This design comes from an exercise in tuning for small area on the open sky130 flow, not from production work. RTL that was checked went through simulation tests only; none was proved equivalent to the original. Not every run is shown, and edits may drop behaviour that the tests do not exercise. For runs 2 and 3, only the layout was checked, not whether the RTL still works.

**flow/config.mk**
```make
export PLATFORM = sky130hd
export DESIGN_NAME = DE2_115_Project_Top
export DESIGN_NICKNAME = DE2_115_Project_Top
export VERILOG_FILES = /design/flow/design.v
export SDC_FILE = /design/flow/constraint.sdc
export NUM_CORES = 4
export LEC_CHECK = 0
export CAP_MARGIN = 20
export CORE_MARGIN = 2
export CORE_UTILIZATION = 40
export SLEW_MARGIN = 20
```
**flow/constraint.sdc**
```tcl
create_clock -name core_clock -period 20.0 [get_ports {CLOCK_50}]
set_input_delay 4.0000 -clock core_clock [delete_from_list [all_inputs] [get_ports {CLOCK_50}]]
set_output_delay 4.0000 -clock core_clock [all_outputs]
set_load 0.01 [all_outputs]
```
**flow/design.v**
```verilog
module DE2_115_Project_Top (
    input  wire        CLOCK_50,
    input  wire        RST,       
    input  wire [3:0]  KEY,       
    input  wire [17:0] SW,
    output wire [7:0]  LCD_DATA,
    output wire        LCD_RS,
    output wire        LCD_RW,
    output wire        LCD_EN,
    output wire        LCD_ON,
    output wire        LCD_BLON
);
    assign LCD_ON   = 1'b1;
    assign LCD_BLON = 1'b1;
    assign LCD_RW   = 1'b0;
    wire clk = CLOCK_50;
    reg kp_last, ks_last;
    always @(posedge clk) begin
        kp_last <= ~KEY[0];
        ks_last <= ~KEY[1];
    end
    wire power_rel = kp_last & KEY[0];
    wire send_rel  = ks_last & KEY[1];
    localparam [3:0] ST_OFF1  = 4'd0,    
                     ST_OFF0  = 4'd1,    
                     ST_PWAIT = 4'd2,    
                     ST_QWAIT = 4'd3,    
                     ST_ISET  = 4'd4,    
                     ST_IPUL  = 4'd5,    
                     ST_IWAIT = 4'd6,    
                     ST_PRE   = 4'd7,    
                     ST_CMDE  = 4'd8,    
                     ST_CMDW  = 4'd9,    
                     ST_CHE   = 4'd10,   
                     ST_CHW   = 4'd11,   
                     ST_IDLE  = 4'd12;
    reg  [3:0]  st;
    reg  [19:0] cnt;
    reg  [4:0]  cp;           
    reg         m_splash, m_blank;
    reg  [7:0]  dbus;
    reg         rs_q, en_q;
    assign LCD_DATA = dbus;
    assign LCD_RS   = rs_q;
    assign LCD_EN   = en_q;
    function hit;
        input [19:0] c;
        input [19:0] k;
        hit = &(c | ~k);
    endfunction
    reg  [2:0]  op_l;
    reg  [3:0]  rd_l;
    reg  [3:0]  ra_l;         
    reg  [6:0]  im_l;         
    localparam [2:0] OP_LOAD = 3'd0, OP_ADD = 3'd1, OP_ADDI = 3'd2, OP_SUB = 3'd3,
                     OP_SUBI = 3'd4, OP_MUL = 3'd5, OP_CLEAR = 3'd6, OP_DPL = 3'd7;
    reg  [3:0]   ph;          
    reg  [255:0] rf;          
    reg  [15:0]  sc;          
    reg          dly;         
    reg          cy;
    reg          sign_q;
    reg  [3:0]   es;          
    reg  [3:0]   cntd;        
    localparam [3:0] ES_ABS = 4'd6, ES_SUB = 4'd7, ES_REST = 4'd8, ES_DONE = 4'd9, ES_WAIT = 4'd15;
    wire ph0  = (ph == 4'd0);
    wire ph15 = (ph == 4'd15);
    wire [15:0] taps;
    genvar gi;
    generate for (gi = 0; gi < 16; gi = gi + 1) begin : g_tap
        assign taps[gi] = rf[16*gi];
    end endgenerate
    wire addsub = (op_l == OP_ADD) || (op_l == OP_SUB);
    wire [3:0] raddr = (es == 4'd5 && addsub) ? im_l[6:3] : ra_l;
    wire port = taps[raddr];
    wire imbit = (ph[3:1] == 3'd0) ? im_l[ph[0]] :
                 (ph[3:1] == 3'd1) ? im_l[{2'b01, ph[0]}] :
                 (ph[3:1] == 3'd2) ? im_l[{2'b10, ph[0]}] : 1'b0;
    reg [15:0] kval;
    always @(*) begin
        if (cp[4:2] == 3'b111)
            case (cp[1:0])
                2'd0: kval = 16'd1000;
                2'd1: kval = 16'd100;
                2'd2: kval = 16'd10;
                default: kval = 16'd1;
            endcase
        else
            kval = 16'd10000;
    end
    wire kbit = kval[ph];
    reg mulbit;
    always @(*) begin
        case (es[2:0])
            3'd0: mulbit = im_l[5];
            3'd1: mulbit = im_l[4];
            3'd2: mulbit = im_l[3];
            3'd3: mulbit = im_l[2];
            3'd4: mulbit = im_l[1];
            default: mulbit = im_l[0];
        endcase
    end
    reg a_in, b_in, sub;
    always @(*) begin
        a_in = sc[0]; b_in = 1'b0; sub = 1'b0;
        if (es <= 4'd5) begin
            if (op_l == OP_MUL) begin
                a_in = (es == 4'd0) ? 1'b0 : (dly & ~ph0);
                b_in = mulbit & port;
                sub  = im_l[6];
            end else if (es != 4'd5) begin
                a_in = 1'b0;
                b_in = (op_l == OP_LOAD) ? 1'b0 : port;
            end else begin
                a_in = sc[0];
                case (op_l)
                    OP_LOAD, OP_ADDI: begin b_in = imbit; sub = im_l[6];  end
                    OP_SUBI:          begin b_in = imbit; sub = ~im_l[6]; end
                    OP_ADD:           begin b_in = port;  sub = 1'b0;     end
                    OP_SUB:           begin b_in = port;  sub = 1'b1;     end
                    default:          begin b_in = 1'b0;  sub = 1'b0;     end
                endcase
            end
        end else if (es == ES_ABS) begin
            a_in = 1'b0; b_in = sc[0]; sub = sign_q;
        end else if (es == ES_SUB) begin
            b_in = kbit; sub = 1'b1;
        end else if (es == ES_REST) begin
            b_in = kbit;
        end
    end
    wire bx   = b_in ^ sub;
    wire cin  = ph0 ? sub : cy;
    wire sum  = a_in ^ bx ^ cin;
    wire cout = (a_in & bx) | (a_in & cin) | (bx & cin);
    wire booting = (st == ST_OFF1) || (st == ST_PWAIT) || (st == ST_ISET) ||
                   (st == ST_IPUL) || (st == ST_IWAIT);
    wire clr = booting || (op_l == OP_CLEAR);
    wire wr  = (es == 4'd5);
    integer ri;
    always @(posedge clk) begin
        for (ri = 0; ri < 16; ri = ri + 1) begin
            rf[16*ri +: 15] <= rf[16*ri+1 +: 15];
            rf[16*ri+15]    <= clr ? 1'b0 : ((wr && rd_l == ri) ? sum : rf[16*ri]);
        end
        sc  <= {sum, sc[15:1]};
        dly <= sc[0];
        cy  <= cout;
    end
    reg [7:0] chr;
    reg [39:0] opstr;
    always @(*) begin
        case (op_l)
            3'd0: opstr = "LOAD ";
            3'd1: opstr = "ADD  ";
            3'd2: opstr = "ADDI ";
            3'd3: opstr = "SUB  ";
            3'd4: opstr = "SUBI ";
            3'd5: opstr = "MUL  ";
            3'd6: opstr = "CLEAR";
            default: opstr = "DPL  ";
        endcase
        if (m_splash) opstr = "---- ";
        chr = " ";
        if (m_blank) chr = " ";
        else if (!m_splash && op_l == OP_CLEAR) begin
            if (cp < 5) chr = opstr[8*(4-cp) +: 8];
        end else begin
            if (cp < 5) chr = opstr[8*(4-cp) +: 8];
            else if (cp == 10) chr = "[";
            else if (cp >= 11 && cp <= 14) chr = (rd_l[14-cp] && !m_splash) ? "1" : "0";
            else if (cp == 15) chr = "]";
            else if (cp == 26) chr = (sign_q && !m_splash) ? "-" : "+";
            else if (cp >= 27) chr = {4'b0011, m_splash ? 4'd0 : cntd};
        end
    end
    wire digit_wr = !m_blank && !m_splash && op_l != OP_CLEAR && (cp >= 27);
    always @(posedge clk) begin
        ph <= ph + 4'd1;
        cnt <= cnt + 20'd1;
        if (ph15) begin
            case (es)
                ES_WAIT: es <= 4'd0;
                4'd0, 4'd1, 4'd2, 4'd3, 4'd4: es <= es + 4'd1;
                4'd5: begin es <= ES_ABS; sign_q <= sum; end
                ES_ABS: es <= ES_SUB;
                ES_SUB: if (cout) cntd <= cntd + 4'd1; else es <= ES_REST;
                ES_REST: es <= ES_DONE;
                default: if (cntd == 4'd15) begin es <= ES_SUB; cntd <= 4'd0; end
            endcase
        end
        case (st)
            ST_OFF1: begin
                cp <= 5'd0; dbus <= 8'h00; rs_q <= 1'b0; en_q <= 1'b0;
                if (power_rel) begin
                    st <= ST_PWAIT; cnt <= 20'd0; m_splash <= 1'b1; m_blank <= 1'b0;
                end
            end
            ST_OFF0: begin
                cnt <= 20'd0;
                if (power_rel) begin
                    st <= ST_QWAIT; m_splash <= 1'b1; m_blank <= 1'b0;
                end else begin
                    st <= ST_OFF1; dbus <= 8'h00; rs_q <= 1'b0; en_q <= 1'b0;
                end
            end
            ST_PWAIT: if (hit(cnt, 20'd750002)) begin
                st <= ST_ISET; cnt <= 20'd0; dbus <= 8'h38;
            end
            ST_QWAIT: if (hit(cnt, 20'd997)) begin
                st <= ST_PRE; cnt <= 20'd0;
            end
            ST_ISET: begin
                st <= ST_IPUL; cnt <= 20'd0; en_q <= 1'b1;
            end
            ST_IPUL: if (hit(cnt, 20'd50)) begin
                st <= ST_IWAIT; cnt <= 20'd0; en_q <= 1'b0;
            end
            ST_IWAIT: if (hit(cnt, (cp[1:0] == 2'd2) ? 20'd90000 : 20'd2000)) begin
                cnt <= 20'd0;
                if (cp[1:0] == 2'd3) begin
                    st <= ST_PRE; cp <= 5'd0; dbus <= 8'h00;
                end else begin
                    st <= ST_ISET; cp <= cp + 5'd1;
                    case (cp[1:0])
                        2'd0: dbus <= 8'h0C;
                        2'd1: dbus <= 8'h01;
                        default: dbus <= 8'h06;
                    endcase
                end
            end
            ST_PRE: if (hit(cnt, m_blank ? 20'd4 : m_splash ? 20'd7 : 20'd5)) begin
                st <= ST_CMDE; cnt <= 20'd0;
                dbus <= 8'h01; rs_q <= 1'b0; en_q <= 1'b1;
            end
            ST_CMDE: if (hit(cnt, 20'd25)) begin
                st <= ST_CMDW; cnt <= 20'd0; en_q <= 1'b0;
            end
            ST_CMDW: if (hit(cnt, cp[4] ? 20'd2525 : 20'd80025)) begin
                st <= ST_CHE; cnt <= 20'd0;
                dbus <= chr; rs_q <= 1'b1; en_q <= 1'b1; cp <= cp + 5'd1;
                if (digit_wr) cntd <= 4'd15;
            end
            ST_CHE: if (hit(cnt, 20'd2475)) begin
                st <= ST_CHW; cnt <= 20'd0; en_q <= 1'b0;
            end
            ST_CHW: if (hit(cnt, (cp == 5'd16) ? 20'd2526 : (cp == 5'd0) ? 20'd2527 : 20'd2525)) begin
                cnt <= 20'd0;
                if (cp == 5'd16) begin
                    st <= ST_CMDE; dbus <= 8'hC0; rs_q <= 1'b0; en_q <= 1'b1;
                end else if (cp == 5'd0) begin
                    st <= m_blank ? ST_OFF0 : ST_IDLE;
                end else begin
                    st <= ST_CHE;
                    dbus <= chr; rs_q <= 1'b1; en_q <= 1'b1; cp <= cp + 5'd1;
                    if (digit_wr) cntd <= 4'd15;
                end
            end
            ST_IDLE: begin
                cnt <= 20'd0;
                if (power_rel) begin
                    st <= ST_PRE; m_blank <= 1'b1; m_splash <= 1'b0;
                end else if (send_rel) begin
                    st <= ST_PRE; m_blank <= 1'b0; m_splash <= 1'b0;
                    op_l <= SW[17:15];
                    rd_l <= SW[14:11];
                    ra_l <= (SW[17:15] == OP_DPL) ? SW[14:11] : SW[10:7];
                    im_l <= SW[6:0];
                    es   <= ES_WAIT;
                    cntd <= 4'd0;
                end
            end
            default: st <= ST_OFF1;
        endcase
        if (RST) begin
            st <= ST_OFF1;
            cp <= 5'd0;
            ph <= 4'd0;
            es <= ES_DONE;
            cntd <= 4'd0;
            op_l <= OP_LOAD;
            m_splash <= 1'b0;
            m_blank <= 1'b0;
            dbus <= 8'h00; rs_q <= 1'b0; en_q <= 1'b0;
        end
    end
endmodule
```
**flow/run.sh**
```bash
#!/bin/bash
# synth_recipe.tcl (not shown) runs the flow's synth.tcl, then flattens the netlist and writes it again
# the make line also repeats each setting of config.mk as NAME=value (left out here)
make -C /OpenROAD-flow-scripts/flow DESIGN_CONFIG=/design/flow/config.mk WORK_HOME=/design/flow/orfs CLKGATE_MAP_FILE= SYNTH_SCRIPT=/design/flow/synth_recipe.tcl finish
```
run_1/worst_path.png
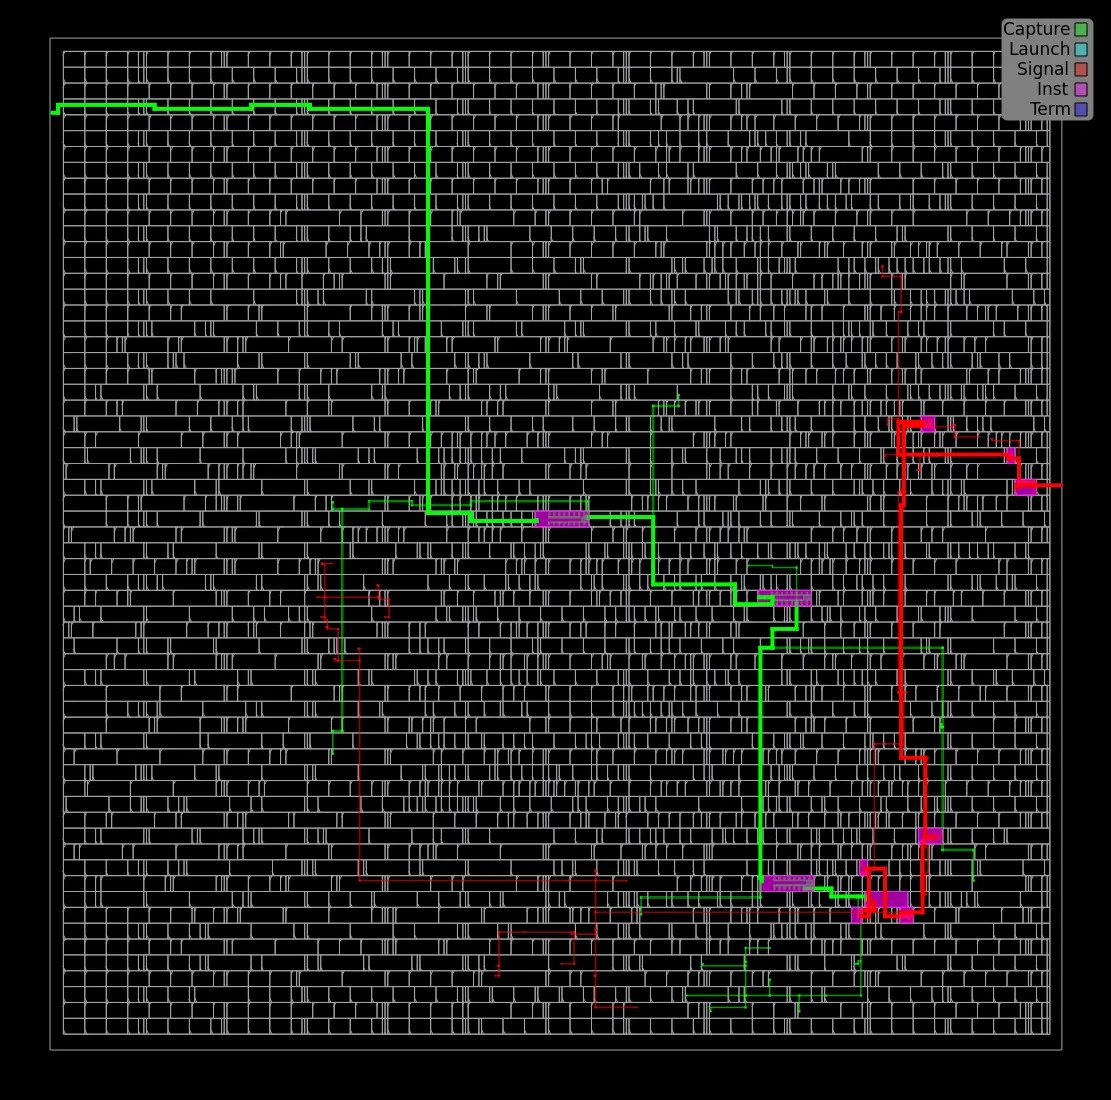
Post-Route Setup TNS: 0 ns
fraction of the core area covered by cells at the end of the flow: 0.4660
Final Instance Count excl. Fillers: 1498
final setup slack of the worst path: 14.27 ns

run_1/wires.png
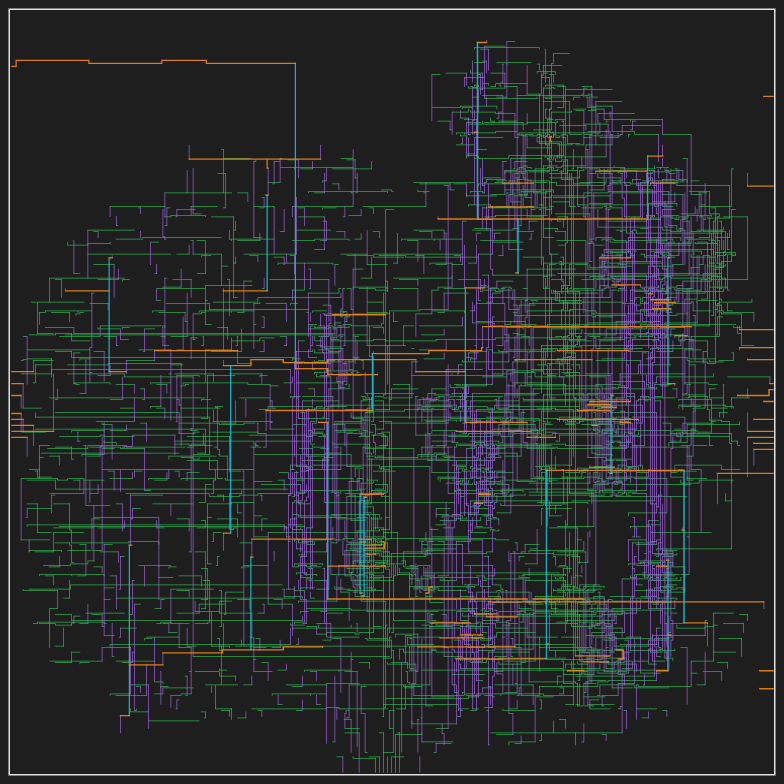
color	layer	wire length
green	metal 1	11100 um
orange	metal 3	1070 um
cyan	metal 4	559 um
purple	metal 2	10300 um
all-layer global routing usage: 0.1528
count of vias placed by the detailed router: 7715
Routed WL per cell: 15.39 um

run_1/layer_met3.png
The bar under the picture is 50 um long.
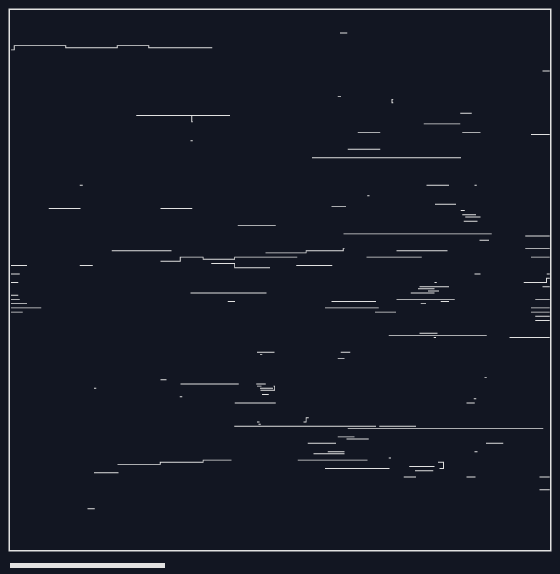
nets with wire on the layer	75
wire length on this layer	1070 um
longest straight run	62.6 um
main direction	horizontal

==> results.json, run 1 <==
{
  "synth.avg_cell_area_um2": 10.77,
  "totalWireLength_um": 23050,
  "num-nets-final": 1132,
  "synth_largest_type_area_fraction": 0.5774,
  "final.setup_skew_ns": 0.02322,
  "cts-root-to-sink-buffers": 3,
  "synth_adder_area_share": 0.02130,
  "total_of_plain_and_repair_buffers_excluding_clock_buffers": 34,
  "nMultiInputCombCells": 643,
  "async_flop_share": 0,
  "fraction_of_final_layout_cells_with_drive_strength_greater_than_1": 0.07271,
  "post_drt_via_cell_ratio": 5.150,
  "cts_htree_levels": 2,
  "status": "no timing/DRC/antenna violations",
  "cts_tree": "done",
  "cp_max_fo": 20,
  "n_antenna_cell": 0,
  "dpl_cell_area_mm2": 0.01211,
  "area_taken_by_multi_input_logic_gates_mm2": 0.004069,
  "largest_class": "registers",
  "area_growth_pct": 15.58,
  "non_clock_inverter_count": 27,
  "yosys.area_share.xor_xnor": 0.02130,
  "synth_flop_cell": "sky130_fd_sc_hd__dfxtp_1",
  "flops_and_latches": 348,
  "crit_path_end_kind": "flop",
  "synth-edff-count": 16,
  "report.final.slew_viol_count": 0,
  "filler_cell_count": 2746,
  "timing.slew.headroom": 0.4283,
  "yosys-top-cells-area": "sky130_fd_sc_hd__dfxtp_1, sky130_fd_sc_hd__edfxtp_1, sky130_fd_sc_hd__nor2_1",
  "portBuffers": 31,
  "die_h_um": 173.6
}
-- run 1: stage by stage --
step	cells	worst slack [ns]
4_1_cts	1498	13.94
3_5_place_dp	1436	13.41
3_3_place_gp	1436	13.47
5_1_grt	1498	14.16
6_report	1498	14.27
2_1_floorplan	1070	14.16
-- run 1: critical path, delay by kind of cell --
family          cells  cell delay [ns]
compound gates      1             0.07
simple gates        5             1.66
buf+inv             1             0.43
-- run 1: routing by layer --
metal  global-route usage  up-vias  part of all wire
met4              0.05322        0             0.024
met5                    0        -                 0
met1               0.2073     3684              0.48
met3              0.03114       47             0.046
met2               0.2435      182              0.45
li1                     -     3802                 -
-- run 1: registers in the layout (all words and copies together), names as in the netlist --
register	count
cp	5
rs_q	1
dly	1
en_q	1
m_splash	1
sc	16
ph	4
es	4
cy	1
op_l	3
cnt	20
st	4
ra_l	4
ks_last	1
cntd	4
sign_q	1
dbus	8
im_l	7
rd_l	4
rf	256
m_blank	1
kp_last	1
-- run 1: final timing paths --
path / slack, ns / startpoint / end / cells after the start
worst max-delay path: 14.27 / KEY[0] / es[3] / 7
worst min-delay path: 0.30 / rf[246] / rf[245] / 0
worst min register to register: 0.30 / rf[246] / rf[245] / 0
worst max register to register: 14.93 / cp[0] / cntd[3] / 16
-- run 1: placed cells by master, fill, tap and decap left out, types with 10 or more instances in the layout --
cell,n
sky130_fd_sc_hd__nand2_1,80
sky130_fd_sc_hd__a21boi_0,14
sky130_fd_sc_hd__mux2i_1,19
sky130_fd_sc_hd__edfxtp_1,16
sky130_fd_sc_hd__a31oi_1,13
sky130_fd_sc_hd__xor2_1,17
sky130_fd_sc_hd__ha_1,18
sky130_fd_sc_hd__nor3_1,18
sky130_fd_sc_hd__nor2b_1,16
sky130_fd_sc_hd__o21ai_0,46
sky130_fd_sc_hd__a21oi_1,59
sky130_fd_sc_hd__inv_1,25
sky130_fd_sc_hd__dfxtp_1,332
sky130_fd_sc_hd__clkdlybuf4s50_1,31
sky130_fd_sc_hd__nand4_1,12
sky130_fd_sc_hd__nand2b_1,13
sky130_fd_sc_hd__clkbuf_16,36
sky130_fd_sc_hd__nor2_1,93
sky130_fd_sc_hd__nand3_1,41
sky130_fd_sc_hd__and3_1,10
sky130_fd_sc_hd__xnor2_1,11
--- run 2 (changed files replaced; the others as in run 1) ---
==> flow/design.v <==
module regfile (
    input  wire       clk,
    input  wire       clr,
    input  wire       we,
    input  wire [3:0] waddr,
    input  wire       wdata,
    input  wire [3:0] raddr,
    output wire       rdata
);
    reg [255:0] rf;
    wire [15:0] taps;
    genvar gi;
    generate for (gi = 0; gi < 16; gi = gi + 1) begin : g_tap
        assign taps[gi] = rf[16*gi];
    end endgenerate
    assign rdata = taps[raddr];
    integer ri;
    always @(posedge clk) begin
        for (ri = 0; ri < 16; ri = ri + 1) begin
            rf[16*ri +: 15] <= rf[16*ri+1 +: 15];
            rf[16*ri+15]    <= clr ? 1'b0 : ((we && waddr == ri) ? wdata : rf[16*ri]);
        end
    end
endmodule
module serial_cpu (
    input  wire       clk,
    input  wire       rst,
    input  wire       start,
    input  wire       clr,
    input  wire [2:0] op,
    input  wire [3:0] rd,
    input  wire [3:0] ra,
    input  wire [6:0] im,
    input  wire [4:0] cp,
    input  wire       digit_wr,
    output reg        sign_q,
    output reg  [3:0] cntd
);
    localparam [2:0] OP_LOAD = 3'd0, OP_ADD = 3'd1, OP_ADDI = 3'd2, OP_SUB = 3'd3,
                     OP_SUBI = 3'd4, OP_MUL = 3'd5, OP_CLEAR = 3'd6, OP_DPL = 3'd7;
    localparam [3:0] ES_ABS = 4'd6, ES_SUB = 4'd7, ES_REST = 4'd8, ES_DONE = 4'd9, ES_WAIT = 4'd15;
    reg  [3:0]  ph;
    reg  [15:0] sc;
    reg         dly, cy;
    reg  [3:0]  es;
    wire ph0  = (ph == 4'd0);
    wire ph15 = (ph == 4'd15);
    wire addsub = (op == OP_ADD) || (op == OP_SUB);
    wire [3:0] raddr = (es == 4'd5 && addsub) ? im[6:3] : ra;
    wire port;
    wire sum;
    wire wr = (es == 4'd5);
    regfile u_rf (.clk(clk), .clr(clr), .we(wr), .waddr(rd), .wdata(sum), .raddr(raddr), .rdata(port));
    wire imbit = (ph[3:1] == 3'd0) ? im[ph[0]] :
                 (ph[3:1] == 3'd1) ? im[{2'b01, ph[0]}] :
                 (ph[3:1] == 3'd2) ? im[{2'b10, ph[0]}] : 1'b0;
    reg [15:0] kval;
    always @(*) begin
        if (cp[4:2] == 3'b111)
            case (cp[1:0])
                2'd0: kval = 16'd1000;
                2'd1: kval = 16'd100;
                2'd2: kval = 16'd10;
                default: kval = 16'd1;
            endcase
        else
            kval = 16'd10000;
    end
    wire kbit = kval[ph];
    reg mulbit;
    always @(*) begin
        case (es[2:0])
            3'd0: mulbit = im[5];
            3'd1: mulbit = im[4];
            3'd2: mulbit = im[3];
            3'd3: mulbit = im[2];
            3'd4: mulbit = im[1];
            default: mulbit = im[0];
        endcase
    end
    reg a_in, b_in, sub;
    always @(*) begin
        a_in = sc[0]; b_in = 1'b0; sub = 1'b0;
        if (es <= 4'd5) begin
            if (op == OP_MUL) begin
                a_in = (es == 4'd0) ? 1'b0 : (dly & ~ph0);
                b_in = mulbit & port;
                sub  = im[6];
            end else if (es != 4'd5) begin
                a_in = 1'b0;
                b_in = (op == OP_LOAD) ? 1'b0 : port;
            end else begin
                a_in = sc[0];
                case (op)
                    OP_LOAD, OP_ADDI: begin b_in = imbit; sub = im[6];  end
                    OP_SUBI:          begin b_in = imbit; sub = ~im[6]; end
                    OP_ADD:           begin b_in = port;  sub = 1'b0;   end
                    OP_SUB:           begin b_in = port;  sub = 1'b1;   end
                    default:          begin b_in = 1'b0;  sub = 1'b0;   end
                endcase
            end
        end else if (es == ES_ABS) begin
            a_in = 1'b0; b_in = sc[0]; sub = sign_q;
        end else if (es == ES_SUB) begin
            b_in = kbit; sub = 1'b1;
        end else if (es == ES_REST) begin
            b_in = kbit;
        end
    end
    wire bx   = b_in ^ sub;
    wire cin  = ph0 ? sub : cy;
    assign sum = a_in ^ bx ^ cin;
    wire cout = (a_in & bx) | (a_in & cin) | (bx & cin);
    always @(posedge clk) begin
        ph  <= ph + 4'd1;
        sc  <= {sum, sc[15:1]};
        dly <= sc[0];
        cy  <= cout;
        if (ph15) begin
            case (es)
                ES_WAIT: es <= 4'd0;
                4'd0, 4'd1, 4'd2, 4'd3, 4'd4: es <= es + 4'd1;
                4'd5: begin es <= ES_ABS; sign_q <= sum; end
                ES_ABS: es <= ES_SUB;
                ES_SUB: if (cout) cntd <= cntd + 4'd1; else es <= ES_REST;
                ES_REST: es <= ES_DONE;
                default: if (cntd == 4'd15) begin es <= ES_SUB; cntd <= 4'd0; end
            endcase
        end
        if (digit_wr) cntd <= 4'd15;
        if (start) begin
            es <= ES_WAIT;
            cntd <= 4'd0;
        end
        if (rst) begin
            ph <= 4'd0;
            es <= ES_DONE;
            cntd <= 4'd0;
        end
    end
endmodule
module lcd_chargen (
    input  wire [4:0] cp,
    input  wire [2:0] op,
    input  wire [3:0] rd,
    input  wire       sign_q,
    input  wire [3:0] cntd,
    input  wire       m_splash,
    input  wire       m_blank,
    output reg  [7:0] chr
);
    reg [6:0] t;    
    always @(*) begin
        case ({op, cp[2:0]})
            6'o00: t = "L"; 6'o01: t = "O"; 6'o02: t = "A"; 6'o03: t = "D";
            6'o10: t = "A"; 6'o11: t = "D"; 6'o12: t = "D";
            6'o20: t = "A"; 6'o21: t = "D"; 6'o22: t = "D"; 6'o23: t = "I";
            6'o30: t = "S"; 6'o31: t = "U"; 6'o32: t = "B";
            6'o40: t = "S"; 6'o41: t = "U"; 6'o42: t = "B"; 6'o43: t = "I";
            6'o50: t = "M"; 6'o51: t = "U"; 6'o52: t = "L";
            6'o60: t = "C"; 6'o61: t = "L"; 6'o62: t = "E"; 6'o63: t = "A"; 6'o64: t = "R";
            6'o70: t = "D"; 6'o71: t = "P"; 6'o72: t = "L";
            default: t = " ";
        endcase
        if (m_splash) t = (cp[2] ? " " : "-");
    end
    wire txt   = (cp[4:3] == 2'b00) && !(cp[2] && (cp[1] | cp[0]));    
    wire [3:0] low = cp[3:0];
    wire br_l  = !cp[4] && low == 4'd10;
    wire br_r  = !cp[4] && low == 4'd15;
    wire sgn   =  cp[4] && low == 4'd10;
    wire dig1  = !cp[4] && low >= 4'd11 && low <= 4'd14;
    wire dig2  =  cp[4] && low >= 4'd11;
    wire full  = !m_blank && !(op == 3'd6 && !m_splash);
    reg rdsel;
    always @(*) case (cp[1:0]) 2'd3: rdsel = rd[3]; 2'd0: rdsel = rd[2]; 2'd1: rdsel = rd[1]; default: rdsel = rd[0]; endcase
    wire rdbit = rdsel & !m_splash;    
    always @(*) begin
        chr = 8'h20;
        if (m_blank) chr = 8'h20;
        else if (txt) chr = {1'b0, t};
        else if (full) begin
            if (br_l) chr = 8'h5B;
            else if (br_r) chr = 8'h5D;
            else if (sgn) chr = (sign_q && !m_splash) ? 8'h2D : 8'h2B;
            else if (dig1) chr = {7'b0011000, rdbit};
            else if (dig2) chr = {4'b0011, m_splash ? 4'd0 : cntd};
        end
    end
endmodule
module lcd_seq (
    input  wire       clk,
    input  wire       rst,
    input  wire       power_rel,
    input  wire       send_rel,
    input  wire [7:0] chr,
    input  wire       op_clear,
    output wire       start,
    output wire       booting,
    output reg  [4:0] cp,           
    output reg        m_splash,
    output reg        m_blank,
    output wire       digit_wr,
    output reg  [7:0] lcd_data,
    output reg        lcd_rs,
    output wire       lcd_en
);
    localparam [3:0] ST_OFF1  = 4'd0,    
                     ST_ISET  = 4'd1,    
                     ST_IWAIT = 4'd2,    
                     ST_IPUL  = 4'd3,    
                     ST_OFF0  = 4'd4,    
                     ST_QWAIT = 4'd5,    
                     ST_PRE   = 4'd6,    
                     ST_IDLE  = 4'd7,
                     ST_CMDW  = 4'd8,    
                     ST_CMDE  = 4'd9,    
                     ST_CHW   = 4'd10,   
                     ST_CHE   = 4'd11;   
    reg [3:0]  st;
    reg [16:0] cnt;
    wire [17:0] cc;
    wire [16:0] cinc;
    assign cc[0] = 1'b1;
    genvar gi;
    generate for (gi = 0; gi < 17; gi = gi + 1) begin : g_inc
        assign cinc[gi]  = cnt[gi] ^ cc[gi];
        assign cc[gi+1]  = cnt[gi] & cc[gi];
    end endgenerate
    function hit;
        input [16:0] c;
        input [16:0] k;
        hit = &(c | ~k);
    endfunction
    assign booting = (st[3:2] == 2'b00);
    assign lcd_en  = (st == ST_IPUL) || (st == ST_CMDE) || (st == ST_CHE);
    assign start   = (st == ST_IDLE) && !power_rel && send_rel;
    wire cp16 = (cp == 5'd16);
    wire cp0  = (cp == 5'd0);
    wire cpw  = !(cp[4] & cp[3] & (cp[2] | (cp[1] & cp[0])));    
    wire t_iwait = hit(cnt, cpw ? 17'd124666 : (cp == 5'd30) ? 17'd90000 : 17'd2000);
    wire t_qwait = hit(cnt, 17'd997);
    wire t_ipul  = hit(cnt, 17'd50);
    wire t_pre   = hit(cnt, m_blank ? 17'd4 : m_splash ? 17'd7 : 17'd5);
    wire t_cmde  = hit(cnt, 17'd25);
    wire t_cmdw  = hit(cnt, cp[4] ? 17'd2525 : 17'd80025);
    wire t_che   = hit(cnt, 17'd2475);
    wire t_chw   = hit(cnt, cp16 ? 17'd2526 : cp0 ? 17'd2527 : 17'd2525);
    wire chwr = (st == ST_CMDW && t_cmdw) || (st == ST_CHW && t_chw && !cp16 && !cp0);
    assign digit_wr = chwr && !m_blank && !m_splash && !op_clear && (cp >= 5'd27);
    reg adv;
    always @(*) begin
        case (st)
            ST_OFF1:  adv = power_rel;
            ST_OFF0:  adv = 1'b1;
            ST_QWAIT: adv = t_qwait;
            ST_ISET:  adv = 1'b1;
            ST_IPUL:  adv = t_ipul;
            ST_IWAIT: adv = t_iwait;
            ST_PRE:   adv = t_pre;
            ST_CMDE:  adv = t_cmde;
            ST_CMDW:  adv = t_cmdw;
            ST_CHE:   adv = t_che;
            ST_CHW:   adv = t_chw;
            ST_IDLE:  adv = power_rel | send_rel;
            default:  adv = 1'b1;
        endcase
    end
    always @(posedge clk) begin
        cnt <= adv ? 17'd0 : cinc;
        if (adv) begin
            case (st)
                ST_OFF1: begin
                    st <= ST_IWAIT; m_splash <= 1'b1; m_blank <= 1'b0;
                end
                ST_OFF0: begin
                    if (power_rel) begin
                        st <= ST_QWAIT; m_splash <= 1'b1; m_blank <= 1'b0;
                    end else begin
                        st <= ST_OFF1; lcd_data <= 8'h00; lcd_rs <= 1'b0;
                    end
                end
                ST_QWAIT: st <= ST_PRE;
                ST_ISET:  st <= ST_IPUL;
                ST_IPUL:  st <= ST_IWAIT;
                ST_IWAIT: begin
                    cp <= cp + 5'd1;
                    if (!cpw) begin
                        st <= (cp == 5'd31) ? ST_PRE : ST_ISET;
                        case (cp[2:0])
                            3'd3: lcd_data <= 8'h38;
                            3'd4: lcd_data <= 8'h0C;
                            3'd5: lcd_data <= 8'h01;
                            3'd6: lcd_data <= 8'h06;
                            default: lcd_data <= 8'h00;
                        endcase
                    end
                end
                ST_PRE: begin
                    st <= ST_CMDE; lcd_data <= 8'h01; lcd_rs <= 1'b0;
                end
                ST_CMDE: st <= ST_CMDW;
                ST_CMDW: begin
                    st <= ST_CHE; lcd_data <= chr; lcd_rs <= 1'b1; cp <= cp + 5'd1;
                end
                ST_CHE: st <= ST_CHW;
                ST_CHW: begin
                    if (cp16) begin
                        st <= ST_CMDE; lcd_data <= 8'hC0; lcd_rs <= 1'b0;
                    end else if (cp0) begin
                        st <= m_blank ? ST_OFF0 : ST_IDLE;
                    end else begin
                        st <= ST_CHE; lcd_data <= chr; lcd_rs <= 1'b1; cp <= cp + 5'd1;
                    end
                end
                ST_IDLE: begin
                    st <= ST_PRE;
                    m_blank <= power_rel; m_splash <= 1'b0;
                end
                default: st <= ST_OFF1;
            endcase
        end
        if (st == ST_OFF1) begin
            cp <= 5'd21; lcd_data <= 8'h00; lcd_rs <= 1'b0;
        end
        if (rst) begin
            st <= ST_OFF1;
            m_splash <= 1'b0;
            m_blank <= 1'b0;
            lcd_data <= 8'h00; lcd_rs <= 1'b0;
        end
    end
endmodule
module DE2_115_Project_Top (
    input  wire        CLOCK_50,
    input  wire        RST,       
    input  wire [3:0]  KEY,       
    input  wire [17:0] SW,
    output wire [7:0]  LCD_DATA,
    output wire        LCD_RS,
    output wire        LCD_RW,
    output wire        LCD_EN,
    output wire        LCD_ON,
    output wire        LCD_BLON
);
    assign LCD_ON   = 1'b1;
    assign LCD_BLON = 1'b1;
    assign LCD_RW   = 1'b0;
    wire clk = CLOCK_50;
    reg kp_last, ks_last;
    always @(posedge clk) begin
        kp_last <= ~KEY[0];
        ks_last <= ~KEY[1];
    end
    wire power_rel = kp_last & KEY[0];
    wire send_rel  = ks_last & KEY[1];
    wire        start;           
    wire        booting;
    wire [4:0]  cp;
    wire        m_splash, m_blank;
    wire        digit_wr;
    wire [7:0]  chr;
    reg  [2:0]  op_l;
    reg  [3:0]  rd_l;
    reg  [3:0]  ra_l;         
    reg  [6:0]  im_l;         
    always @(posedge clk) begin
        if (start) begin
            op_l <= SW[17:15];
            rd_l <= SW[14:11];
            ra_l <= (SW[17:15] == 3'd7) ? SW[14:11] : SW[10:7];
            im_l <= SW[6:0];
        end
        if (RST) op_l <= 3'd0;
    end
    wire        sign_q;
    wire [3:0]  cntd;
    lcd_seq u_seq (
        .clk(clk), .rst(RST), .power_rel(power_rel), .send_rel(send_rel),
        .chr(chr), .op_clear(op_l == 3'd6),
        .start(start), .booting(booting), .cp(cp), .m_splash(m_splash), .m_blank(m_blank),
        .digit_wr(digit_wr),
        .lcd_data(LCD_DATA), .lcd_rs(LCD_RS), .lcd_en(LCD_EN)
    );
    lcd_chargen u_cg (
        .cp(cp), .op(op_l), .rd(rd_l), .sign_q(sign_q), .cntd(cntd),
        .m_splash(m_splash), .m_blank(m_blank), .chr(chr)
    );
    serial_cpu u_cpu (
        .clk(clk), .rst(RST), .start(start), .clr(booting || op_l == 3'd6),
        .op(op_l), .rd(rd_l), .ra(ra_l), .im(im_l), .cp(cp), .digit_wr(digit_wr),
        .sign_q(sign_q), .cntd(cntd)
    );
endmodule
==> results.json, run 2 <==
{
  "critical_path_required_ns": 16.00,
  "die_h_um": 169.7,
  "cts-root-to-sink-buffers": 3,
  "synth-edff-count": 16,
  "synth_largest_type_area_fraction": 0.5982,
  "synthMostInstantiatedCell": "sky130_fd_sc_hd__dfxtp_1",
  "num-nets-final": 1053,
  "layout.cells.most_common": "sky130_fd_sc_hd__dfxtp_1",
  "die_w_um": 169.7,
  "design.die.area_mm2": 0.02878,
  "ios": 37,
  "status": "no timing/DRC/antenna violations",
  "report.final.slew_viol_count": 0,
  "totalWireLength_um": 21250,
  "fp-row-count": 60,
  "largest_register_ff_count": 256,
  "synth_flop_cell": "sky130_fd_sc_hd__dfxtp_1",
  "critical-path-max-stage-delay_ns": 0.82,
  "n_antenna_cell": 0,
  "fraction_of_final_layout_cells_with_drive_strength_greater_than_1": 0.07466,
  "track_usage": 0.1468,
  "reg_top3": "u_cpu.u_rf.rf x256, u_seq.cnt x17, u_cpu.sc x16",
  "critical_path_cell_by_cell": "inv_1, nand2_1, nor2_1, clkdlybuf4s50_1",
  "timing.slew.headroom": 0.3839,
  "clock_tree.root_cell": "sky130_fd_sc_hd__clkbuf_16",
  "vias": 6968,
  "timing.fmax_mhz": 157.0,
  "setup.worst_path.start_class": "flop",
  "synth.avg_cell_area_um2": 11.30,
  "rsz0062_at_grt": "false",
  "hpwlAfterDp_um": 14420,
  "largest_register": "u_cpu.u_rf.rf",
  "most-common-layout-cells": "sky130_fd_sc_hd__dfxtp_1, sky130_fd_sc_hd__nand2_1, sky130_fd_sc_hd__nor2_1, sky130_fd_sc_hd__a21oi_1, sky130_fd_sc_hd__nand3_1",
  "portBuffers": 31,
  "yosys-top-cells-area": "sky130_fd_sc_hd__dfxtp_1, sky130_fd_sc_hd__edfxtp_1, sky130_fd_sc_hd__ha_1",
  "final.setup_skew_ns": 0.01950,
  "final.period_utilization": 0.3184,
  "crit_path_end_kind": "primary output",
  "worstHoldPathType": "reg -> reg",
  "wl_per_cell_um": 15.64,
  "postSynthCellCount": 971,
  "postRouteAntennaNets": 0,
  "cts_htree_levels": 2,
  "critical-path-slowest-cell": "sky130_fd_sc_hd__dfxtp_1",
  "post_synth_top_area_cell": "sky130_fd_sc_hd__dfxtp_1",
  "postCtsSetupBuffers": 0,
  "placeable_area_mm2": 0.02695,
  "cts_hold_buf": 0,
  "post_drt_via_cell_ratio": 5.127,
  "mapped_area_mm2": 0.01098,
  "cts_tree": "done",
  "async_flop_share": 0,
  "timing.reg2reg.setup_slack_ns": 15.25,
  "cp_max_fo": 22,
  "fin_setup_tns_ns": 0
}
## run 2: layout make-up
class	count	area [um^2]
Sequential cell	344	7047
Multi-Input combinational cell	555	3630
Fill cell	2439	14260
Tap cell	341	426.7
Clock buffer	50	1023
Timing Repair Buffer	34	332.8
Inverter	23	86.33
Clock inverter	12	140.1
## run 2: logic make-up (layout without fill, tap and decap cells)
family / after synthesis / after routing / share of synthesized area
XOR/XNOR: 8 / 8 / 0.006383
other: 2 / 3 / 0.0006842
adder cells (fa/ha/maj): 37 / 37 / 0.04286
flip-flops: 344 / 344 / 0.6420
buffers and inverters: 73 / 119 / 0.02770
AO/OA/AOI/OAI: 199 / 199 / 0.1208
AND/OR/NAND/NOR: 278 / 278 / 0.1314
multiplexers: 30 / 30 / 0.02815
## run 2: metrics by stage
| step | setup WS, ns | hold WS [ns] | instances | utilization | instance area, um^2 |
|---|---|---|---|---|---|
| 2_1_floorplan | 14.47 | 0.3096 | 972 | - | 10980 |
| 3_3_place_gp | 13.20 | 0.3100 | 1297 | 0.4275 | 11520 |
| 3_5_place_dp | 13.17 | 0.3121 | 1297 | 0.4275 | 11520 |
| 4_1_cts | 13.65 | 0.3220 | 1359 | 0.4707 | 12690 |
| 5_1_grt | 13.53 | 0.3253 | 1359 | 0.4707 | 12690 |
| 6_report | 13.63 | 0.3160 | 1359 | 0.4707 | 12690 |
## run 2: critical path: cells and delay by family (launching register included)
| family | cells | cell delay [ns] |
|---|---|---|
| AND/OR/NAND/NOR | 2 | 0.23 |
| buffers and inverters | 2 | 0.81 |
| flip-flops | 1 | 0.82 |
## run 2: worst paths after layout
path / startpoint / endpoint / cells past startpoint
max: u_seq.st[2] / LCD_EN / 4
min: u_cpu.u_rf.rf[225] / u_cpu.u_rf.rf[224] / 0
max reg2reg: u_cpu.es[1] / u_cpu.cntd[2] / 16
min reg2reg: u_cpu.u_rf.rf[225] / u_cpu.u_rf.rf[224] / 0
## run 2: per-layer routing
layer / wire length [um] / global-route usage / vias to the layer above
met5: 0 / 0 / -
met3: 1087 / 0.02495 / 50
li1: - / - / 3480
met4: 652 / 0.05648 / 0
met2: 8858 / 0.2185 / 186
met1: 10650 / 0.2128 / 3252
run_2/flops_by_reg.png
Other sequential cells in the stronger gray, the rest of the logic in the fainter gray.
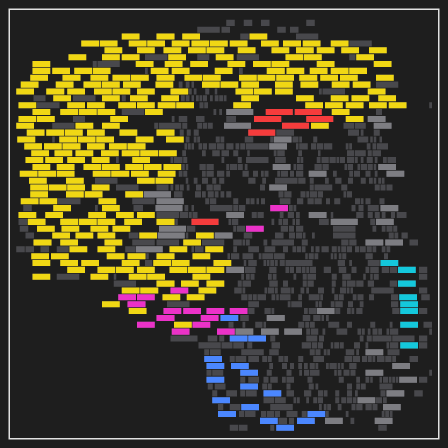
color	signal	sequential cells
cyan	`u_seq.lcd_data`	8
yellow	`u_cpu.u_rf.rf`	256
magenta	`u_cpu.sc`	16
blue	`u_seq.cnt`	17
red	`im_l`	7
not colored	40

run_2/sizes.png
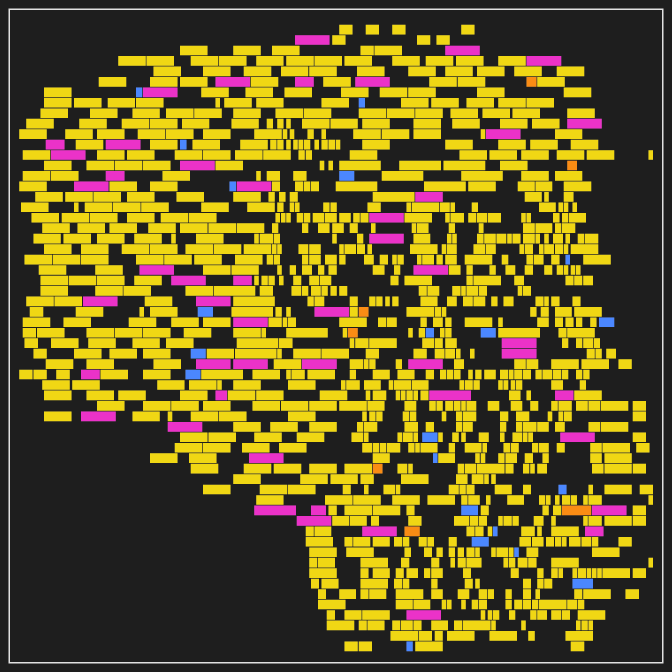
color	size	cells	most used
blue	_2 cells	21	mux2_2
magenta	_6 and larger	48	clkbuf_16
orange	_3 and _4 cells	7	buf_4
yellow	_0 and _1 cells	942	dfxtp_1
post-layout instance area: 0.01269 mm^2
area added between synthesis and finish: 15.57%
total of plain and repair buffers excluding clock buffers: 34

## Run 3: what changed since run 2
--- a/flow/config.mk
+++ b/flow/config.mk
@@ -6,6 +6,9 @@
 export NUM_CORES = 4
 export LEC_CHECK = 0
+export ABC_AREA = 1
 export CAP_MARGIN = 20
 export CORE_MARGIN = 2
-export CORE_UTILIZATION = 40
+export CORE_UTILIZATION = 60
+export CTS_BUF_LIST = sky130_fd_sc_hd__clkbuf_4 sky130_fd_sc_hd__clkbuf_8
+export CTS_CLUSTER_SIZE = 30
 export SLEW_MARGIN = 20
==> results.json, run 3 <==
{
  "wl_per_cell_um": 15.67,
  "crit-reg2reg-launch": "u_cpu.es[1]",
  "vias": 7425,
  "ios": 37,
  "non_clock_buffering_overhead_in_the_final_layout": 0.02490,
  "worstHoldPathType": "reg -> reg",
  "postSynthCellCount": 1085,
  "post_drt_via_cell_ratio": 5.233,
  "reg_top3": "u_cpu.u_rf.rf x256, u_seq.cnt x17, u_cpu.sc x16",
  "drt-met1-wl_um": 10590,
  "synth_flop_cell": "sky130_fd_sc_hd__dfxtp_1",
  "portBuffers": 31,
  "groute.layer.met2.usage": 0.3768,
  "maxUsedRoutingLayer": "met4",
  "worst_r2r_path_depth": 16,
  "area_taken_by_multi_input_logic_gates_mm2": 0.003181,
  "use_met3": 0.04788,
  "post_synth_top_area_cell": "sky130_fd_sc_hd__dfxtp_1",
  "fin_setup_tns_ns": 0,
  "gr-max-usage-layer": "met2",
  "design.die.area_mm2": 0.01901,
  "area_growth_pct": 15.91,
  "status": "no timing/DRC/antenna violations",
  "setup.worst_path.start_class": "flop",
  "placeable_area_mm2": 0.01742,
  "track_usage": 0.2366,
  "grtUsageMet1": 0.3228,
  "largest_register": "u_cpu.u_rf.rf",
  "mapped_area_mm2": 0.01075,
  "place_inst": 1328,
  "die_w_um": 137.9,
  "non_clock_inverter_count": 122,
  "flops_and_latches": 344,
  "report.final.slew_viol_count": 0,
  "fp-row-count": 48,
  "fraction_of_area_in_registers": 0.5655,
  "multi_input_area_share": 0.2552,
  "worstHoldStart": "u_cpu.u_rf.rf[158]",
  "most-common-layout-cells": "sky130_fd_sc_hd__dfxtp_1, sky130_fd_sc_hd__nand2_1, sky130_fd_sc_hd__inv_1, sky130_fd_sc_hd__nor2_1, sky130_fd_sc_hd__nand3_1",
  "num-nets-final": 1216,
  "synth-edff-count": 16,
  "nMultiInputCombCells": 606,
  "cp_max_fo": 7,
  "totalWireLength_um": 22240,
  "cpLargestDelayFamily": "buffers and inverters",
  "r2r_end": "u_cpu.u_rf.rf[111]",
  "sequential_cell_area_mm2": 0.007047,
  "final_cell_count_no_fill": 1419,
  "hold_depth": 0,
  "cts_tree": "done",
  "timing.reg2reg.setup_slack_ns": 15.73,
  "layout.cells.most_common": "sky130_fd_sc_hd__dfxtp_1",
  "final.period_utilization": 0.3006,
  "critical_path_cell_by_cell": "inv_1, a211oi_1, clkdlybuf4s50_1"
}
-- run 3: cell count changes in the layout (fill, tap and decap cells not counted), moves of 16 or more --
cell                        delta
sky130_fd_sc_hd__nor2_1       +28
sky130_fd_sc_hd__and2_1       -18
sky130_fd_sc_hd__inv_1        +97
sky130_fd_sc_hd__nand3_1      +41
sky130_fd_sc_hd__mux2i_1      -23
sky130_fd_sc_hd__nand2_1     +114
sky130_fd_sc_hd__clkbuf_16    -36
sky130_fd_sc_hd__o21ai_0      +33
sky130_fd_sc_hd__nor2b_1      -16
sky130_fd_sc_hd__clkbuf_8     +61
-- run 3: stage by stage --
step | utilization | hold WS, ns | setup slack, ns | area [um^2]
4_1_cts | 0.7155 | 0.3029 | 13.95 | 12460
3_3_place_gp | 0.6475 | 0.3098 | 13.88 | 11280
3_5_place_dp | 0.6475 | 0.3121 | 13.88 | 11280
2_1_floorplan | - | 0.3096 | 14.85 | 10760
5_1_grt | 0.7155 | 0.3147 | 13.85 | 12460
6_report | 0.7155 | 0.3130 | 13.99 | 12460
-- run 3: worst max-delay path by stage --
stage	from	to	slack (ns)	cells past startpoint
after floorplan	KEY[0]	u_seq.m_blank	14.85	10
after global placement	KEY[0]	u_seq.st[3]	13.88	10
after detailed placement	KEY[0]	u_seq.st[2]	13.88	10
after CTS	u_seq.st[0]	LCD_EN	13.95	3
after global routing	u_seq.st[0]	LCD_EN	13.85	3
final	u_seq.st[0]	LCD_EN	13.99	3
-- run 3: cells by family (layout without fill, tap and decap cells) --
kind of cell	count (synthesis)	in the layout	share of synthesized area
AND/OR/NAND/NOR	391	391	0.1562
flip-flops	344	344	0.6554
AO/OA/AOI/OAI	168	168	0.08798
buffers and inverters	136	244	0.04911
adder cells (fa/ha/maj)	37	37	0.04376
multiplexers	5	5	0.005236
other	2	3	0.0006985
XOR/XNOR	2	2	0.001630
run_3/wires.png
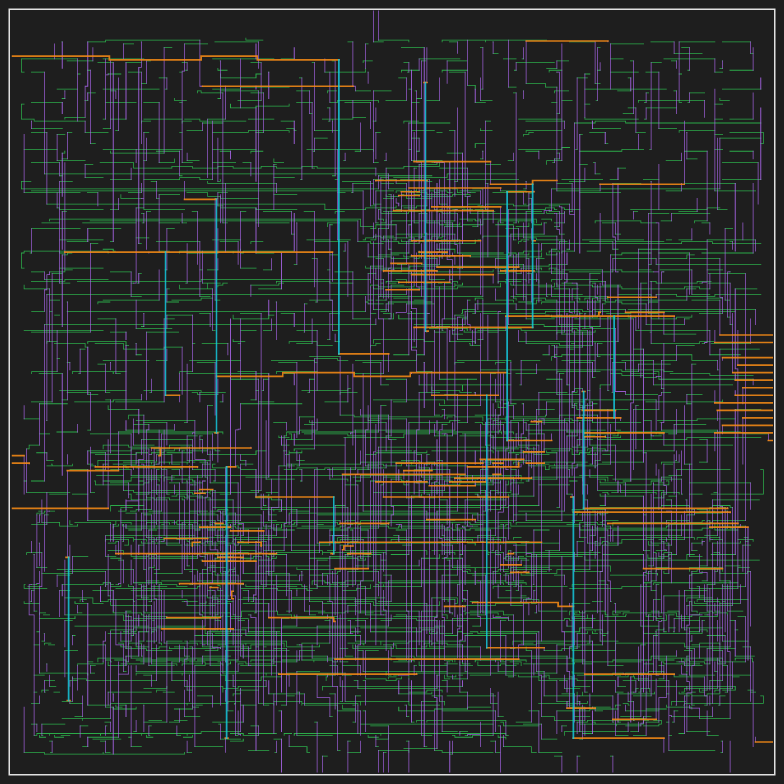
color	layer	wire length
cyan	metal 4	450 um
orange	metal 3	1310 um
green	metal 1	10600 um
purple	metal 2	9880 um

run_3/layer_met3.png
The bar under the picture is 50 um long.
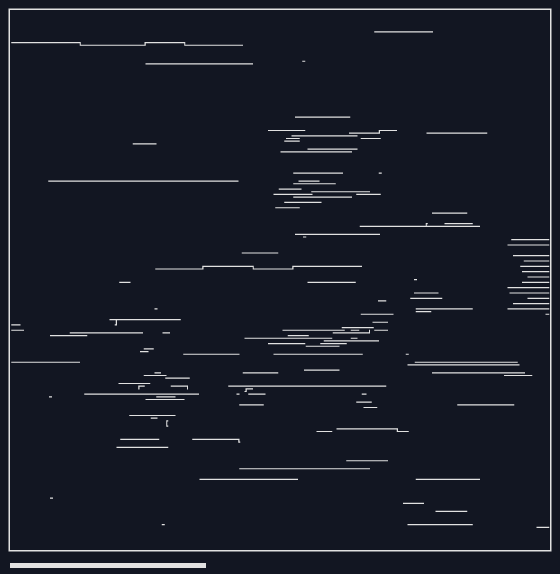
wire length on this layer	1310 um
nets with wire on the layer	90
share of all routed wire	5.9%
longest straight run	48.3 um
main direction	horizontal

## Run 4: what changed since run 3
--- a/flow/design.v
+++ b/flow/design.v
@@ -1,26 +1,2 @@
-module regfile (
-    input  wire       clk,
-    input  wire       clr,
-    input  wire       we,
-    input  wire [3:0] waddr,
-    input  wire       wdata,
-    input  wire [3:0] raddr,
-    output wire       rdata
-);
-    reg [255:0] rf;
-    wire [15:0] taps;
-    genvar gi;
-    generate for (gi = 0; gi < 16; gi = gi + 1) begin : g_tap
-        assign taps[gi] = rf[16*gi];
-    end endgenerate
-    assign rdata = taps[raddr];
-    integer ri;
-    always @(posedge clk) begin
-        for (ri = 0; ri < 16; ri = ri + 1) begin
-            rf[16*ri +: 15] <= rf[16*ri+1 +: 15];
-            rf[16*ri+15]    <= clr ? 1'b0 : ((we && waddr == ri) ? wdata : rf[16*ri]);
-        end
-    end
-endmodule
 module serial_cpu (
     input  wire       clk,
@@ -39,17 +15,18 @@
     localparam [2:0] OP_LOAD = 3'd0, OP_ADD = 3'd1, OP_ADDI = 3'd2, OP_SUB = 3'd3,
                      OP_SUBI = 3'd4, OP_MUL = 3'd5, OP_CLEAR = 3'd6, OP_DPL = 3'd7;
-    localparam [3:0] ES_ABS = 4'd6, ES_SUB = 4'd7, ES_REST = 4'd8, ES_DONE = 4'd9, ES_WAIT = 4'd15;
-    reg  [3:0]  ph;
-    reg  [15:0] sc;
-    reg         dly, cy;
-    reg  [3:0]  es;
+    localparam [3:0] ES_WB = 4'd6, ES_ABS = 4'd7, ES_SUB = 4'd8, ES_REST = 4'd9,
+                     ES_DONE = 4'd10, ES_WAIT = 4'd15;
+    reg  [3:0]   ph;          
+    reg  [3:0]   tr;          
+    reg  [255:0] rf;
+    reg  [15:0]  sc;
+    reg          dly, cy;
+    reg  [3:0]   es;
     wire ph0  = (ph == 4'd0);
     wire ph15 = (ph == 4'd15);
     wire addsub = (op == OP_ADD) || (op == OP_SUB);
-    wire [3:0] raddr = (es == 4'd5 && addsub) ? im[6:3] : ra;
-    wire port;
-    wire sum;
-    wire wr = (es == 4'd5);
-    regfile u_rf (.clk(clk), .clr(clr), .we(wr), .waddr(rd), .wdata(sum), .raddr(raddr), .rdata(port));
+    wire [3:0] need = (es == ES_WB) ? rd : (es == 4'd5 && addsub) ? im[6:3] : ra;
+    wire run  = (es[3] && !(es == ES_WAIT)) || es == ES_ABS || (tr == need);
+    wire port = rf[0];
     wire imbit = (ph[3:1] == 3'd0) ? im[ph[0]] :
                  (ph[3:1] == 3'd1) ? im[{2'b01, ph[0]}] :
@@ -82,5 +59,7 @@
     always @(*) begin
         a_in = sc[0]; b_in = 1'b0; sub = 1'b0;
-        if (es <= 4'd5) begin
+        if (!run) begin
+            a_in = sc[0];
+        end else if (es <= 4'd5) begin
             if (op == OP_MUL) begin
                 a_in = (es == 4'd0) ? 1'b0 : (dly & ~ph0);
@@ -110,8 +89,10 @@
     wire bx   = b_in ^ sub;
     wire cin  = ph0 ? sub : cy;
-    assign sum = a_in ^ bx ^ cin;
+    wire sum  = a_in ^ bx ^ cin;
     wire cout = (a_in & bx) | (a_in & cin) | (bx & cin);
+    wire wr = run && (es == ES_WB);
     always @(posedge clk) begin
-        ph  <= ph + 4'd1;
+        rf  <= {clr ? 1'b0 : wr ? sc[0] : rf[0], rf[255:1]};
+        {tr, ph} <= {tr, ph} + 8'd1;
         sc  <= {sum, sc[15:1]};
         dly <= sc[0];
@@ -120,11 +101,11 @@
             case (es)
                 ES_WAIT: es <= 4'd0;
-                4'd0, 4'd1, 4'd2, 4'd3, 4'd4: es <= es + 4'd1;
-                4'd5: begin es <= ES_ABS; sign_q <= sum; end
-                ES_ABS: es <= ES_SUB;
+                4'd0, 4'd1, 4'd2, 4'd3, 4'd4, 4'd5, ES_WB: if (run) es <= es + 4'd1;
+                ES_ABS: begin es <= ES_SUB; end
                 ES_SUB: if (cout) cntd <= cntd + 4'd1; else es <= ES_REST;
                 ES_REST: es <= ES_DONE;
                 default: if (cntd == 4'd15) begin es <= ES_SUB; cntd <= 4'd0; end
             endcase
+            if (es == 4'd5 && run) sign_q <= sum;
         end
         if (digit_wr) cntd <= 4'd15;
@@ -134,5 +115,5 @@
         end
         if (rst) begin
-            ph <= 4'd0;
+            {tr, ph} <= 8'd0;
             es <= ES_DONE;
             cntd <= 4'd0;
--- a/flow/config.mk
+++ b/flow/config.mk
@@ -6,9 +6,9 @@
 export NUM_CORES = 4
 export LEC_CHECK = 0
-export ABC_AREA = 1
 export CAP_MARGIN = 20
 export CORE_MARGIN = 2
 export CORE_UTILIZATION = 60
-export CTS_BUF_LIST = sky130_fd_sc_hd__clkbuf_4 sky130_fd_sc_hd__clkbuf_8
+export CTS_BUF_LIST = sky130_fd_sc_hd__clkbuf_16
+export CTS_CLUSTER_DIAMETER = 80
 export CTS_CLUSTER_SIZE = 30
 export SLEW_MARGIN = 20
==> results.json, run 4 <==
{
  "cts_tree": "done",
  "drt-met1-wl_um": 9302,
  "async_flop_share": 0,
  "design.die.area_mm2": 0.01907,
  "status": "no timing/DRC/antenna violations",
  "worst_r2r_path_depth": 15,
  "place_inst": 1126,
  "reg_top3": "u_cpu.rf x256, u_seq.cnt x17, u_cpu.sc x16",
  "r2r_end": "u_cpu.cntd[0]",
  "cp_max_fo": 20,
  "post_drt_via_cell_ratio": 5.544,
  "timing.slew.headroom": 0.3238,
  "maxUsedRoutingLayer": "met4",
  "critical_path_required_ns": 16.00,
  "synth-edff-count": 16,
  "fin_setup_tns_ns": 0,
  "mapped_area_mm2": 0.01079,
  "hpwlAfterDp_um": 13380,
  "cts_htree_levels": 1,
  "n_antenna_cell": 0,
  "final.hold.worst_slack_ns": 0.3046,
  "synth_largest_type_area_fraction": 0.6161,
  "met2WireLength_um": 9299,
  "worstHoldPathType": "reg -> reg",
  "critical_path_cell_by_cell": "nor2_1, nor3b_1, clkdlybuf4s50_1"
}
==> run 4: cell families after synthesis <==
family,synth area share
other,0.0006962
and+or+nand+nor,0.1212
DFF,0.6606
muxes,0.02146
adders and majority gates,0.04245
buffers and inverters,0.02783
xor gates and xnor gates,0.01624
AOI/OAI and AO/OA,0.1095
==> run 4: final cells by class <==
type	instances	area, um^2
Clock buffer	17	425.4
Clock inverter	5	91.34
Fill cell	1320	6022
Inverter	32	120.1
Multi-Input combinational cell	483	3374
Sequential cell	348	7127
Tap cell	229	286.5
Timing Repair Buffer	34	332.8
==> run 4: how the worst min path moves through the flow <==
stage | slack, ns | from | cells after the start | endpoint
after floorplan | 0.31 | u_cpu.rf[1] | 0 | u_cpu.rf[0]
after global placement | 0.31 | u_cpu.rf[128] | 0 | u_cpu.rf[127]
after detailed placement | 0.31 | u_cpu.rf[11] | 0 | u_cpu.rf[10]
after CTS | 0.30 | u_cpu.rf[167] | 0 | u_cpu.rf[166]
after global routing | 0.31 | u_cpu.rf[167] | 0 | u_cpu.rf[166]
final | 0.30 | u_cpu.rf[167] | 0 | u_cpu.rf[166]
==> run 4: worst reg2reg max path, stage by stage, from the launching register on <==
cell                        delay (ns)
sky130_fd_sc_hd__dfxtp_1          0.51
sky130_fd_sc_hd__inv_1            0.21
sky130_fd_sc_hd__ha_1             0.38
sky130_fd_sc_hd__or2_2            0.36
sky130_fd_sc_hd__mux4_2           0.46
sky130_fd_sc_hd__o211ai_1         0.17
sky130_fd_sc_hd__nand3_1          0.11
sky130_fd_sc_hd__o2111ai_1        0.13
sky130_fd_sc_hd__xor2_1           0.18
sky130_fd_sc_hd__nand2_1          0.09
sky130_fd_sc_hd__fa_1             0.44
sky130_fd_sc_hd__mux2i_1          0.14
sky130_fd_sc_hd__and3_1           0.28
sky130_fd_sc_hd__nor2b_1          0.27
sky130_fd_sc_hd__o21ai_0          0.14
sky130_fd_sc_hd__a21oi_1          0.16
run_4/layer_met3.png
The bar under the picture is 50 um long.
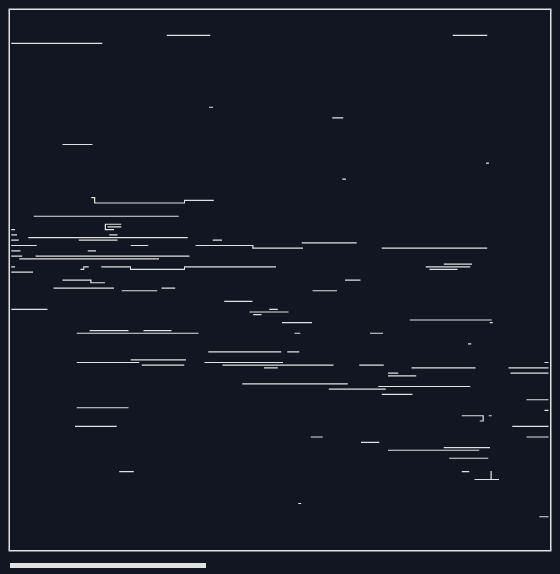
nets with wire on the layer	67
longest straight run	40.5 um
main direction	horizontal
wire length on this layer	941 um
share of all routed wire	4.7%

run_4/worst_path.png
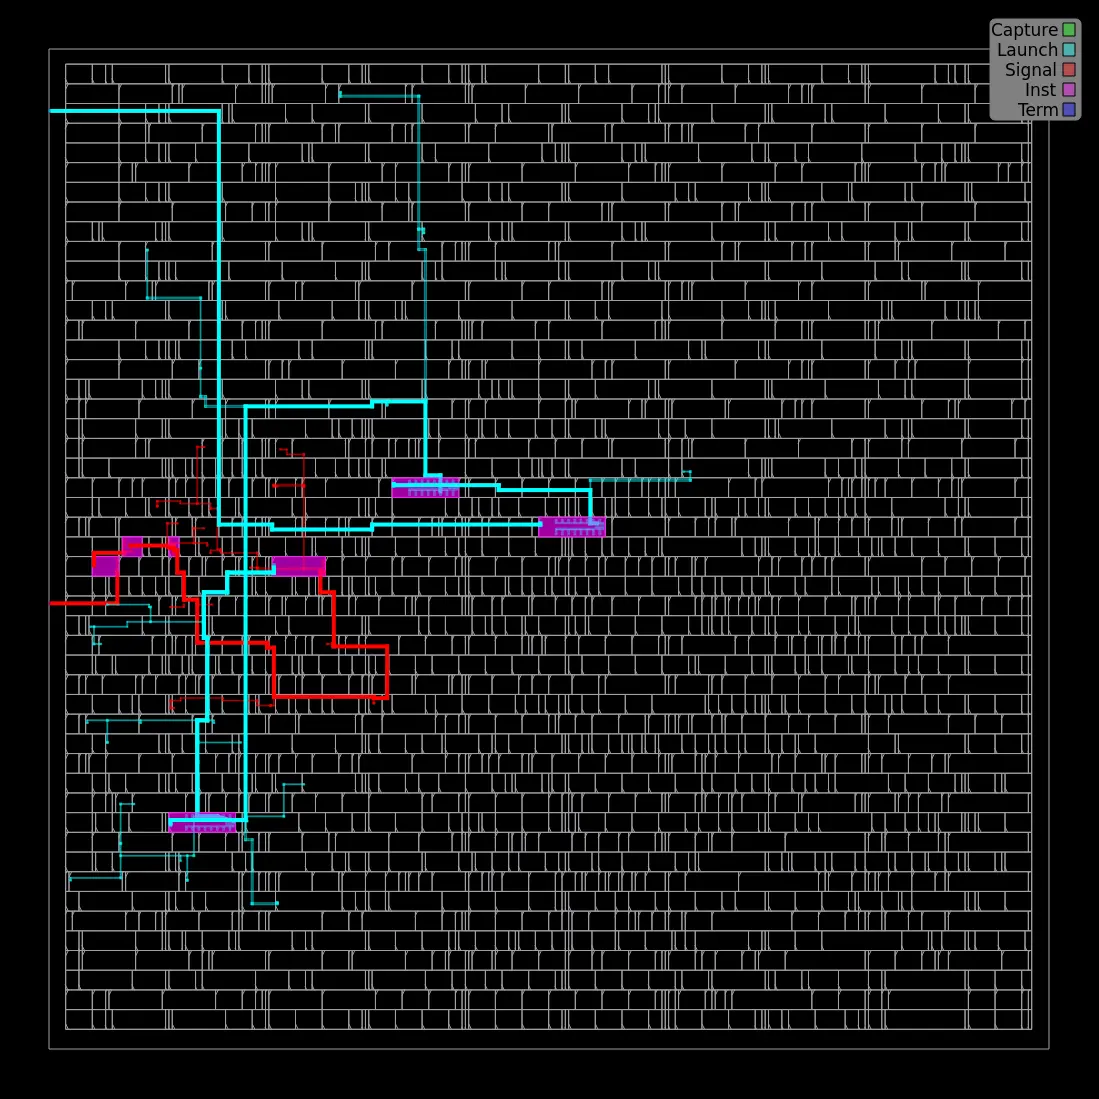
final setup slack of the worst path: 13.75 ns
shortest clock period the worst path allows after layout: 6.246 ns
fraction of the core area covered by cells at the end of the flow: 0.6613

## Run 5: what changed since run 4
--- a/flow/config.mk
+++ b/flow/config.mk
@@ -9,6 +9,6 @@
 export CORE_MARGIN = 2
 export CORE_UTILIZATION = 60
-export CTS_BUF_LIST = sky130_fd_sc_hd__clkbuf_16
-export CTS_CLUSTER_DIAMETER = 80
-export CTS_CLUSTER_SIZE = 30
+export CTS_BUF_LIST = sky130_fd_sc_hd__clkbuf_8
+export CTS_CLUSTER_DIAMETER = 60
+export CTS_CLUSTER_SIZE = 20
 export SLEW_MARGIN = 20
==> results.json, run 5 <==
{
  "status": "no timing/DRC/antenna violations",
  "synth_adder_area_share": 0.04245,
  "timing.reg2reg.setup_slack_ns": 15.87,
  "report.final.slew_viol_count": 0,
  "totalWireLength_um": 19900,
  "synth_largest_type_area_fraction": 0.6161,
  "dpl_cell_area_mm2": 0.01124,
  "worst_setup_path_startpoint": "u_seq.st[3]",
  "synth-edff-count": 16,
  "hold_depth": 0,
  "clock_tree.root_cell": "sky130_fd_sc_hd__clkbuf_8",
  "cts_tree": "done",
  "gr-max-usage-layer": "met2",
  "simple_gate_share_of_the_synthesized_area": 0.1212,
  "cts_hold_buf": 0,
  "die_w_um": 138.1,
  "placeable_area_mm2": 0.01778,
  "setup.worst_path.start_class": "flop",
  "filler_cell_count": 1342,
  "portBuffers": 31,
  "synth.mux.area_fraction": 0.02146,
  "cp_max_fo": 20,
  "postRouteAntennaNets": 0,
  "track_usage": 0.2104,
  "fin_setup_tns_ns": 0,
  "worst_r2r_path_depth": 15,
  "post_synth_top_area_cell": "sky130_fd_sc_hd__dfxtp_1",
  "async_flop_share": 0,
  "timing.fmax_mhz": 158.5,
  "die_h_um": 138.1,
  "place_inst": 1126,
  "crit_path_end_kind": "primary output"
}
==> run 5: cell type report <==
type / instances / area (um^2) / area share
flip-flops and latches: 348 / 7127 / 0.6119
multi-input cells: 483 / 3374 / 0.2898
clock buffers: 25 / 344.1 / 0.02954
repair buffers: 34 / 332.8 / 0.02858
well taps: 229 / 286.5 / 0.02460
inverters: 32 / 120.1 / 0.01031
clock inverters: 5 / 61.31 / 0.005264
==> run 5: how the worst min path moves through the flow <==
| stage | startpoint | to | slack [ns] |
|---|---|---|---|
| 3_3_place_gp | u_cpu.rf[128] | u_cpu.rf[127] | 0.31 |
| 2_1_floorplan | u_cpu.rf[1] | u_cpu.rf[0] | 0.31 |
| 5_1_grt | u_cpu.rf[59] | u_cpu.rf[58] | 0.33 |
| 4_1_cts | u_cpu.rf[199] | u_cpu.rf[198] | 0.34 |
| 3_5_place_dp | u_cpu.rf[11] | u_cpu.rf[10] | 0.31 |
| 6_report | u_cpu.rf[86] | u_cpu.rf[85] | 0.33 |
==> run 5: critical path, cell delays in order (launching register included) <==
cell                              delay, ns
sky130_fd_sc_hd__dfxtp_1               0.80
sky130_fd_sc_hd__nor2_1                0.17
sky130_fd_sc_hd__nor3b_1               0.23
sky130_fd_sc_hd__clkdlybuf4s50_1       0.57
==> run 5: logic make-up (layout without fill, tap and decap cells) <==
logic type	count (synthesis)	in the layout
AO/OA/AOI/OAI	169	169
flip-flops	348	348
adder cells (fa/ha/maj)	36	36
XOR/XNOR	20	20
other	2	3
buffers and inverters	74	96
multiplexers	20	20
AND/OR/NAND/NOR	235	235
==> run 5: per-layer routing <==
layer	up-vias	part of all wire	wire [um]
met2	169	0.46	9061
met5	-	0	0
met4	0	0.026	508
met3	33	0.052	1041
li1	3189	-	-
met1	3040	0.47	9291
run_5/sizes.png
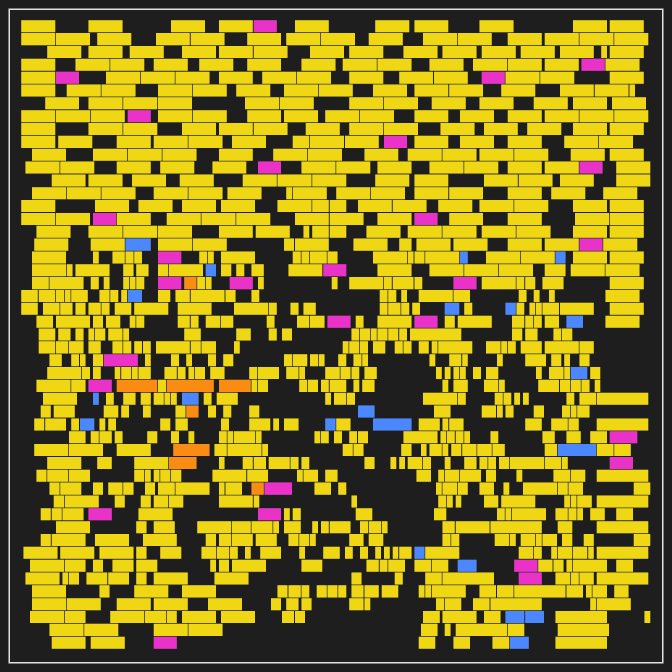
color	size	cells	most used
blue	_2 cells	21	or2_2
yellow	_0 and _1 cells	870	dfxtp_1
magenta	_6 and larger	28	clkbuf_8
orange	_3 and _4 cells	8	buf_4
final setup slack of the worst path: 13.69 ns
post-layout instance area: 0.01165 mm^2
area added between synthesis and finish: 7.957%

run_5/flops_by_reg.png
Other sequential cells in the stronger gray, the rest of the logic in the fainter gray.
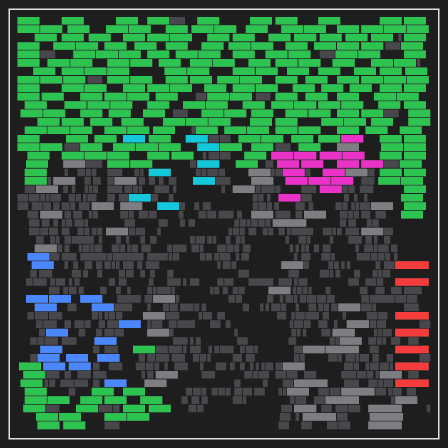
color	signal	sequential cells
red	`im_l`	7
green	`u_cpu.rf`	256
blue	`u_seq.cnt`	17
magenta	`u_cpu.sc`	16
cyan	`u_seq.lcd_data`	8
not colored	44
sequential cell area: 0.007127 mm^2
fraction of the core area covered by cells at the end of the flow: 0.6550
fraction of area in registers: 0.6119

## Run 6: what changed since run 5
==> flow/flow/run.sh (new file) <==
#!/bin/bash
# Own layout flow: the standard flow, except that the combinational logic
# of the standard synthesis is re-mapped for area (registers untouched), the
# ports are buffered with the smallest buffer, and the clock tree settings
# come from config.mk. Each tool's output goes to its own log file here.
set -euo pipefail
R=orfs/results/${FLOW_PLATFORM}/DE2_115_Project_Top/base

# 1. the standard synthesis
bash standard.sh synth > 1_synth_standard.log 2>&1

# 2. re-map the combinational logic for area
cp $R/1_2_yosys.v 1_2_yosys_std.v
yosys -c flow/remap.tcl > 1_remap_yosys.log 2>&1
cp 1_2_yosys_remap.v $R/1_2_yosys.v
rm -f $R/1_synth.odb

# 3. the rest of the standard flow
bash standard.sh finish "BUFFER_PORTS_ARGS=-buffer_cell sky130_fd_sc_hd__buf_1" > 2_layout_standard.log 2>&1
==> flow/flow/abc_area.script (new file) <==
strash
dch -f
map -a
topo
==> flow/flow/dont_use.txt (new file) <==
sky130_fd_sc_hd__probe_p_8 sky130_fd_sc_hd__probec_p_8 sky130_fd_sc_hd__lpflow_bleeder_1 sky130_fd_sc_hd__lpflow_clkbufkapwr_1 sky130_fd_sc_hd__lpflow_clkbufkapwr_16 sky130_fd_sc_hd__lpflow_clkbufkapwr_2 sky130_fd_sc_hd__lpflow_clkbufkapwr_4 sky130_fd_sc_hd__lpflow_clkbufkapwr_8 sky130_fd_sc_hd__lpflow_clkinvkapwr_1 sky130_fd_sc_hd__lpflow_clkinvkapwr_16 sky130_fd_sc_hd__lpflow_clkinvkapwr_2 sky130_fd_sc_hd__lpflow_clkinvkapwr_4 sky130_fd_sc_hd__lpflow_clkinvkapwr_8 sky130_fd_sc_hd__lpflow_decapkapwr_12 sky130_fd_sc_hd__lpflow_decapkapwr_3 sky130_fd_sc_hd__lpflow_decapkapwr_4 sky130_fd_sc_hd__lpflow_decapkapwr_6 sky130_fd_sc_hd__lpflow_decapkapwr_8 sky130_fd_sc_hd__lpflow_inputiso0n_1 sky130_fd_sc_hd__lpflow_inputiso0p_1 sky130_fd_sc_hd__lpflow_inputiso1n_1 sky130_fd_sc_hd__lpflow_inputiso1p_1 sky130_fd_sc_hd__lpflow_inputisolatch_1 sky130_fd_sc_hd__lpflow_isobufsrc_1 sky130_fd_sc_hd__lpflow_isobufsrc_16 sky130_fd_sc_hd__lpflow_isobufsrc_2 sky130_fd_sc_hd__lpflow_isobufsrc_4 sky130_fd_sc_hd__lpflow_isobufsrc_8 sky130_fd_sc_hd__lpflow_isobufsrckapwr_16 sky130_fd_sc_hd__lpflow_lsbuf_lh_hl_isowell_tap_1 sky130_fd_sc_hd__lpflow_lsbuf_lh_hl_isowell_tap_2 sky130_fd_sc_hd__lpflow_lsbuf_lh_hl_isowell_tap_4 sky130_fd_sc_hd__lpflow_lsbuf_lh_isowell_4 sky130_fd_sc_hd__lpflow_lsbuf_lh_isowell_tap_1 sky130_fd_sc_hd__lpflow_lsbuf_lh_isowell_tap_2 sky130_fd_sc_hd__lpflow_lsbuf_lh_isowell_tap_4 sky130_fd_sc_hd__fill_1 sky130_fd_sc_hd__fill_2 sky130_fd_sc_hd__fill_4 sky130_fd_sc_hd__fill_8 
==> flow/flow/remap.tcl (new file) <==
# Re-map the combinational logic of the standard synthesis netlist for area.
# The registers stay as they are: same cells, same instance names.
set lib $::env(FLOW_HOME)/platforms/$::env(FLOW_PLATFORM)/lib/sky130_fd_sc_hd__tt_025C_1v80.lib
set top $::env(FLOW_TOP)
set fd [open flow/dont_use.txt r]
set du {}
foreach c [split [string trim [read $fd]]] { if {$c ne ""} { lappend du -dont_use $c } }
close $fd

# cell functions from the library; the sequential cells used are black boxes
yosys read_liberty -ignore_miss_func -ignore_miss_dir $lib
set fd [open 1_2_yosys_std.v r]
set txt [read $fd]
close $fd
set seq [lsort -unique [regexp -all -inline {sky130_fd_sc_hd__(?:df|edf|sdf|sedf|dl)[a-z0-9_]*} $txt]]
yosys blackbox {*}$seq
yosys read_verilog 1_2_yosys_std.v
yosys hierarchy -top $top
yosys flatten
yosys rename -hide w:*.*
yosys opt_clean -purge
yosys opt
yosys setundef -zero
yosys abc -liberty $lib {*}$du -script flow/abc_area.script
yosys opt_clean -purge
yosys hilomap -singleton -hicell sky130_fd_sc_hd__conb_1 HI -locell sky130_fd_sc_hd__conb_1 LO
yosys opt_clean -purge
yosys stat -liberty $lib
yosys check
yosys write_verilog -noattr -nohex -nodec 1_2_yosys_remap.v
==> flow/standard.sh (new file) <==
#!/bin/bash
# synth_recipe.tcl (not shown) runs the flow's synth.tcl, then flattens the netlist and writes it again
# the make line also repeats each setting of config.mk as NAME=value (left out here)
make -C /OpenROAD-flow-scripts/flow DESIGN_CONFIG=/design/flow/config.mk WORK_HOME=/design/flow/orfs CLKGATE_MAP_FILE= SYNTH_SCRIPT=/design/flow/synth_recipe.tcl "${@:-finish}"
removed: flow/run.sh
==> results.json, run 6 <==
{
  "status": "no timing/DRC/antenna violations",
  "detailedPlace.worstSlack_ns": 12.69,
  "vias": 6474,
  "area_taken_by_multi_input_logic_gates_mm2": 0.002347,
  "final.period_utilization": 0.3409,
  "postRouteAntennaNets": 0,
  "largest_register_ff_count": 256,
  "cp_max_fo": 20,
  "timing.slew.headroom": 0.4847,
  "worstHoldPathType": "reg -> reg",
  "area_growth_pct": 8.454,
  "period_minus_slack_ns": 6.818,
  "critical_path_cell_by_cell": "buf_1, nand2_1, clkinv_1, nand2_1, nor2_1, clkinv_1, o311ai_0, nand2_1, o311ai_0, a2111oi_0, nand2_1, clkinv_1, nor3_1, clkinv_1, nor3_1, nor2_1, o21ai_0",
  "setup.worst_path.start_class": "input port",
  "critical-path-max-stage-delay_ns": 0.59,
  "die_w_um": 132.4,
  "cts_hold_buf": 0,
  "timing.fmax_mhz": 146.7,
  "hpwlAfterDp_um": 14200,
  "wl_per_cell_um": 16.71,
  "critical-path-slowest-cell": "sky130_fd_sc_hd__nand2_1",
  "final.hold.worst_slack_ns": 0.3270,
  "crit_path_end_kind": "flop",
  "cts-root-to-sink-buffers": 3,
  "critical_path_required_ns": 20.48,
  "most-common-layout-cells": "sky130_fd_sc_hd__dfxtp_1, sky130_fd_sc_hd__nor2_1, sky130_fd_sc_hd__clkinv_1, sky130_fd_sc_hd__nand2_1",
  "n_antenna_cell": 0,
  "postCtsSetupBuffers": 0
}
==> run 6: through the flow <==
step,instances,cell area [um^2]
2_1_floorplan,923,9891
3_3_place_gp,1172,10290
3_5_place_dp,1172,10290
4_1_cts,1207,10720
5_1_grt,1207,10720
6_report,1207,10720
==> run 6: worst paths after layout <==
path                 start             to  cells after the start
min          u_cpu.rf[123]  u_cpu.rf[122]                      0
max                 KEY[0]    u_seq.cp[2]                     17
max reg2reg    u_cpu.es[2]    u_cpu.es[1]                     25
min reg2reg  u_cpu.rf[123]  u_cpu.rf[122]                      0
==> run 6: area by class of cell <==
type,instances,share of cell area
Timing Repair Buffer,33,0.01225
Multi-Input combinational cell,464,0.2189
Clock buffer,24,0.03081
Tap cell,216,0.02520
Sequential cell,348,0.6646
Clock inverter,11,0.009335
Inverter,111,0.03886
==> run 6: routing by layer <==
| layer | GRT usage | wire (um) | vias to the layer above |
|---|---|---|---|
| met4 | 0.06272 | 384 | 0 |
| met5 | 0 | 0 | - |
| met2 | 0.3555 | 8700 | 247 |
| li1 | - | - | 3197 |
| met1 | 0.3452 | 9828 | 2991 |
| met3 | 0.04344 | 1250 | 39 |
run_6/wires.png
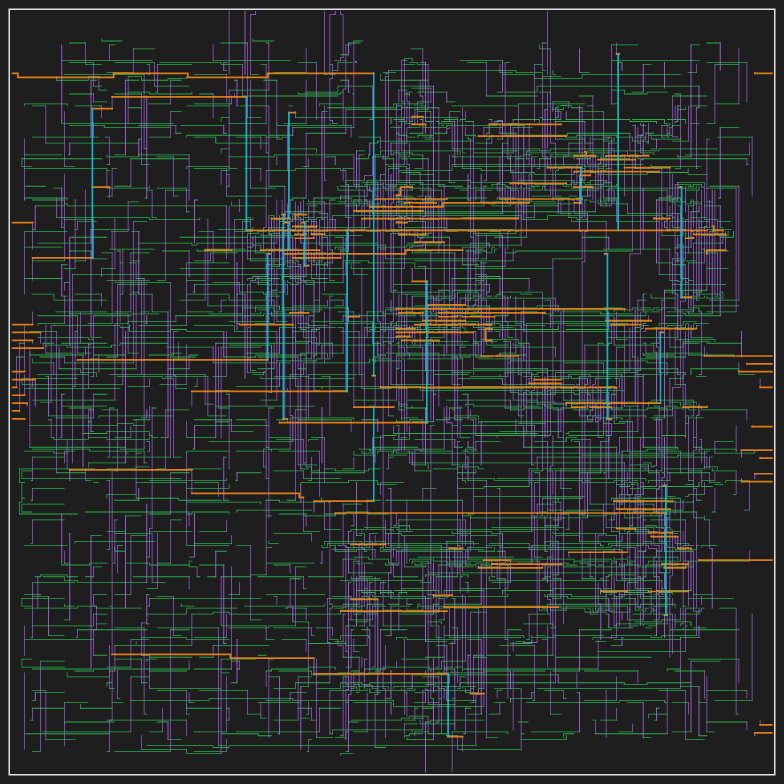
color	layer	wire length
orange	metal 3	1250 um
purple	metal 2	8700 um
green	metal 1	9830 um
cyan	metal 4	384 um

run_6/layer_met3.png
The bar under the picture is 50 um long.
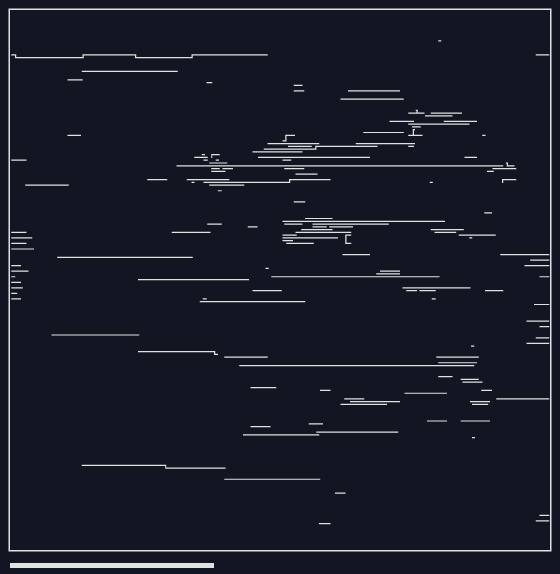
wire length on this layer	1250 um
longest straight run	79.8 um
share of all routed wire	6.2%
nets with wire on the layer	110

## Run 7: what changed since run 6
--- a/flow/design.v
+++ b/flow/design.v
@@ -15,6 +15,6 @@
     localparam [2:0] OP_LOAD = 3'd0, OP_ADD = 3'd1, OP_ADDI = 3'd2, OP_SUB = 3'd3,
                      OP_SUBI = 3'd4, OP_MUL = 3'd5, OP_CLEAR = 3'd6, OP_DPL = 3'd7;
-    localparam [3:0] ES_WB = 4'd6, ES_ABS = 4'd7, ES_SUB = 4'd8, ES_REST = 4'd9,
-                     ES_DONE = 4'd10, ES_WAIT = 4'd15;
+    localparam [3:0] ES_WAIT = 4'd0, ES_LAST = 4'd6, ES_WB = 4'd7, ES_ABS = 4'd8,
+                     ES_SUB = 4'd9, ES_REST = 4'd10, ES_DONE = 4'd11;
     reg  [3:0]   ph;          
     reg  [3:0]   tr;          
@@ -26,6 +26,6 @@
     wire ph15 = (ph == 4'd15);
     wire addsub = (op == OP_ADD) || (op == OP_SUB);
-    wire [3:0] need = (es == ES_WB) ? rd : (es == 4'd5 && addsub) ? im[6:3] : ra;
-    wire run  = (es[3] && !(es == ES_WAIT)) || es == ES_ABS || (tr == need);
+    wire [3:0] need = (es == ES_WB || op == OP_DPL) ? rd : (es == ES_LAST && addsub) ? im[6:3] : ra;
+    wire run  = es[3] || (tr == need);
     wire port = rf[0];
     wire imbit = (ph[3:1] == 3'd0) ? im[ph[0]] :
@@ -48,9 +48,9 @@
     always @(*) begin
         case (es[2:0])
-            3'd0: mulbit = im[5];
-            3'd1: mulbit = im[4];
-            3'd2: mulbit = im[3];
-            3'd3: mulbit = im[2];
-            3'd4: mulbit = im[1];
+            3'd1: mulbit = im[5];
+            3'd2: mulbit = im[4];
+            3'd3: mulbit = im[3];
+            3'd4: mulbit = im[2];
+            3'd5: mulbit = im[1];
             default: mulbit = im[0];
         endcase
@@ -61,10 +61,10 @@
         if (!run) begin
             a_in = sc[0];
-        end else if (es <= 4'd5) begin
+        end else if (es != ES_WAIT && es <= ES_LAST) begin
             if (op == OP_MUL) begin
-                a_in = (es == 4'd0) ? 1'b0 : (dly & ~ph0);
+                a_in = (es == 4'd1) ? 1'b0 : (dly & ~ph0);
                 b_in = mulbit & port;
                 sub  = im[6];
-            end else if (es != 4'd5) begin
+            end else if (es != ES_LAST) begin
                 a_in = 1'b0;
                 b_in = (op == OP_LOAD) ? 1'b0 : port;
@@ -100,12 +100,10 @@
         if (ph15) begin
             case (es)
-                ES_WAIT: es <= 4'd0;
-                4'd0, 4'd1, 4'd2, 4'd3, 4'd4, 4'd5, ES_WB: if (run) es <= es + 4'd1;
-                ES_ABS: begin es <= ES_SUB; end
+                ES_WAIT, ES_ABS, ES_REST: es <= es + 4'd1;
                 ES_SUB: if (cout) cntd <= cntd + 4'd1; else es <= ES_REST;
-                ES_REST: es <= ES_DONE;
-                default: if (cntd == 4'd15) begin es <= ES_SUB; cntd <= 4'd0; end
+                ES_DONE: if (cntd == 4'd15) begin es <= ES_SUB; cntd <= 4'd0; end
+                default: if (run) es <= es + 4'd1;
             endcase
-            if (es == 4'd5 && run) sign_q <= sum;
+            if (es == ES_LAST && run) sign_q <= sum;
         end
         if (digit_wr) cntd <= 4'd15;
@@ -344,5 +342,5 @@
     reg  [2:0]  op_l;
     reg  [3:0]  rd_l;
-    reg  [3:0]  ra_l;         
+    reg  [3:0]  rs_l;         
     reg  [6:0]  im_l;         
     always @(posedge clk) begin
@@ -350,5 +348,5 @@
             op_l <= SW[17:15];
             rd_l <= SW[14:11];
-            ra_l <= (SW[17:15] == 3'd7) ? SW[14:11] : SW[10:7];
+            rs_l <= SW[10:7];
             im_l <= SW[6:0];
         end
@@ -370,5 +368,5 @@
     serial_cpu u_cpu (
         .clk(clk), .rst(RST), .start(start), .clr(booting || op_l == 3'd6),
-        .op(op_l), .rd(rd_l), .ra(ra_l), .im(im_l), .cp(cp), .digit_wr(digit_wr),
+        .op(op_l), .rd(rd_l), .ra(rs_l), .im(im_l), .cp(cp), .digit_wr(digit_wr),
         .sign_q(sign_q), .cntd(cntd)
     );
==> flow/flow/abc_area.script (replaced) <==
strash
dc2
resub -K 8
dch -f
map -a
topo
--- a/flow/config.mk
+++ b/flow/config.mk
@@ -10,5 +10,5 @@
 export CORE_UTILIZATION = 60
 export CTS_BUF_LIST = sky130_fd_sc_hd__clkbuf_8
-export CTS_CLUSTER_DIAMETER = 60
-export CTS_CLUSTER_SIZE = 20
+export CTS_CLUSTER_DIAMETER = 50
+export CTS_CLUSTER_SIZE = 15
 export SLEW_MARGIN = 20
==> results.json, run 7 <==
{
  "status": "no timing/DRC/antenna violations",
  "wl_per_cell_um": 17.04,
  "mapped_area_mm2": 0.009851,
  "timing.fmax_mhz": 165.1,
  "most-common-layout-cells": "sky130_fd_sc_hd__dfxtp_1, sky130_fd_sc_hd__nor2_1, sky130_fd_sc_hd__clkinv_1, sky130_fd_sc_hd__o21ai_0, sky130_fd_sc_hd__nand2_1",
  "track_usage": 0.2400,
  "fraction_of_the_core_area_covered_by_cells_at_the_end_of_the_flow": 0.6765,
  "n_antenna_cell": 0,
  "timing.critical_path.buf_inv": 3,
  "postRouteAntennaNets": 0,
  "hold_depth": 0,
  "ios": 37,
  "die_w_um": 132.1,
  "clock_tree.root_cell": "sky130_fd_sc_hd__clkbuf_8",
  "cpLargestDelayFamily": "simple AND/OR/NAND/NOR gates",
  "critical-path-max-stage-delay_ns": 0.61,
  "worstHoldPathType": "reg -> reg",
  "design.die.area_mm2": 0.01746,
  "largest_register": "u_cpu.rf",
  "postCtsSetupBuffers": 0,
  "setup.worst_path.start_class": "input port",
  "hpwlAfterDp_um": 14730,
  "report.final.slew_viol_count": 0,
  "cts-root-to-sink-buffers": 3,
  "worst_r2r_path_depth": 15,
  "cts_htree_levels": 1,
  "cap_violations": 0,
  "cts_tree": "done",
  "fraction_of_final_layout_cells_with_drive_strength_greater_than_1": 0.04686,
  "period_minus_slack_ns": 6.056,
  "fp-row-count": 46,
  "critical_path_required_ns": 20.45,
  "postSynthCellCount": 925,
  "final.period_utilization": 0.3028,
  "timing.slew.headroom": 0.4556,
  "cp_max_fo": 18,
  "critical-path-slowest-cell": "sky130_fd_sc_hd__nor2_2",
  "post_drt_via_cell_ratio": 5.449,
  "fin_setup_tns_ns": 0,
  "num-nets-final": 1014,
  "crit_path_end_kind": "flop",
  "placeable_area_mm2": 0.01594,
  "largest_register_ff_count": 256,
  "rsz0062_at_grt": "false",
  "critical_path_cell_by_cell": "buf_1, nand2_1, o21ai_0, a21oi_1, nand4_1, nor2_2, clkinv_1, nand2_1, clkinv_1, o21ai_0, or3_2, o221ai_1"
}
==> run 7: metal layers <==
metal / vias to the layer above / wire length, um / global-route usage
met5: - / 0 / 0
met4: 0 / 558 / 0.07911
met3: 51 / 1444 / 0.04306
met2: 232 / 9104 / 0.3655
met1: 3133 / 9667 / 0.3498
li1: 3226 / - / -
==> run 7: cell type report <==
class	instances	area [um^2]
fillers	1209	5157
inverters	113	424.2
well taps	216	270.3
clock buffers	31	426.7
multi-input cells	465	2308
flip-flops and latches	348	7127
repair buffers	32	123.9
clock inverters	14	105.1
==> run 7: worst paths after layout <==
path | start | end | slack [ns]
max reg2reg | u_seq.cp[1] | u_seq.lcd_data[6] | 15.56
min | u_cpu.rf[22] | u_cpu.rf[21] | 0.32
max | KEY[0] | u_cpu.cntd[2] | 13.94
min reg2reg | u_cpu.rf[22] | u_cpu.rf[21] | 0.32
==> run 7: metrics by stage <==
step	cell area (um^2)	std cells	hold slack, ns	setup WS [ns]
after global routing	10790	1219	0.3272	13.73
after floorplan	9854	926	0.3096	14.09
after global placement	10250	1174	0.3095	13.14
after detailed placement	10250	1174	0.3121	13.02
final	10790	1219	0.3190	13.94
after CTS	10780	1219	0.3251	13.63
run_7/sizes.png
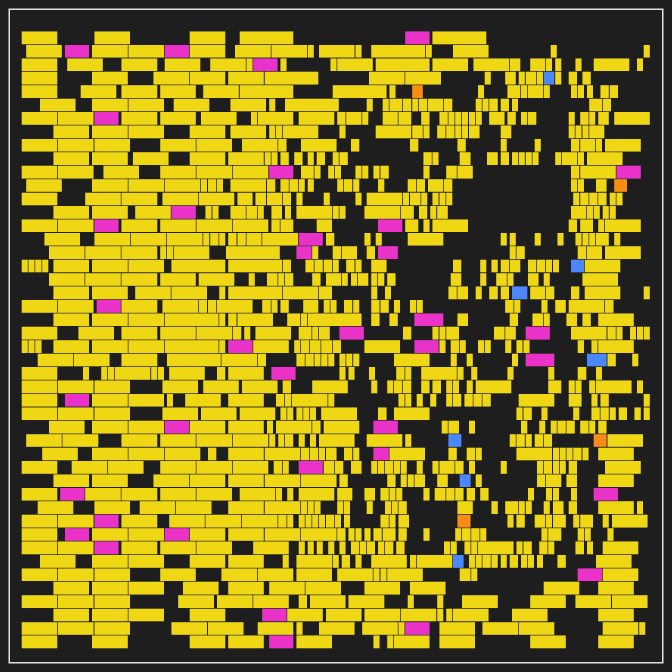
color	size	cells	most used
orange	_3 and _4 cells	4	clkinvlp_4
magenta	_6 and larger	36	clkbuf_8
yellow	_0 and _1 cells	956	dfxtp_1
blue	_2 cells	7	nor2_2
area added between synthesis and finish: 9.488%
final setup slack of the worst path: 13.94 ns

run_7/layer_met3.png
The bar under the picture is 50 um long.
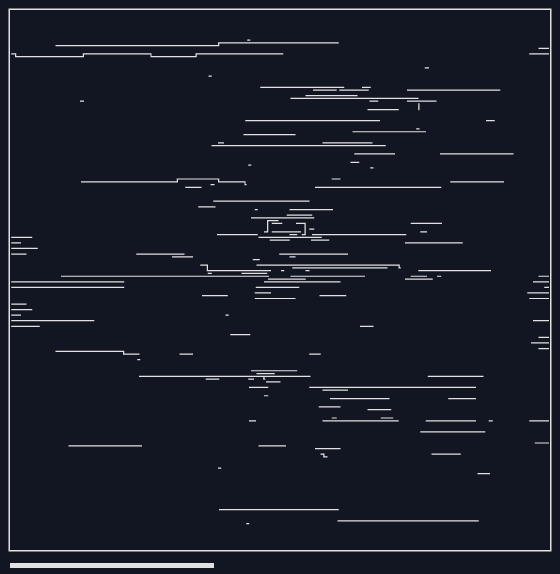
share of all routed wire	7.0%
main direction	horizontal
longest straight run	50.6 um
wire length on this layer	1440 um
nets with wire on the layer	99
Total Wirelength: 20770 um
GR met3 Demand/Resource: 0.04306
count of vias placed by the detailed router: 6642

## Run 8: what changed since run 7
--- a/flow/config.mk
+++ b/flow/config.mk
@@ -10,5 +10,5 @@
 export CORE_UTILIZATION = 60
 export CTS_BUF_LIST = sky130_fd_sc_hd__clkbuf_8
-export CTS_CLUSTER_DIAMETER = 50
-export CTS_CLUSTER_SIZE = 15
+export CTS_CLUSTER_DIAMETER = 55
+export CTS_CLUSTER_SIZE = 18
 export SLEW_MARGIN = 20
==> results.json, run 8 <==
{
  "status": "no timing/DRC/antenna violations",
  "fp-row-count": 46,
  "filler_cell_count": 1206,
  "rsz0062_at_grt": "false",
  "timing.critical_path.buf_inv": 3,
  "cts-root-to-sink-buffers": 3,
  "cts_hold_buf": 0,
  "report.final.slew_viol_count": 0,
  "timing.slew.headroom": 0.4618,
  "area_growth_pct": 8.472,
  "crit_path_end_kind": "flop",
  "largest_register_ff_count": 256,
  "n_antenna_cell": 0,
  "detailedPlace.worstSlack_ns": 13.02,
  "fraction_of_final_layout_cells_with_drive_strength_greater_than_1": 0.04121,
  "globalRoute.totalOverflow": 0,
  "worstHoldPathType": "reg -> reg",
  "reg_top3": "u_cpu.rf x256, u_seq.cnt x17, u_cpu.sc x16",
  "setup.worst_path.start_class": "input port",
  "layout_setup_ws_ns": 13.96,
  "fin_setup_tns_ns": 0,
  "layout.cells.most_common": "sky130_fd_sc_hd__dfxtp_1",
  "post_drt_via_cell_ratio": 5.509,
  "worst_max_slew_pin_slew_ns": 0.8073,
  "postCtsSetupBuffers": 0,
  "cap_violations": 0,
  "portBuffers": 31,
  "critical-path-slowest-cell": "sky130_fd_sc_hd__nor2_2",
  "period_minus_slack_ns": 6.043,
  "most-common-layout-cells": "sky130_fd_sc_hd__dfxtp_1, sky130_fd_sc_hd__nor2_1, sky130_fd_sc_hd__clkinv_1, sky130_fd_sc_hd__o21ai_0, sky130_fd_sc_hd__nand2_1",
  "final.hold.worst_slack_ns": 0.3237,
  "cts_tree": "done",
  "mapped_area_mm2": 0.009851,
  "cts_made_buffers": 25,
  "critical-path-max-stage-delay_ns": 0.60,
  "critical_path_required_ns": 20.44,
  "timing.fmax_mhz": 165.5,
  "initial_core_util": 0.6179,
  "clock_tree.root_cell": "sky130_fd_sc_hd__clkbuf_8",
  "hpwlAfterDp_um": 14730,
  "design.die.area_mm2": 0.01746,
  "ios": 37,
  "final.period_utilization": 0.3021,
  "final.setup_skew_ns": 0.01775,
  "critical_path_cell_by_cell": "buf_1, nand2_1, o21ai_0, a21oi_1, nand4_1, nor2_2, clkinv_1, nand2_1, clkinv_1, o21ai_0, or3_2, o221ai_1",
  "wl_per_cell_um": 17.27,
  "num-nets-final": 1009,
  "die_h_um": 132.1,
  "totalWireLength_um": 20910,
  "ctsResizeCount": 0,
  "cp_max_fo": 18,
  "cts_htree_levels": 1,
  "track_usage": 0.2415,
  "cpLargestDelayFamily": "simple AND/OR/NAND/NOR gates",
  "die_w_um": 132.1,
  "placeable_area_mm2": 0.01594,
  "postRouteAntennaNets": 0,
  "synth.avg_cell_area_um2": 10.65
}
[run 8: layout make-up]
type / count / area (um^2) / share of cell area
flip-flops and latches: 348 / 7127 / 0.6670
multi-input cells: 465 / 2308 / 0.2160
inverters: 113 / 424.2 / 0.03970
clock buffers: 25 / 344.1 / 0.03220
well taps: 216 / 270.3 / 0.02529
repair buffers: 32 / 123.9 / 0.01159
clock inverters: 12 / 87.58 / 0.008197
[run 8: path summary, 6_finish.rpt]
check	start	endpoint	slack, ns	cells after the start
hold reg to reg	u_cpu.rf[59]	u_cpu.rf[58]	0.32	0
setup / recovery	KEY[0]	u_cpu.cntd[2]	13.96	12
setup reg to reg	u_seq.cp[1]	u_seq.lcd_data[6]	15.53	15
hold / removal	u_cpu.rf[59]	u_cpu.rf[58]	0.32	0
[run 8: stage by stage]
step / instances / cell area, um^2
after floorplan: 926 / 9854
after global placement: 1174 / 10250
final: 1211 / 10690
after detailed placement: 1174 / 10250
after CTS: 1211 / 10680
after global routing: 1211 / 10690
[run 8: worst reg2reg max path, delay by kind of cell, from the launching register on]
family / cells / cell delay, ns
AO/OA/AOI/OAI: 4 / 1.52
buffers and inverters: 3 / 0.77
flip-flops: 1 / 0.52
AND/OR/NAND/NOR: 8 / 1.55
[run 8: layer usage]
layer | vias to the layer above | global-route usage | wire length, um
met5 | - | 0 | 0
met4 | 0 | 0.06884 | 474
met3 | 43 | 0.04460 | 1417
met2 | 247 | 0.3756 | 9356
met1 | 3167 | 0.3490 | 9661
li1 | 3214 | - | -
run_8/sizes.png
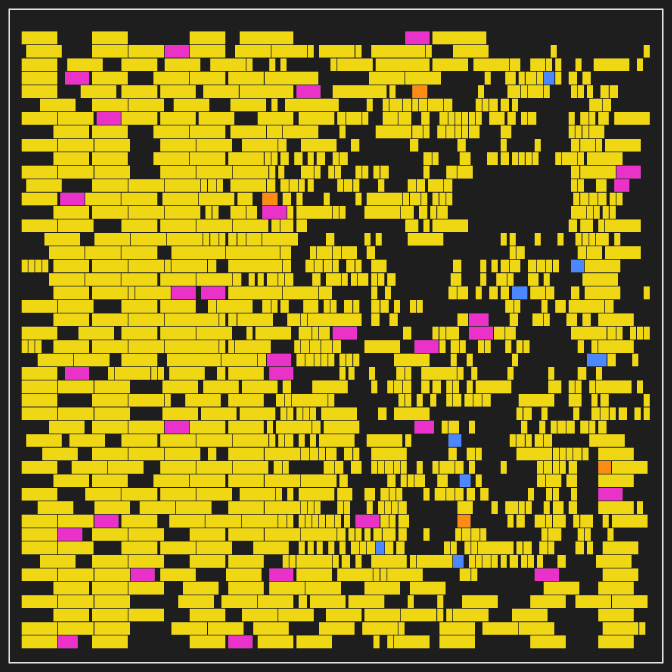
color	size	cells	most used
blue	_2 cells	8	nor2_2
orange	_3 and _4 cells	4	clkinv_4
yellow	_0 and _1 cells	954	dfxtp_1
magenta	_6 and larger	29	clkbuf_8
post-layout instance area: 0.01069 mm^2
total of plain and repair buffers excluding clock buffers: 32

run_8/worst_path.png
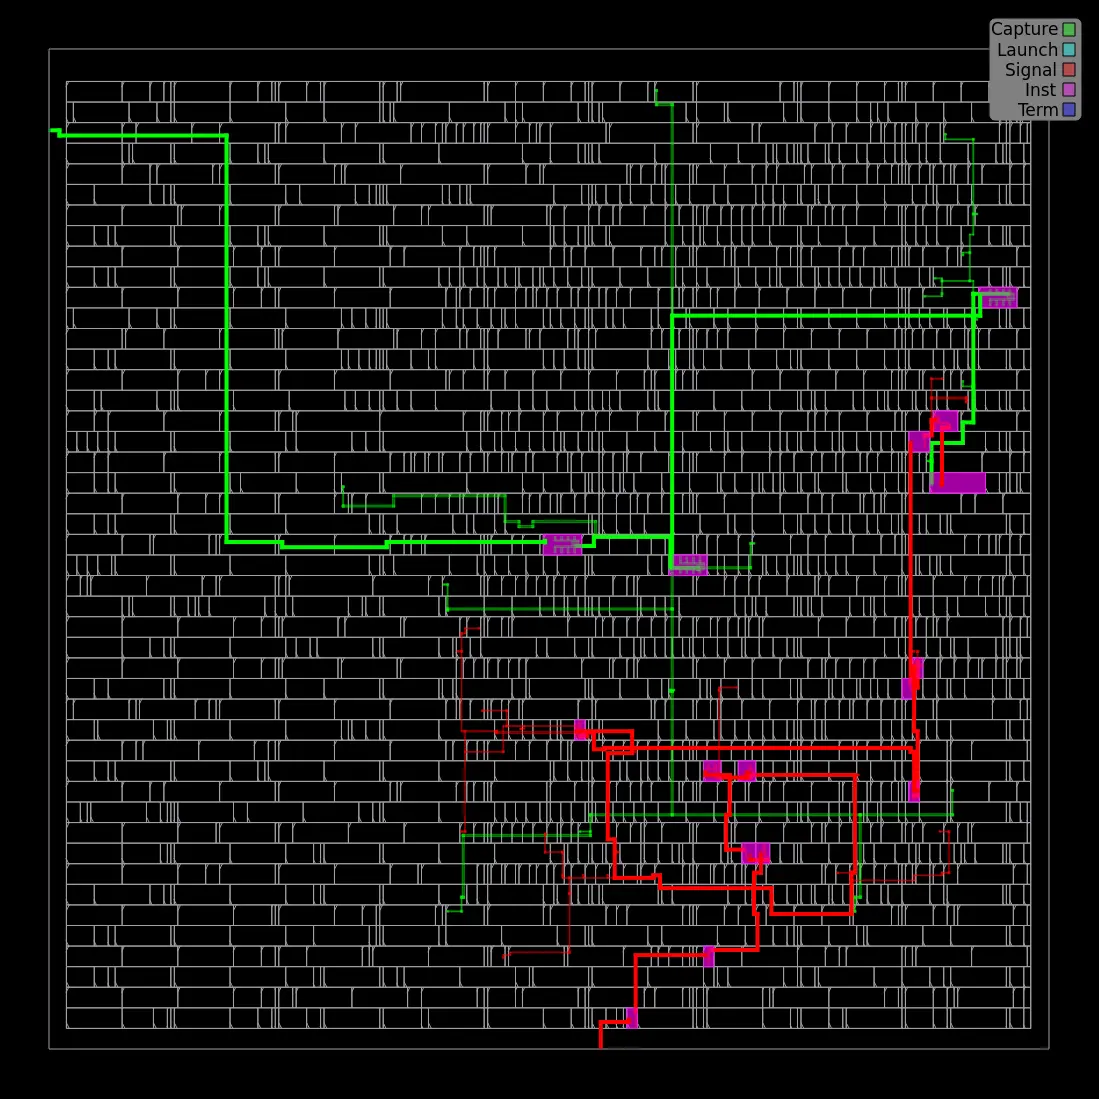
Final Instance Count excl. Fillers: 1211
fraction of the core area covered by cells at the end of the flow: 0.6702

## Run 9: what changed since run 8
--- a/flow/config.mk
+++ b/flow/config.mk
@@ -8,7 +8,7 @@
 export CAP_MARGIN = 20
 export CORE_MARGIN = 2
-export CORE_UTILIZATION = 60
+export CORE_UTILIZATION = 70
 export CTS_BUF_LIST = sky130_fd_sc_hd__clkbuf_8
-export CTS_CLUSTER_DIAMETER = 55
+export CTS_CLUSTER_DIAMETER = 50
 export CTS_CLUSTER_SIZE = 18
 export SLEW_MARGIN = 20
==> results.json, run 9 <==
{
  "status": "no timing/DRC/antenna violations",
  "num-nets-final": 1008,
  "timing.fmax_mhz": 168.7,
  "final.setup_skew_ns": 0.02304,
  "layout.cells.most_common": "sky130_fd_sc_hd__dfxtp_1",
  "fp-row-count": 43,
  "crit_path_end_kind": "flop",
  "reg_top3": "u_cpu.rf x256, u_seq.cnt x17, u_cpu.sc x16",
  "final_cell_count_no_fill": 1174,
  "final.period_utilization": 0.2964,
  "cts_hold_buf": 0,
  "postSynthCellCount": 925,
  "dpl_cell_area_mm2": 0.01021,
  "portBuffers": 31,
  "period_minus_slack_ns": 5.928,
  "worstHoldPathType": "reg -> reg",
  "timing.slew.headroom": 0.4269,
  "synth.avg_cell_area_um2": 10.65,
  "globalRoute.totalOverflow": 0,
  "initial_core_util": 0.7124,
  "fin_setup_tns_ns": 0,
  "setup.worst_path.start_class": "input port",
  "n_antenna_cell": 0,
  "cts_made_buffers": 24,
  "fraction_of_final_layout_cells_with_drive_strength_greater_than_1": 0.03722,
  "critical_path_required_ns": 20.45,
  "cts_tree": "done",
  "area_growth_pct": 8.091,
  "crit-reg2reg-launch": "u_seq.cp[1]",
  "totalWireLength_um": 23890,
  "largest_register": "u_cpu.rf",
  "largest_register_ff_count": 256,
  "ctsResizeCount": 0,
  "vias": 7098,
  "postCtsSetupBuffers": 0,
  "track_usage": 0.3281,
  "design.die.area_mm2": 0.01504,
  "cts_htree_levels": 1,
  "wl_per_cell_um": 20.35,
  "die_h_um": 122.6,
  "cap_violations": 0,
  "cp_max_fo": 13,
  "rsz0062_at_grt": "false",
  "report.final.slew_viol_count": 0,
  "filler_cell_count": 774
}
[run 9: stage by stage]
stage               setup WS (ns)  hold slack, ns
floorplan                   14.09          0.3096
global placement            13.72          0.3117
detailed placement          13.62          0.3121
CTS                         14.19          0.3259
global route                13.78          0.3258
finish                      14.07          0.3232
[run 9: layer usage]
metal | wire length [um] | track usage | share of wire
met1 | 9508 | 0.4325 | 0.40
met3 | 2350 | 0.07249 | 0.098
met5 | 0 | 0 | 0
met2 | 10700 | 0.5191 | 0.45
met4 | 1332 | 0.1545 | 0.056
[run 9: worst max-delay path, cell delays in order]
cell	delay, ns
sky130_fd_sc_hd__buf_1	0.10
sky130_fd_sc_hd__nand2_1	0.14
sky130_fd_sc_hd__o21ai_0	0.18
sky130_fd_sc_hd__a21oi_1	0.09
sky130_fd_sc_hd__nand4_1	0.19
sky130_fd_sc_hd__nor2_1	0.07
sky130_fd_sc_hd__clkinv_1	0.22
sky130_fd_sc_hd__nand2_1	0.13
sky130_fd_sc_hd__a21oi_1	0.68
sky130_fd_sc_hd__clkinv_1	0.22
sky130_fd_sc_hd__a21oi_1	0.26
sky130_fd_sc_hd__a21oi_1	0.09
[run 9: cell type report]
type | instances | area, um^2 | share of cell area
Timing Repair Buffer | 32 | 123.9 | 0.01163
Clock buffer | 24 | 330.3 | 0.03102
Sequential cell | 348 | 7127 | 0.6693
Tap cell | 180 | 225.2 | 0.02115
Multi-Input combinational cell | 465 | 2311 | 0.2170
Inverter | 113 | 424.2 | 0.03984
Clock inverter | 12 | 106.4 | 0.009988
[run 9: worst paths after layout]
kind | to | slack, ns | depth (start not counted)
setup / recovery | u_seq.lcd_data[6] | 14.07 | 12
hold / removal | u_cpu.rf[213] | 0.32 | 0
setup reg to reg | u_seq.lcd_data[6] | 15.39 | 15
hold reg to reg | u_cpu.rf[213] | 0.32 | 0
run_9/wires.png
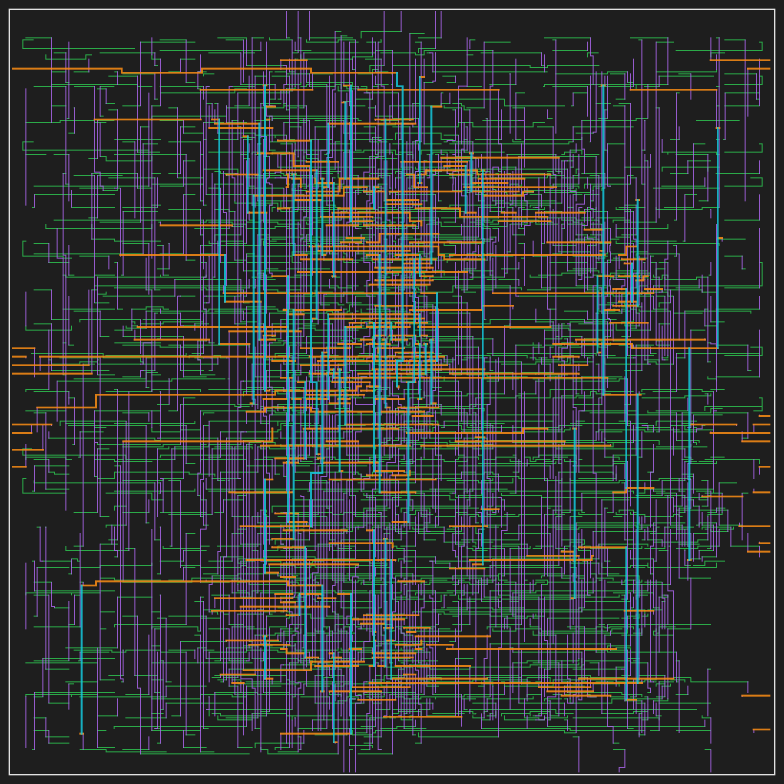
color	layer	wire length
green	metal 1	9510 um
purple	metal 2	10700 um
cyan	metal 4	1330 um
orange	metal 3	2350 um

run_9/flops_by_reg.png
Other sequential cells in the stronger gray, the rest of the logic in the fainter gray.
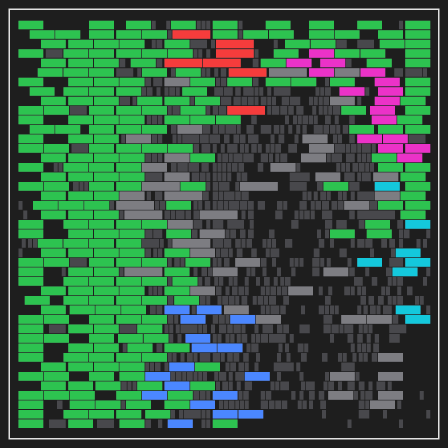
color	signal	sequential cells	where
cyan	`u_seq.lcd_data`	8	right middle
red	`im_l`	7	top middle
magenta	`u_cpu.sc`	16	top right
green	`u_cpu.rf`	256	widely spread
blue	`u_seq.cnt`	17	bottom middle
fraction of area in registers: 0.6693
fraction of the core area covered by cells at the end of the flow: 0.7701

## Run 10: what changed since run 9
--- a/flow/config.mk
+++ b/flow/config.mk
@@ -8,7 +8,7 @@
 export CAP_MARGIN = 20
 export CORE_MARGIN = 2
-export CORE_UTILIZATION = 70
-export CTS_BUF_LIST = sky130_fd_sc_hd__clkbuf_8
-export CTS_CLUSTER_DIAMETER = 50
-export CTS_CLUSTER_SIZE = 18
+export CORE_UTILIZATION = 60
+export CTS_BUF_LIST = sky130_fd_sc_hd__clkbuf_16
+export CTS_CLUSTER_DIAMETER = 60
+export CTS_CLUSTER_SIZE = 24
 export SLEW_MARGIN = 20
==> results.json, run 10 <==
{
  "final.setup_skew_ns": 0.02473,
  "initial_core_util": 0.6179,
  "cp_max_fo": 18,
  "postRouteAntennaNets": 0,
  "cap_violations": 0,
  "fin_setup_tns_ns": 0,
  "worstHoldPathType": "reg -> reg",
  "drt-met1-wl_um": 9941,
  "track_usage": 0.2617,
  "cts_tree": "done",
  "filler_cell_count": 1158,
  "critical-path-max-stage-delay_ns": 0.62,
  "layout_setup_ws_ns": 13.86,
  "cts_htree_levels": 1,
  "layout.cells.most_common": "sky130_fd_sc_hd__dfxtp_1",
  "crit_path_end_kind": "flop",
  "critical-path-slowest-cell": "sky130_fd_sc_hd__nor2_2",
  "status": "no timing/DRC/antenna violations",
  "report.final.slew_viol_count": 0,
  "mapped_area_mm2": 0.009851,
  "sequential_cell_area_mm2": 0.007127,
  "cts-root-to-sink-buffers": 3,
  "cts_made_buffers": 20,
  "final_cell_count_no_fill": 1205,
  "ctsResizeCount": 0,
  "worst_max_slew_pin_slew_ns": 0.8056,
  "critical_path_cell_by_cell": "buf_1, nand2_1, o21ai_0, a21oi_1, nand4_1, nor2_2, clkinv_1, nand2_1, clkinv_1, o21ai_0, or3_2, o221ai_1",
  "reg_top3": "u_cpu.rf x256, u_seq.cnt x17, u_cpu.sc x16",
  "postCtsSetupBuffers": 0,
  "period_minus_slack_ns": 6.144
}
run 10: cell count changes in the layout (fill, tap and decap cells not counted), sizes merged:
cell and delta:
bufinv -1, clkbuf -4, clkinv -2, clkinvlp -1, inv +3
run 10: routing by layer:
metal  GRT usage  vias up
li1            -     3195
met1      0.3709     3214
met2      0.4230      273
met3     0.04037       39
met4     0.07065        0
met5           0        -
run 10: layout make-up:
type,instances,share of cell area
inverter,113,0.03900
sequential,348,0.6553
timing repair buffer,32,0.01139
clock buffer,20,0.04602
tap,216,0.02485
multi-input combinational,465,0.2123
clock inverter,11,0.01116
run 10: critical path, delay by kind of cell:
family / cells / cell delay, ns
buffers and inverters: 3 / 0.67
AOI/OAI and AO/OA: 4 / 0.51
and+or+nand+nor: 5 / 1.36
run 10: metrics by stage:
step	utilization	cell area, um^2	hold slack [ns]
after floorplan	-	9854	0.3096
after detailed placement	0.6430	10250	0.3121
after CTS	0.6820	10870	0.3201
after global placement	0.6430	10250	0.3095
after global routing	0.6822	10880	0.3201
final	0.6822	10880	0.3190
run 10: worst max path at each step:
stage	start	slack, ns	end
detailed placement	KEY[0]	13.02	u_cpu.cntd[2]
floorplan	KEY[0]	14.09	u_seq.lcd_data[4]
finish	KEY[0]	13.86	u_cpu.cntd[2]
CTS	KEY[0]	13.50	u_cpu.cntd[2]
global placement	KEY[0]	13.14	u_cpu.cntd[2]
global route	KEY[0]	13.65	u_seq.lcd_data[2]
run_10/layer_met3.png
The bar under the picture is 50 um long.
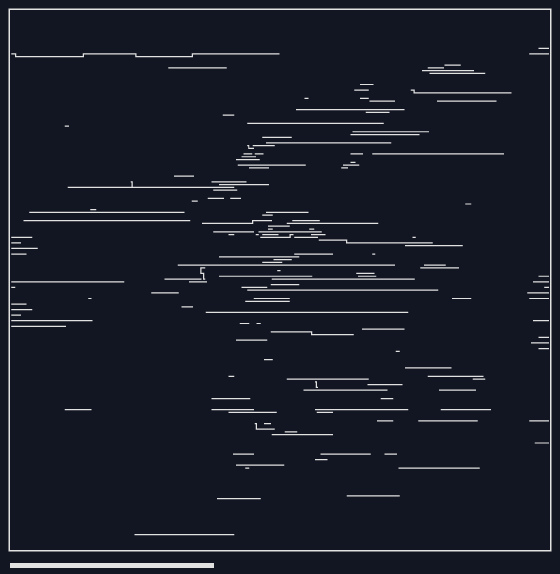
wire length on this layer	1520 um
longest straight run	52.9 um
main direction	horizontal

run_10/wires.png
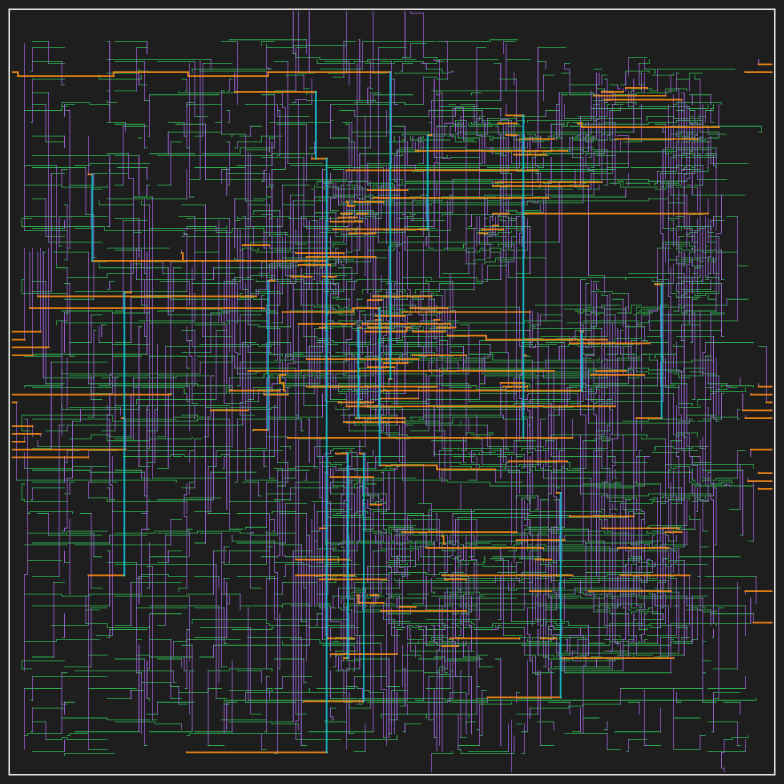
color	layer	wire length
purple	metal 2	10500 um
green	metal 1	9940 um
orange	metal 3	1520 um
cyan	metal 4	519 um


==> screenshots <==
Sequential cells grouped by signal name.
Other sequential cells in the stronger gray, the rest of the logic in the fainter gray.
image #1
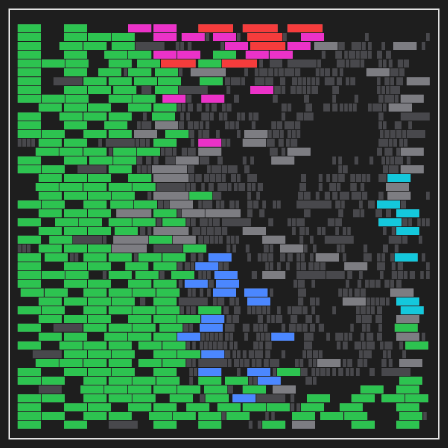
image #2
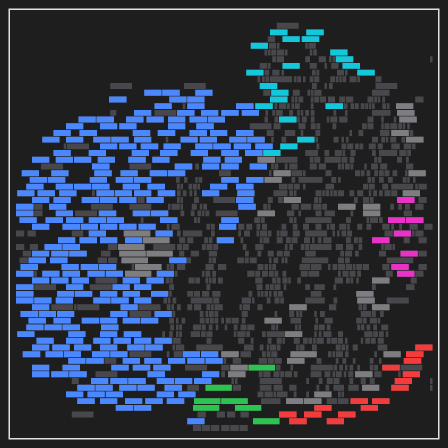
image #3
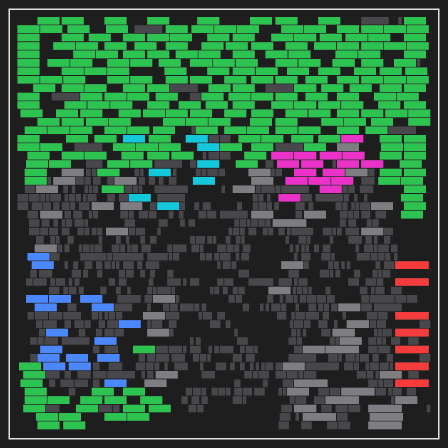
image #4
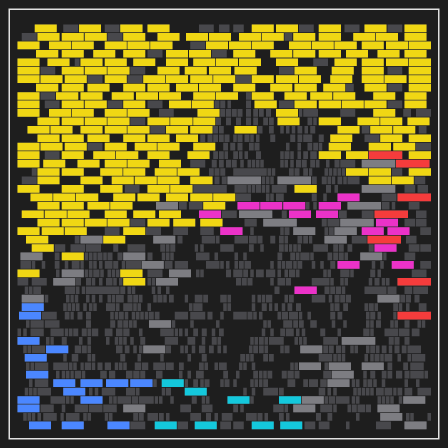
| picture | from |
|---|---|
| image #1 | run 10 |
| image #4 | run 3 |
| image #3 | run 4 |
| image #2 | run 1 |


==> notes/layouts.md <==
Pictures saved along the way, in no particular order.

Signal wires on met3.
Plate I
The bar under the picture is 50 um long.
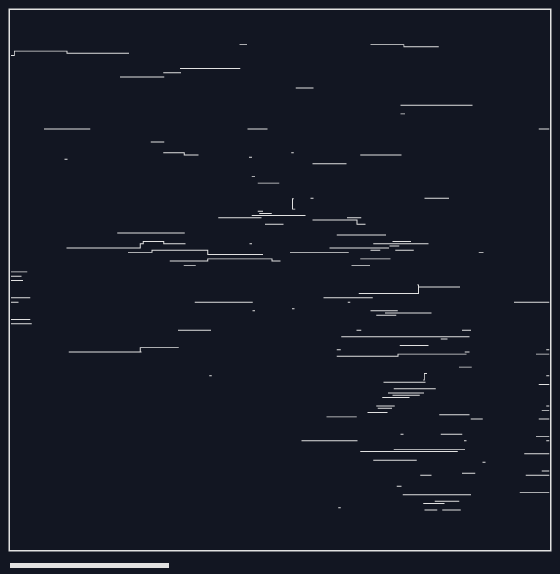
Plate II
The bar under the picture is 20 um long.
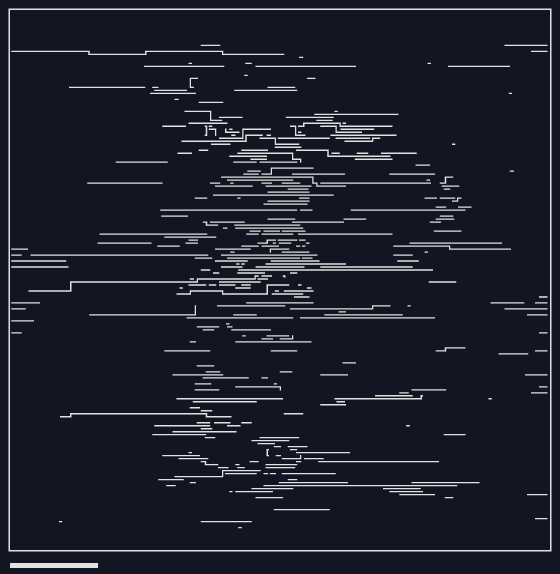
Plate III
The bar under the picture is 50 um long.
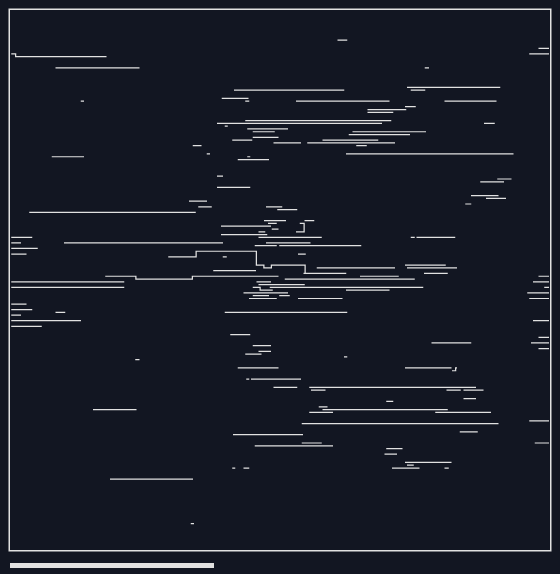
- largest die: Plate I
- smallest die: Plate II
| from | picture |
|---|---|
| run 8 | Plate III |
| run 2 | Plate I |
| run 9 | Plate II |

Key to Plate III:
nets with wire on the layer	106
wire length on this layer	1420 um
main direction	horizontal
longest straight run	47.8 um

## separate check: timing with driven ports
Ports are ideal in the flow. The routed layouts listed here were re-timed in OpenROAD.
Step 1 assumes that a clkbuf_16 drives the clock port and a buf_2 every other input.
Step 2 adds t to the input delays and takes it off the output delays; t is the mean of the earliest and latest rising clock arrival at the registers after step 1. Input paths then give back, and output paths get back, about the clock's delay inside the block.
Slacks: ideal ports / drivers / drivers and shift; pairs: ideal ports / drivers.
run | t, ns | slack for setup (ns) | worst setup path after step 2 | slew at the worst register clock pin (ns) | pins driven straight from the clock port
run 1 | 0.560 | 14.273 / 14.294 / 13.734 | input to register | 0.07 / 0.07 | 1
run 2 | 0.548 | 13.632 / 13.587 / 13.211 | input to register | 0.07 / 0.07 | 1
run 3 | 0.607 | 13.988 / 13.950 / 13.848 | input to register | 0.07 / 0.07 | 1
run 4 | 0.528 | 13.754 / 13.708 / 13.478 | input to register | 0.11 / 0.11 | 1
run 5 | 0.580 | 13.693 / 13.652 / 13.464 | input to register | 0.11 / 0.11 | 1
run 6 | 0.575 | 13.182 / 13.189 / 12.615 | input to register | 0.11 / 0.11 | 1
run 7 | 0.613 | 13.944 / 13.962 / 13.350 | input to register | 0.09 / 0.09 | 1
run 8 | 0.609 | 13.957 / 13.974 / 13.366 | input to register | 0.11 / 0.11 | 1
run 9 | 0.603 | 14.072 / 14.088 / 13.485 | input to register | 0.12 / 0.12 | 1
run 10 | 0.575 | 13.856 / 13.879 / 13.303 | input to register | 0.09 / 0.09 | 1
After both steps every run listed still meets setup and hold. The setup slack of run 7, which loses most, moves by +0.018 ns with the drivers and by -0.594 ns with both steps.
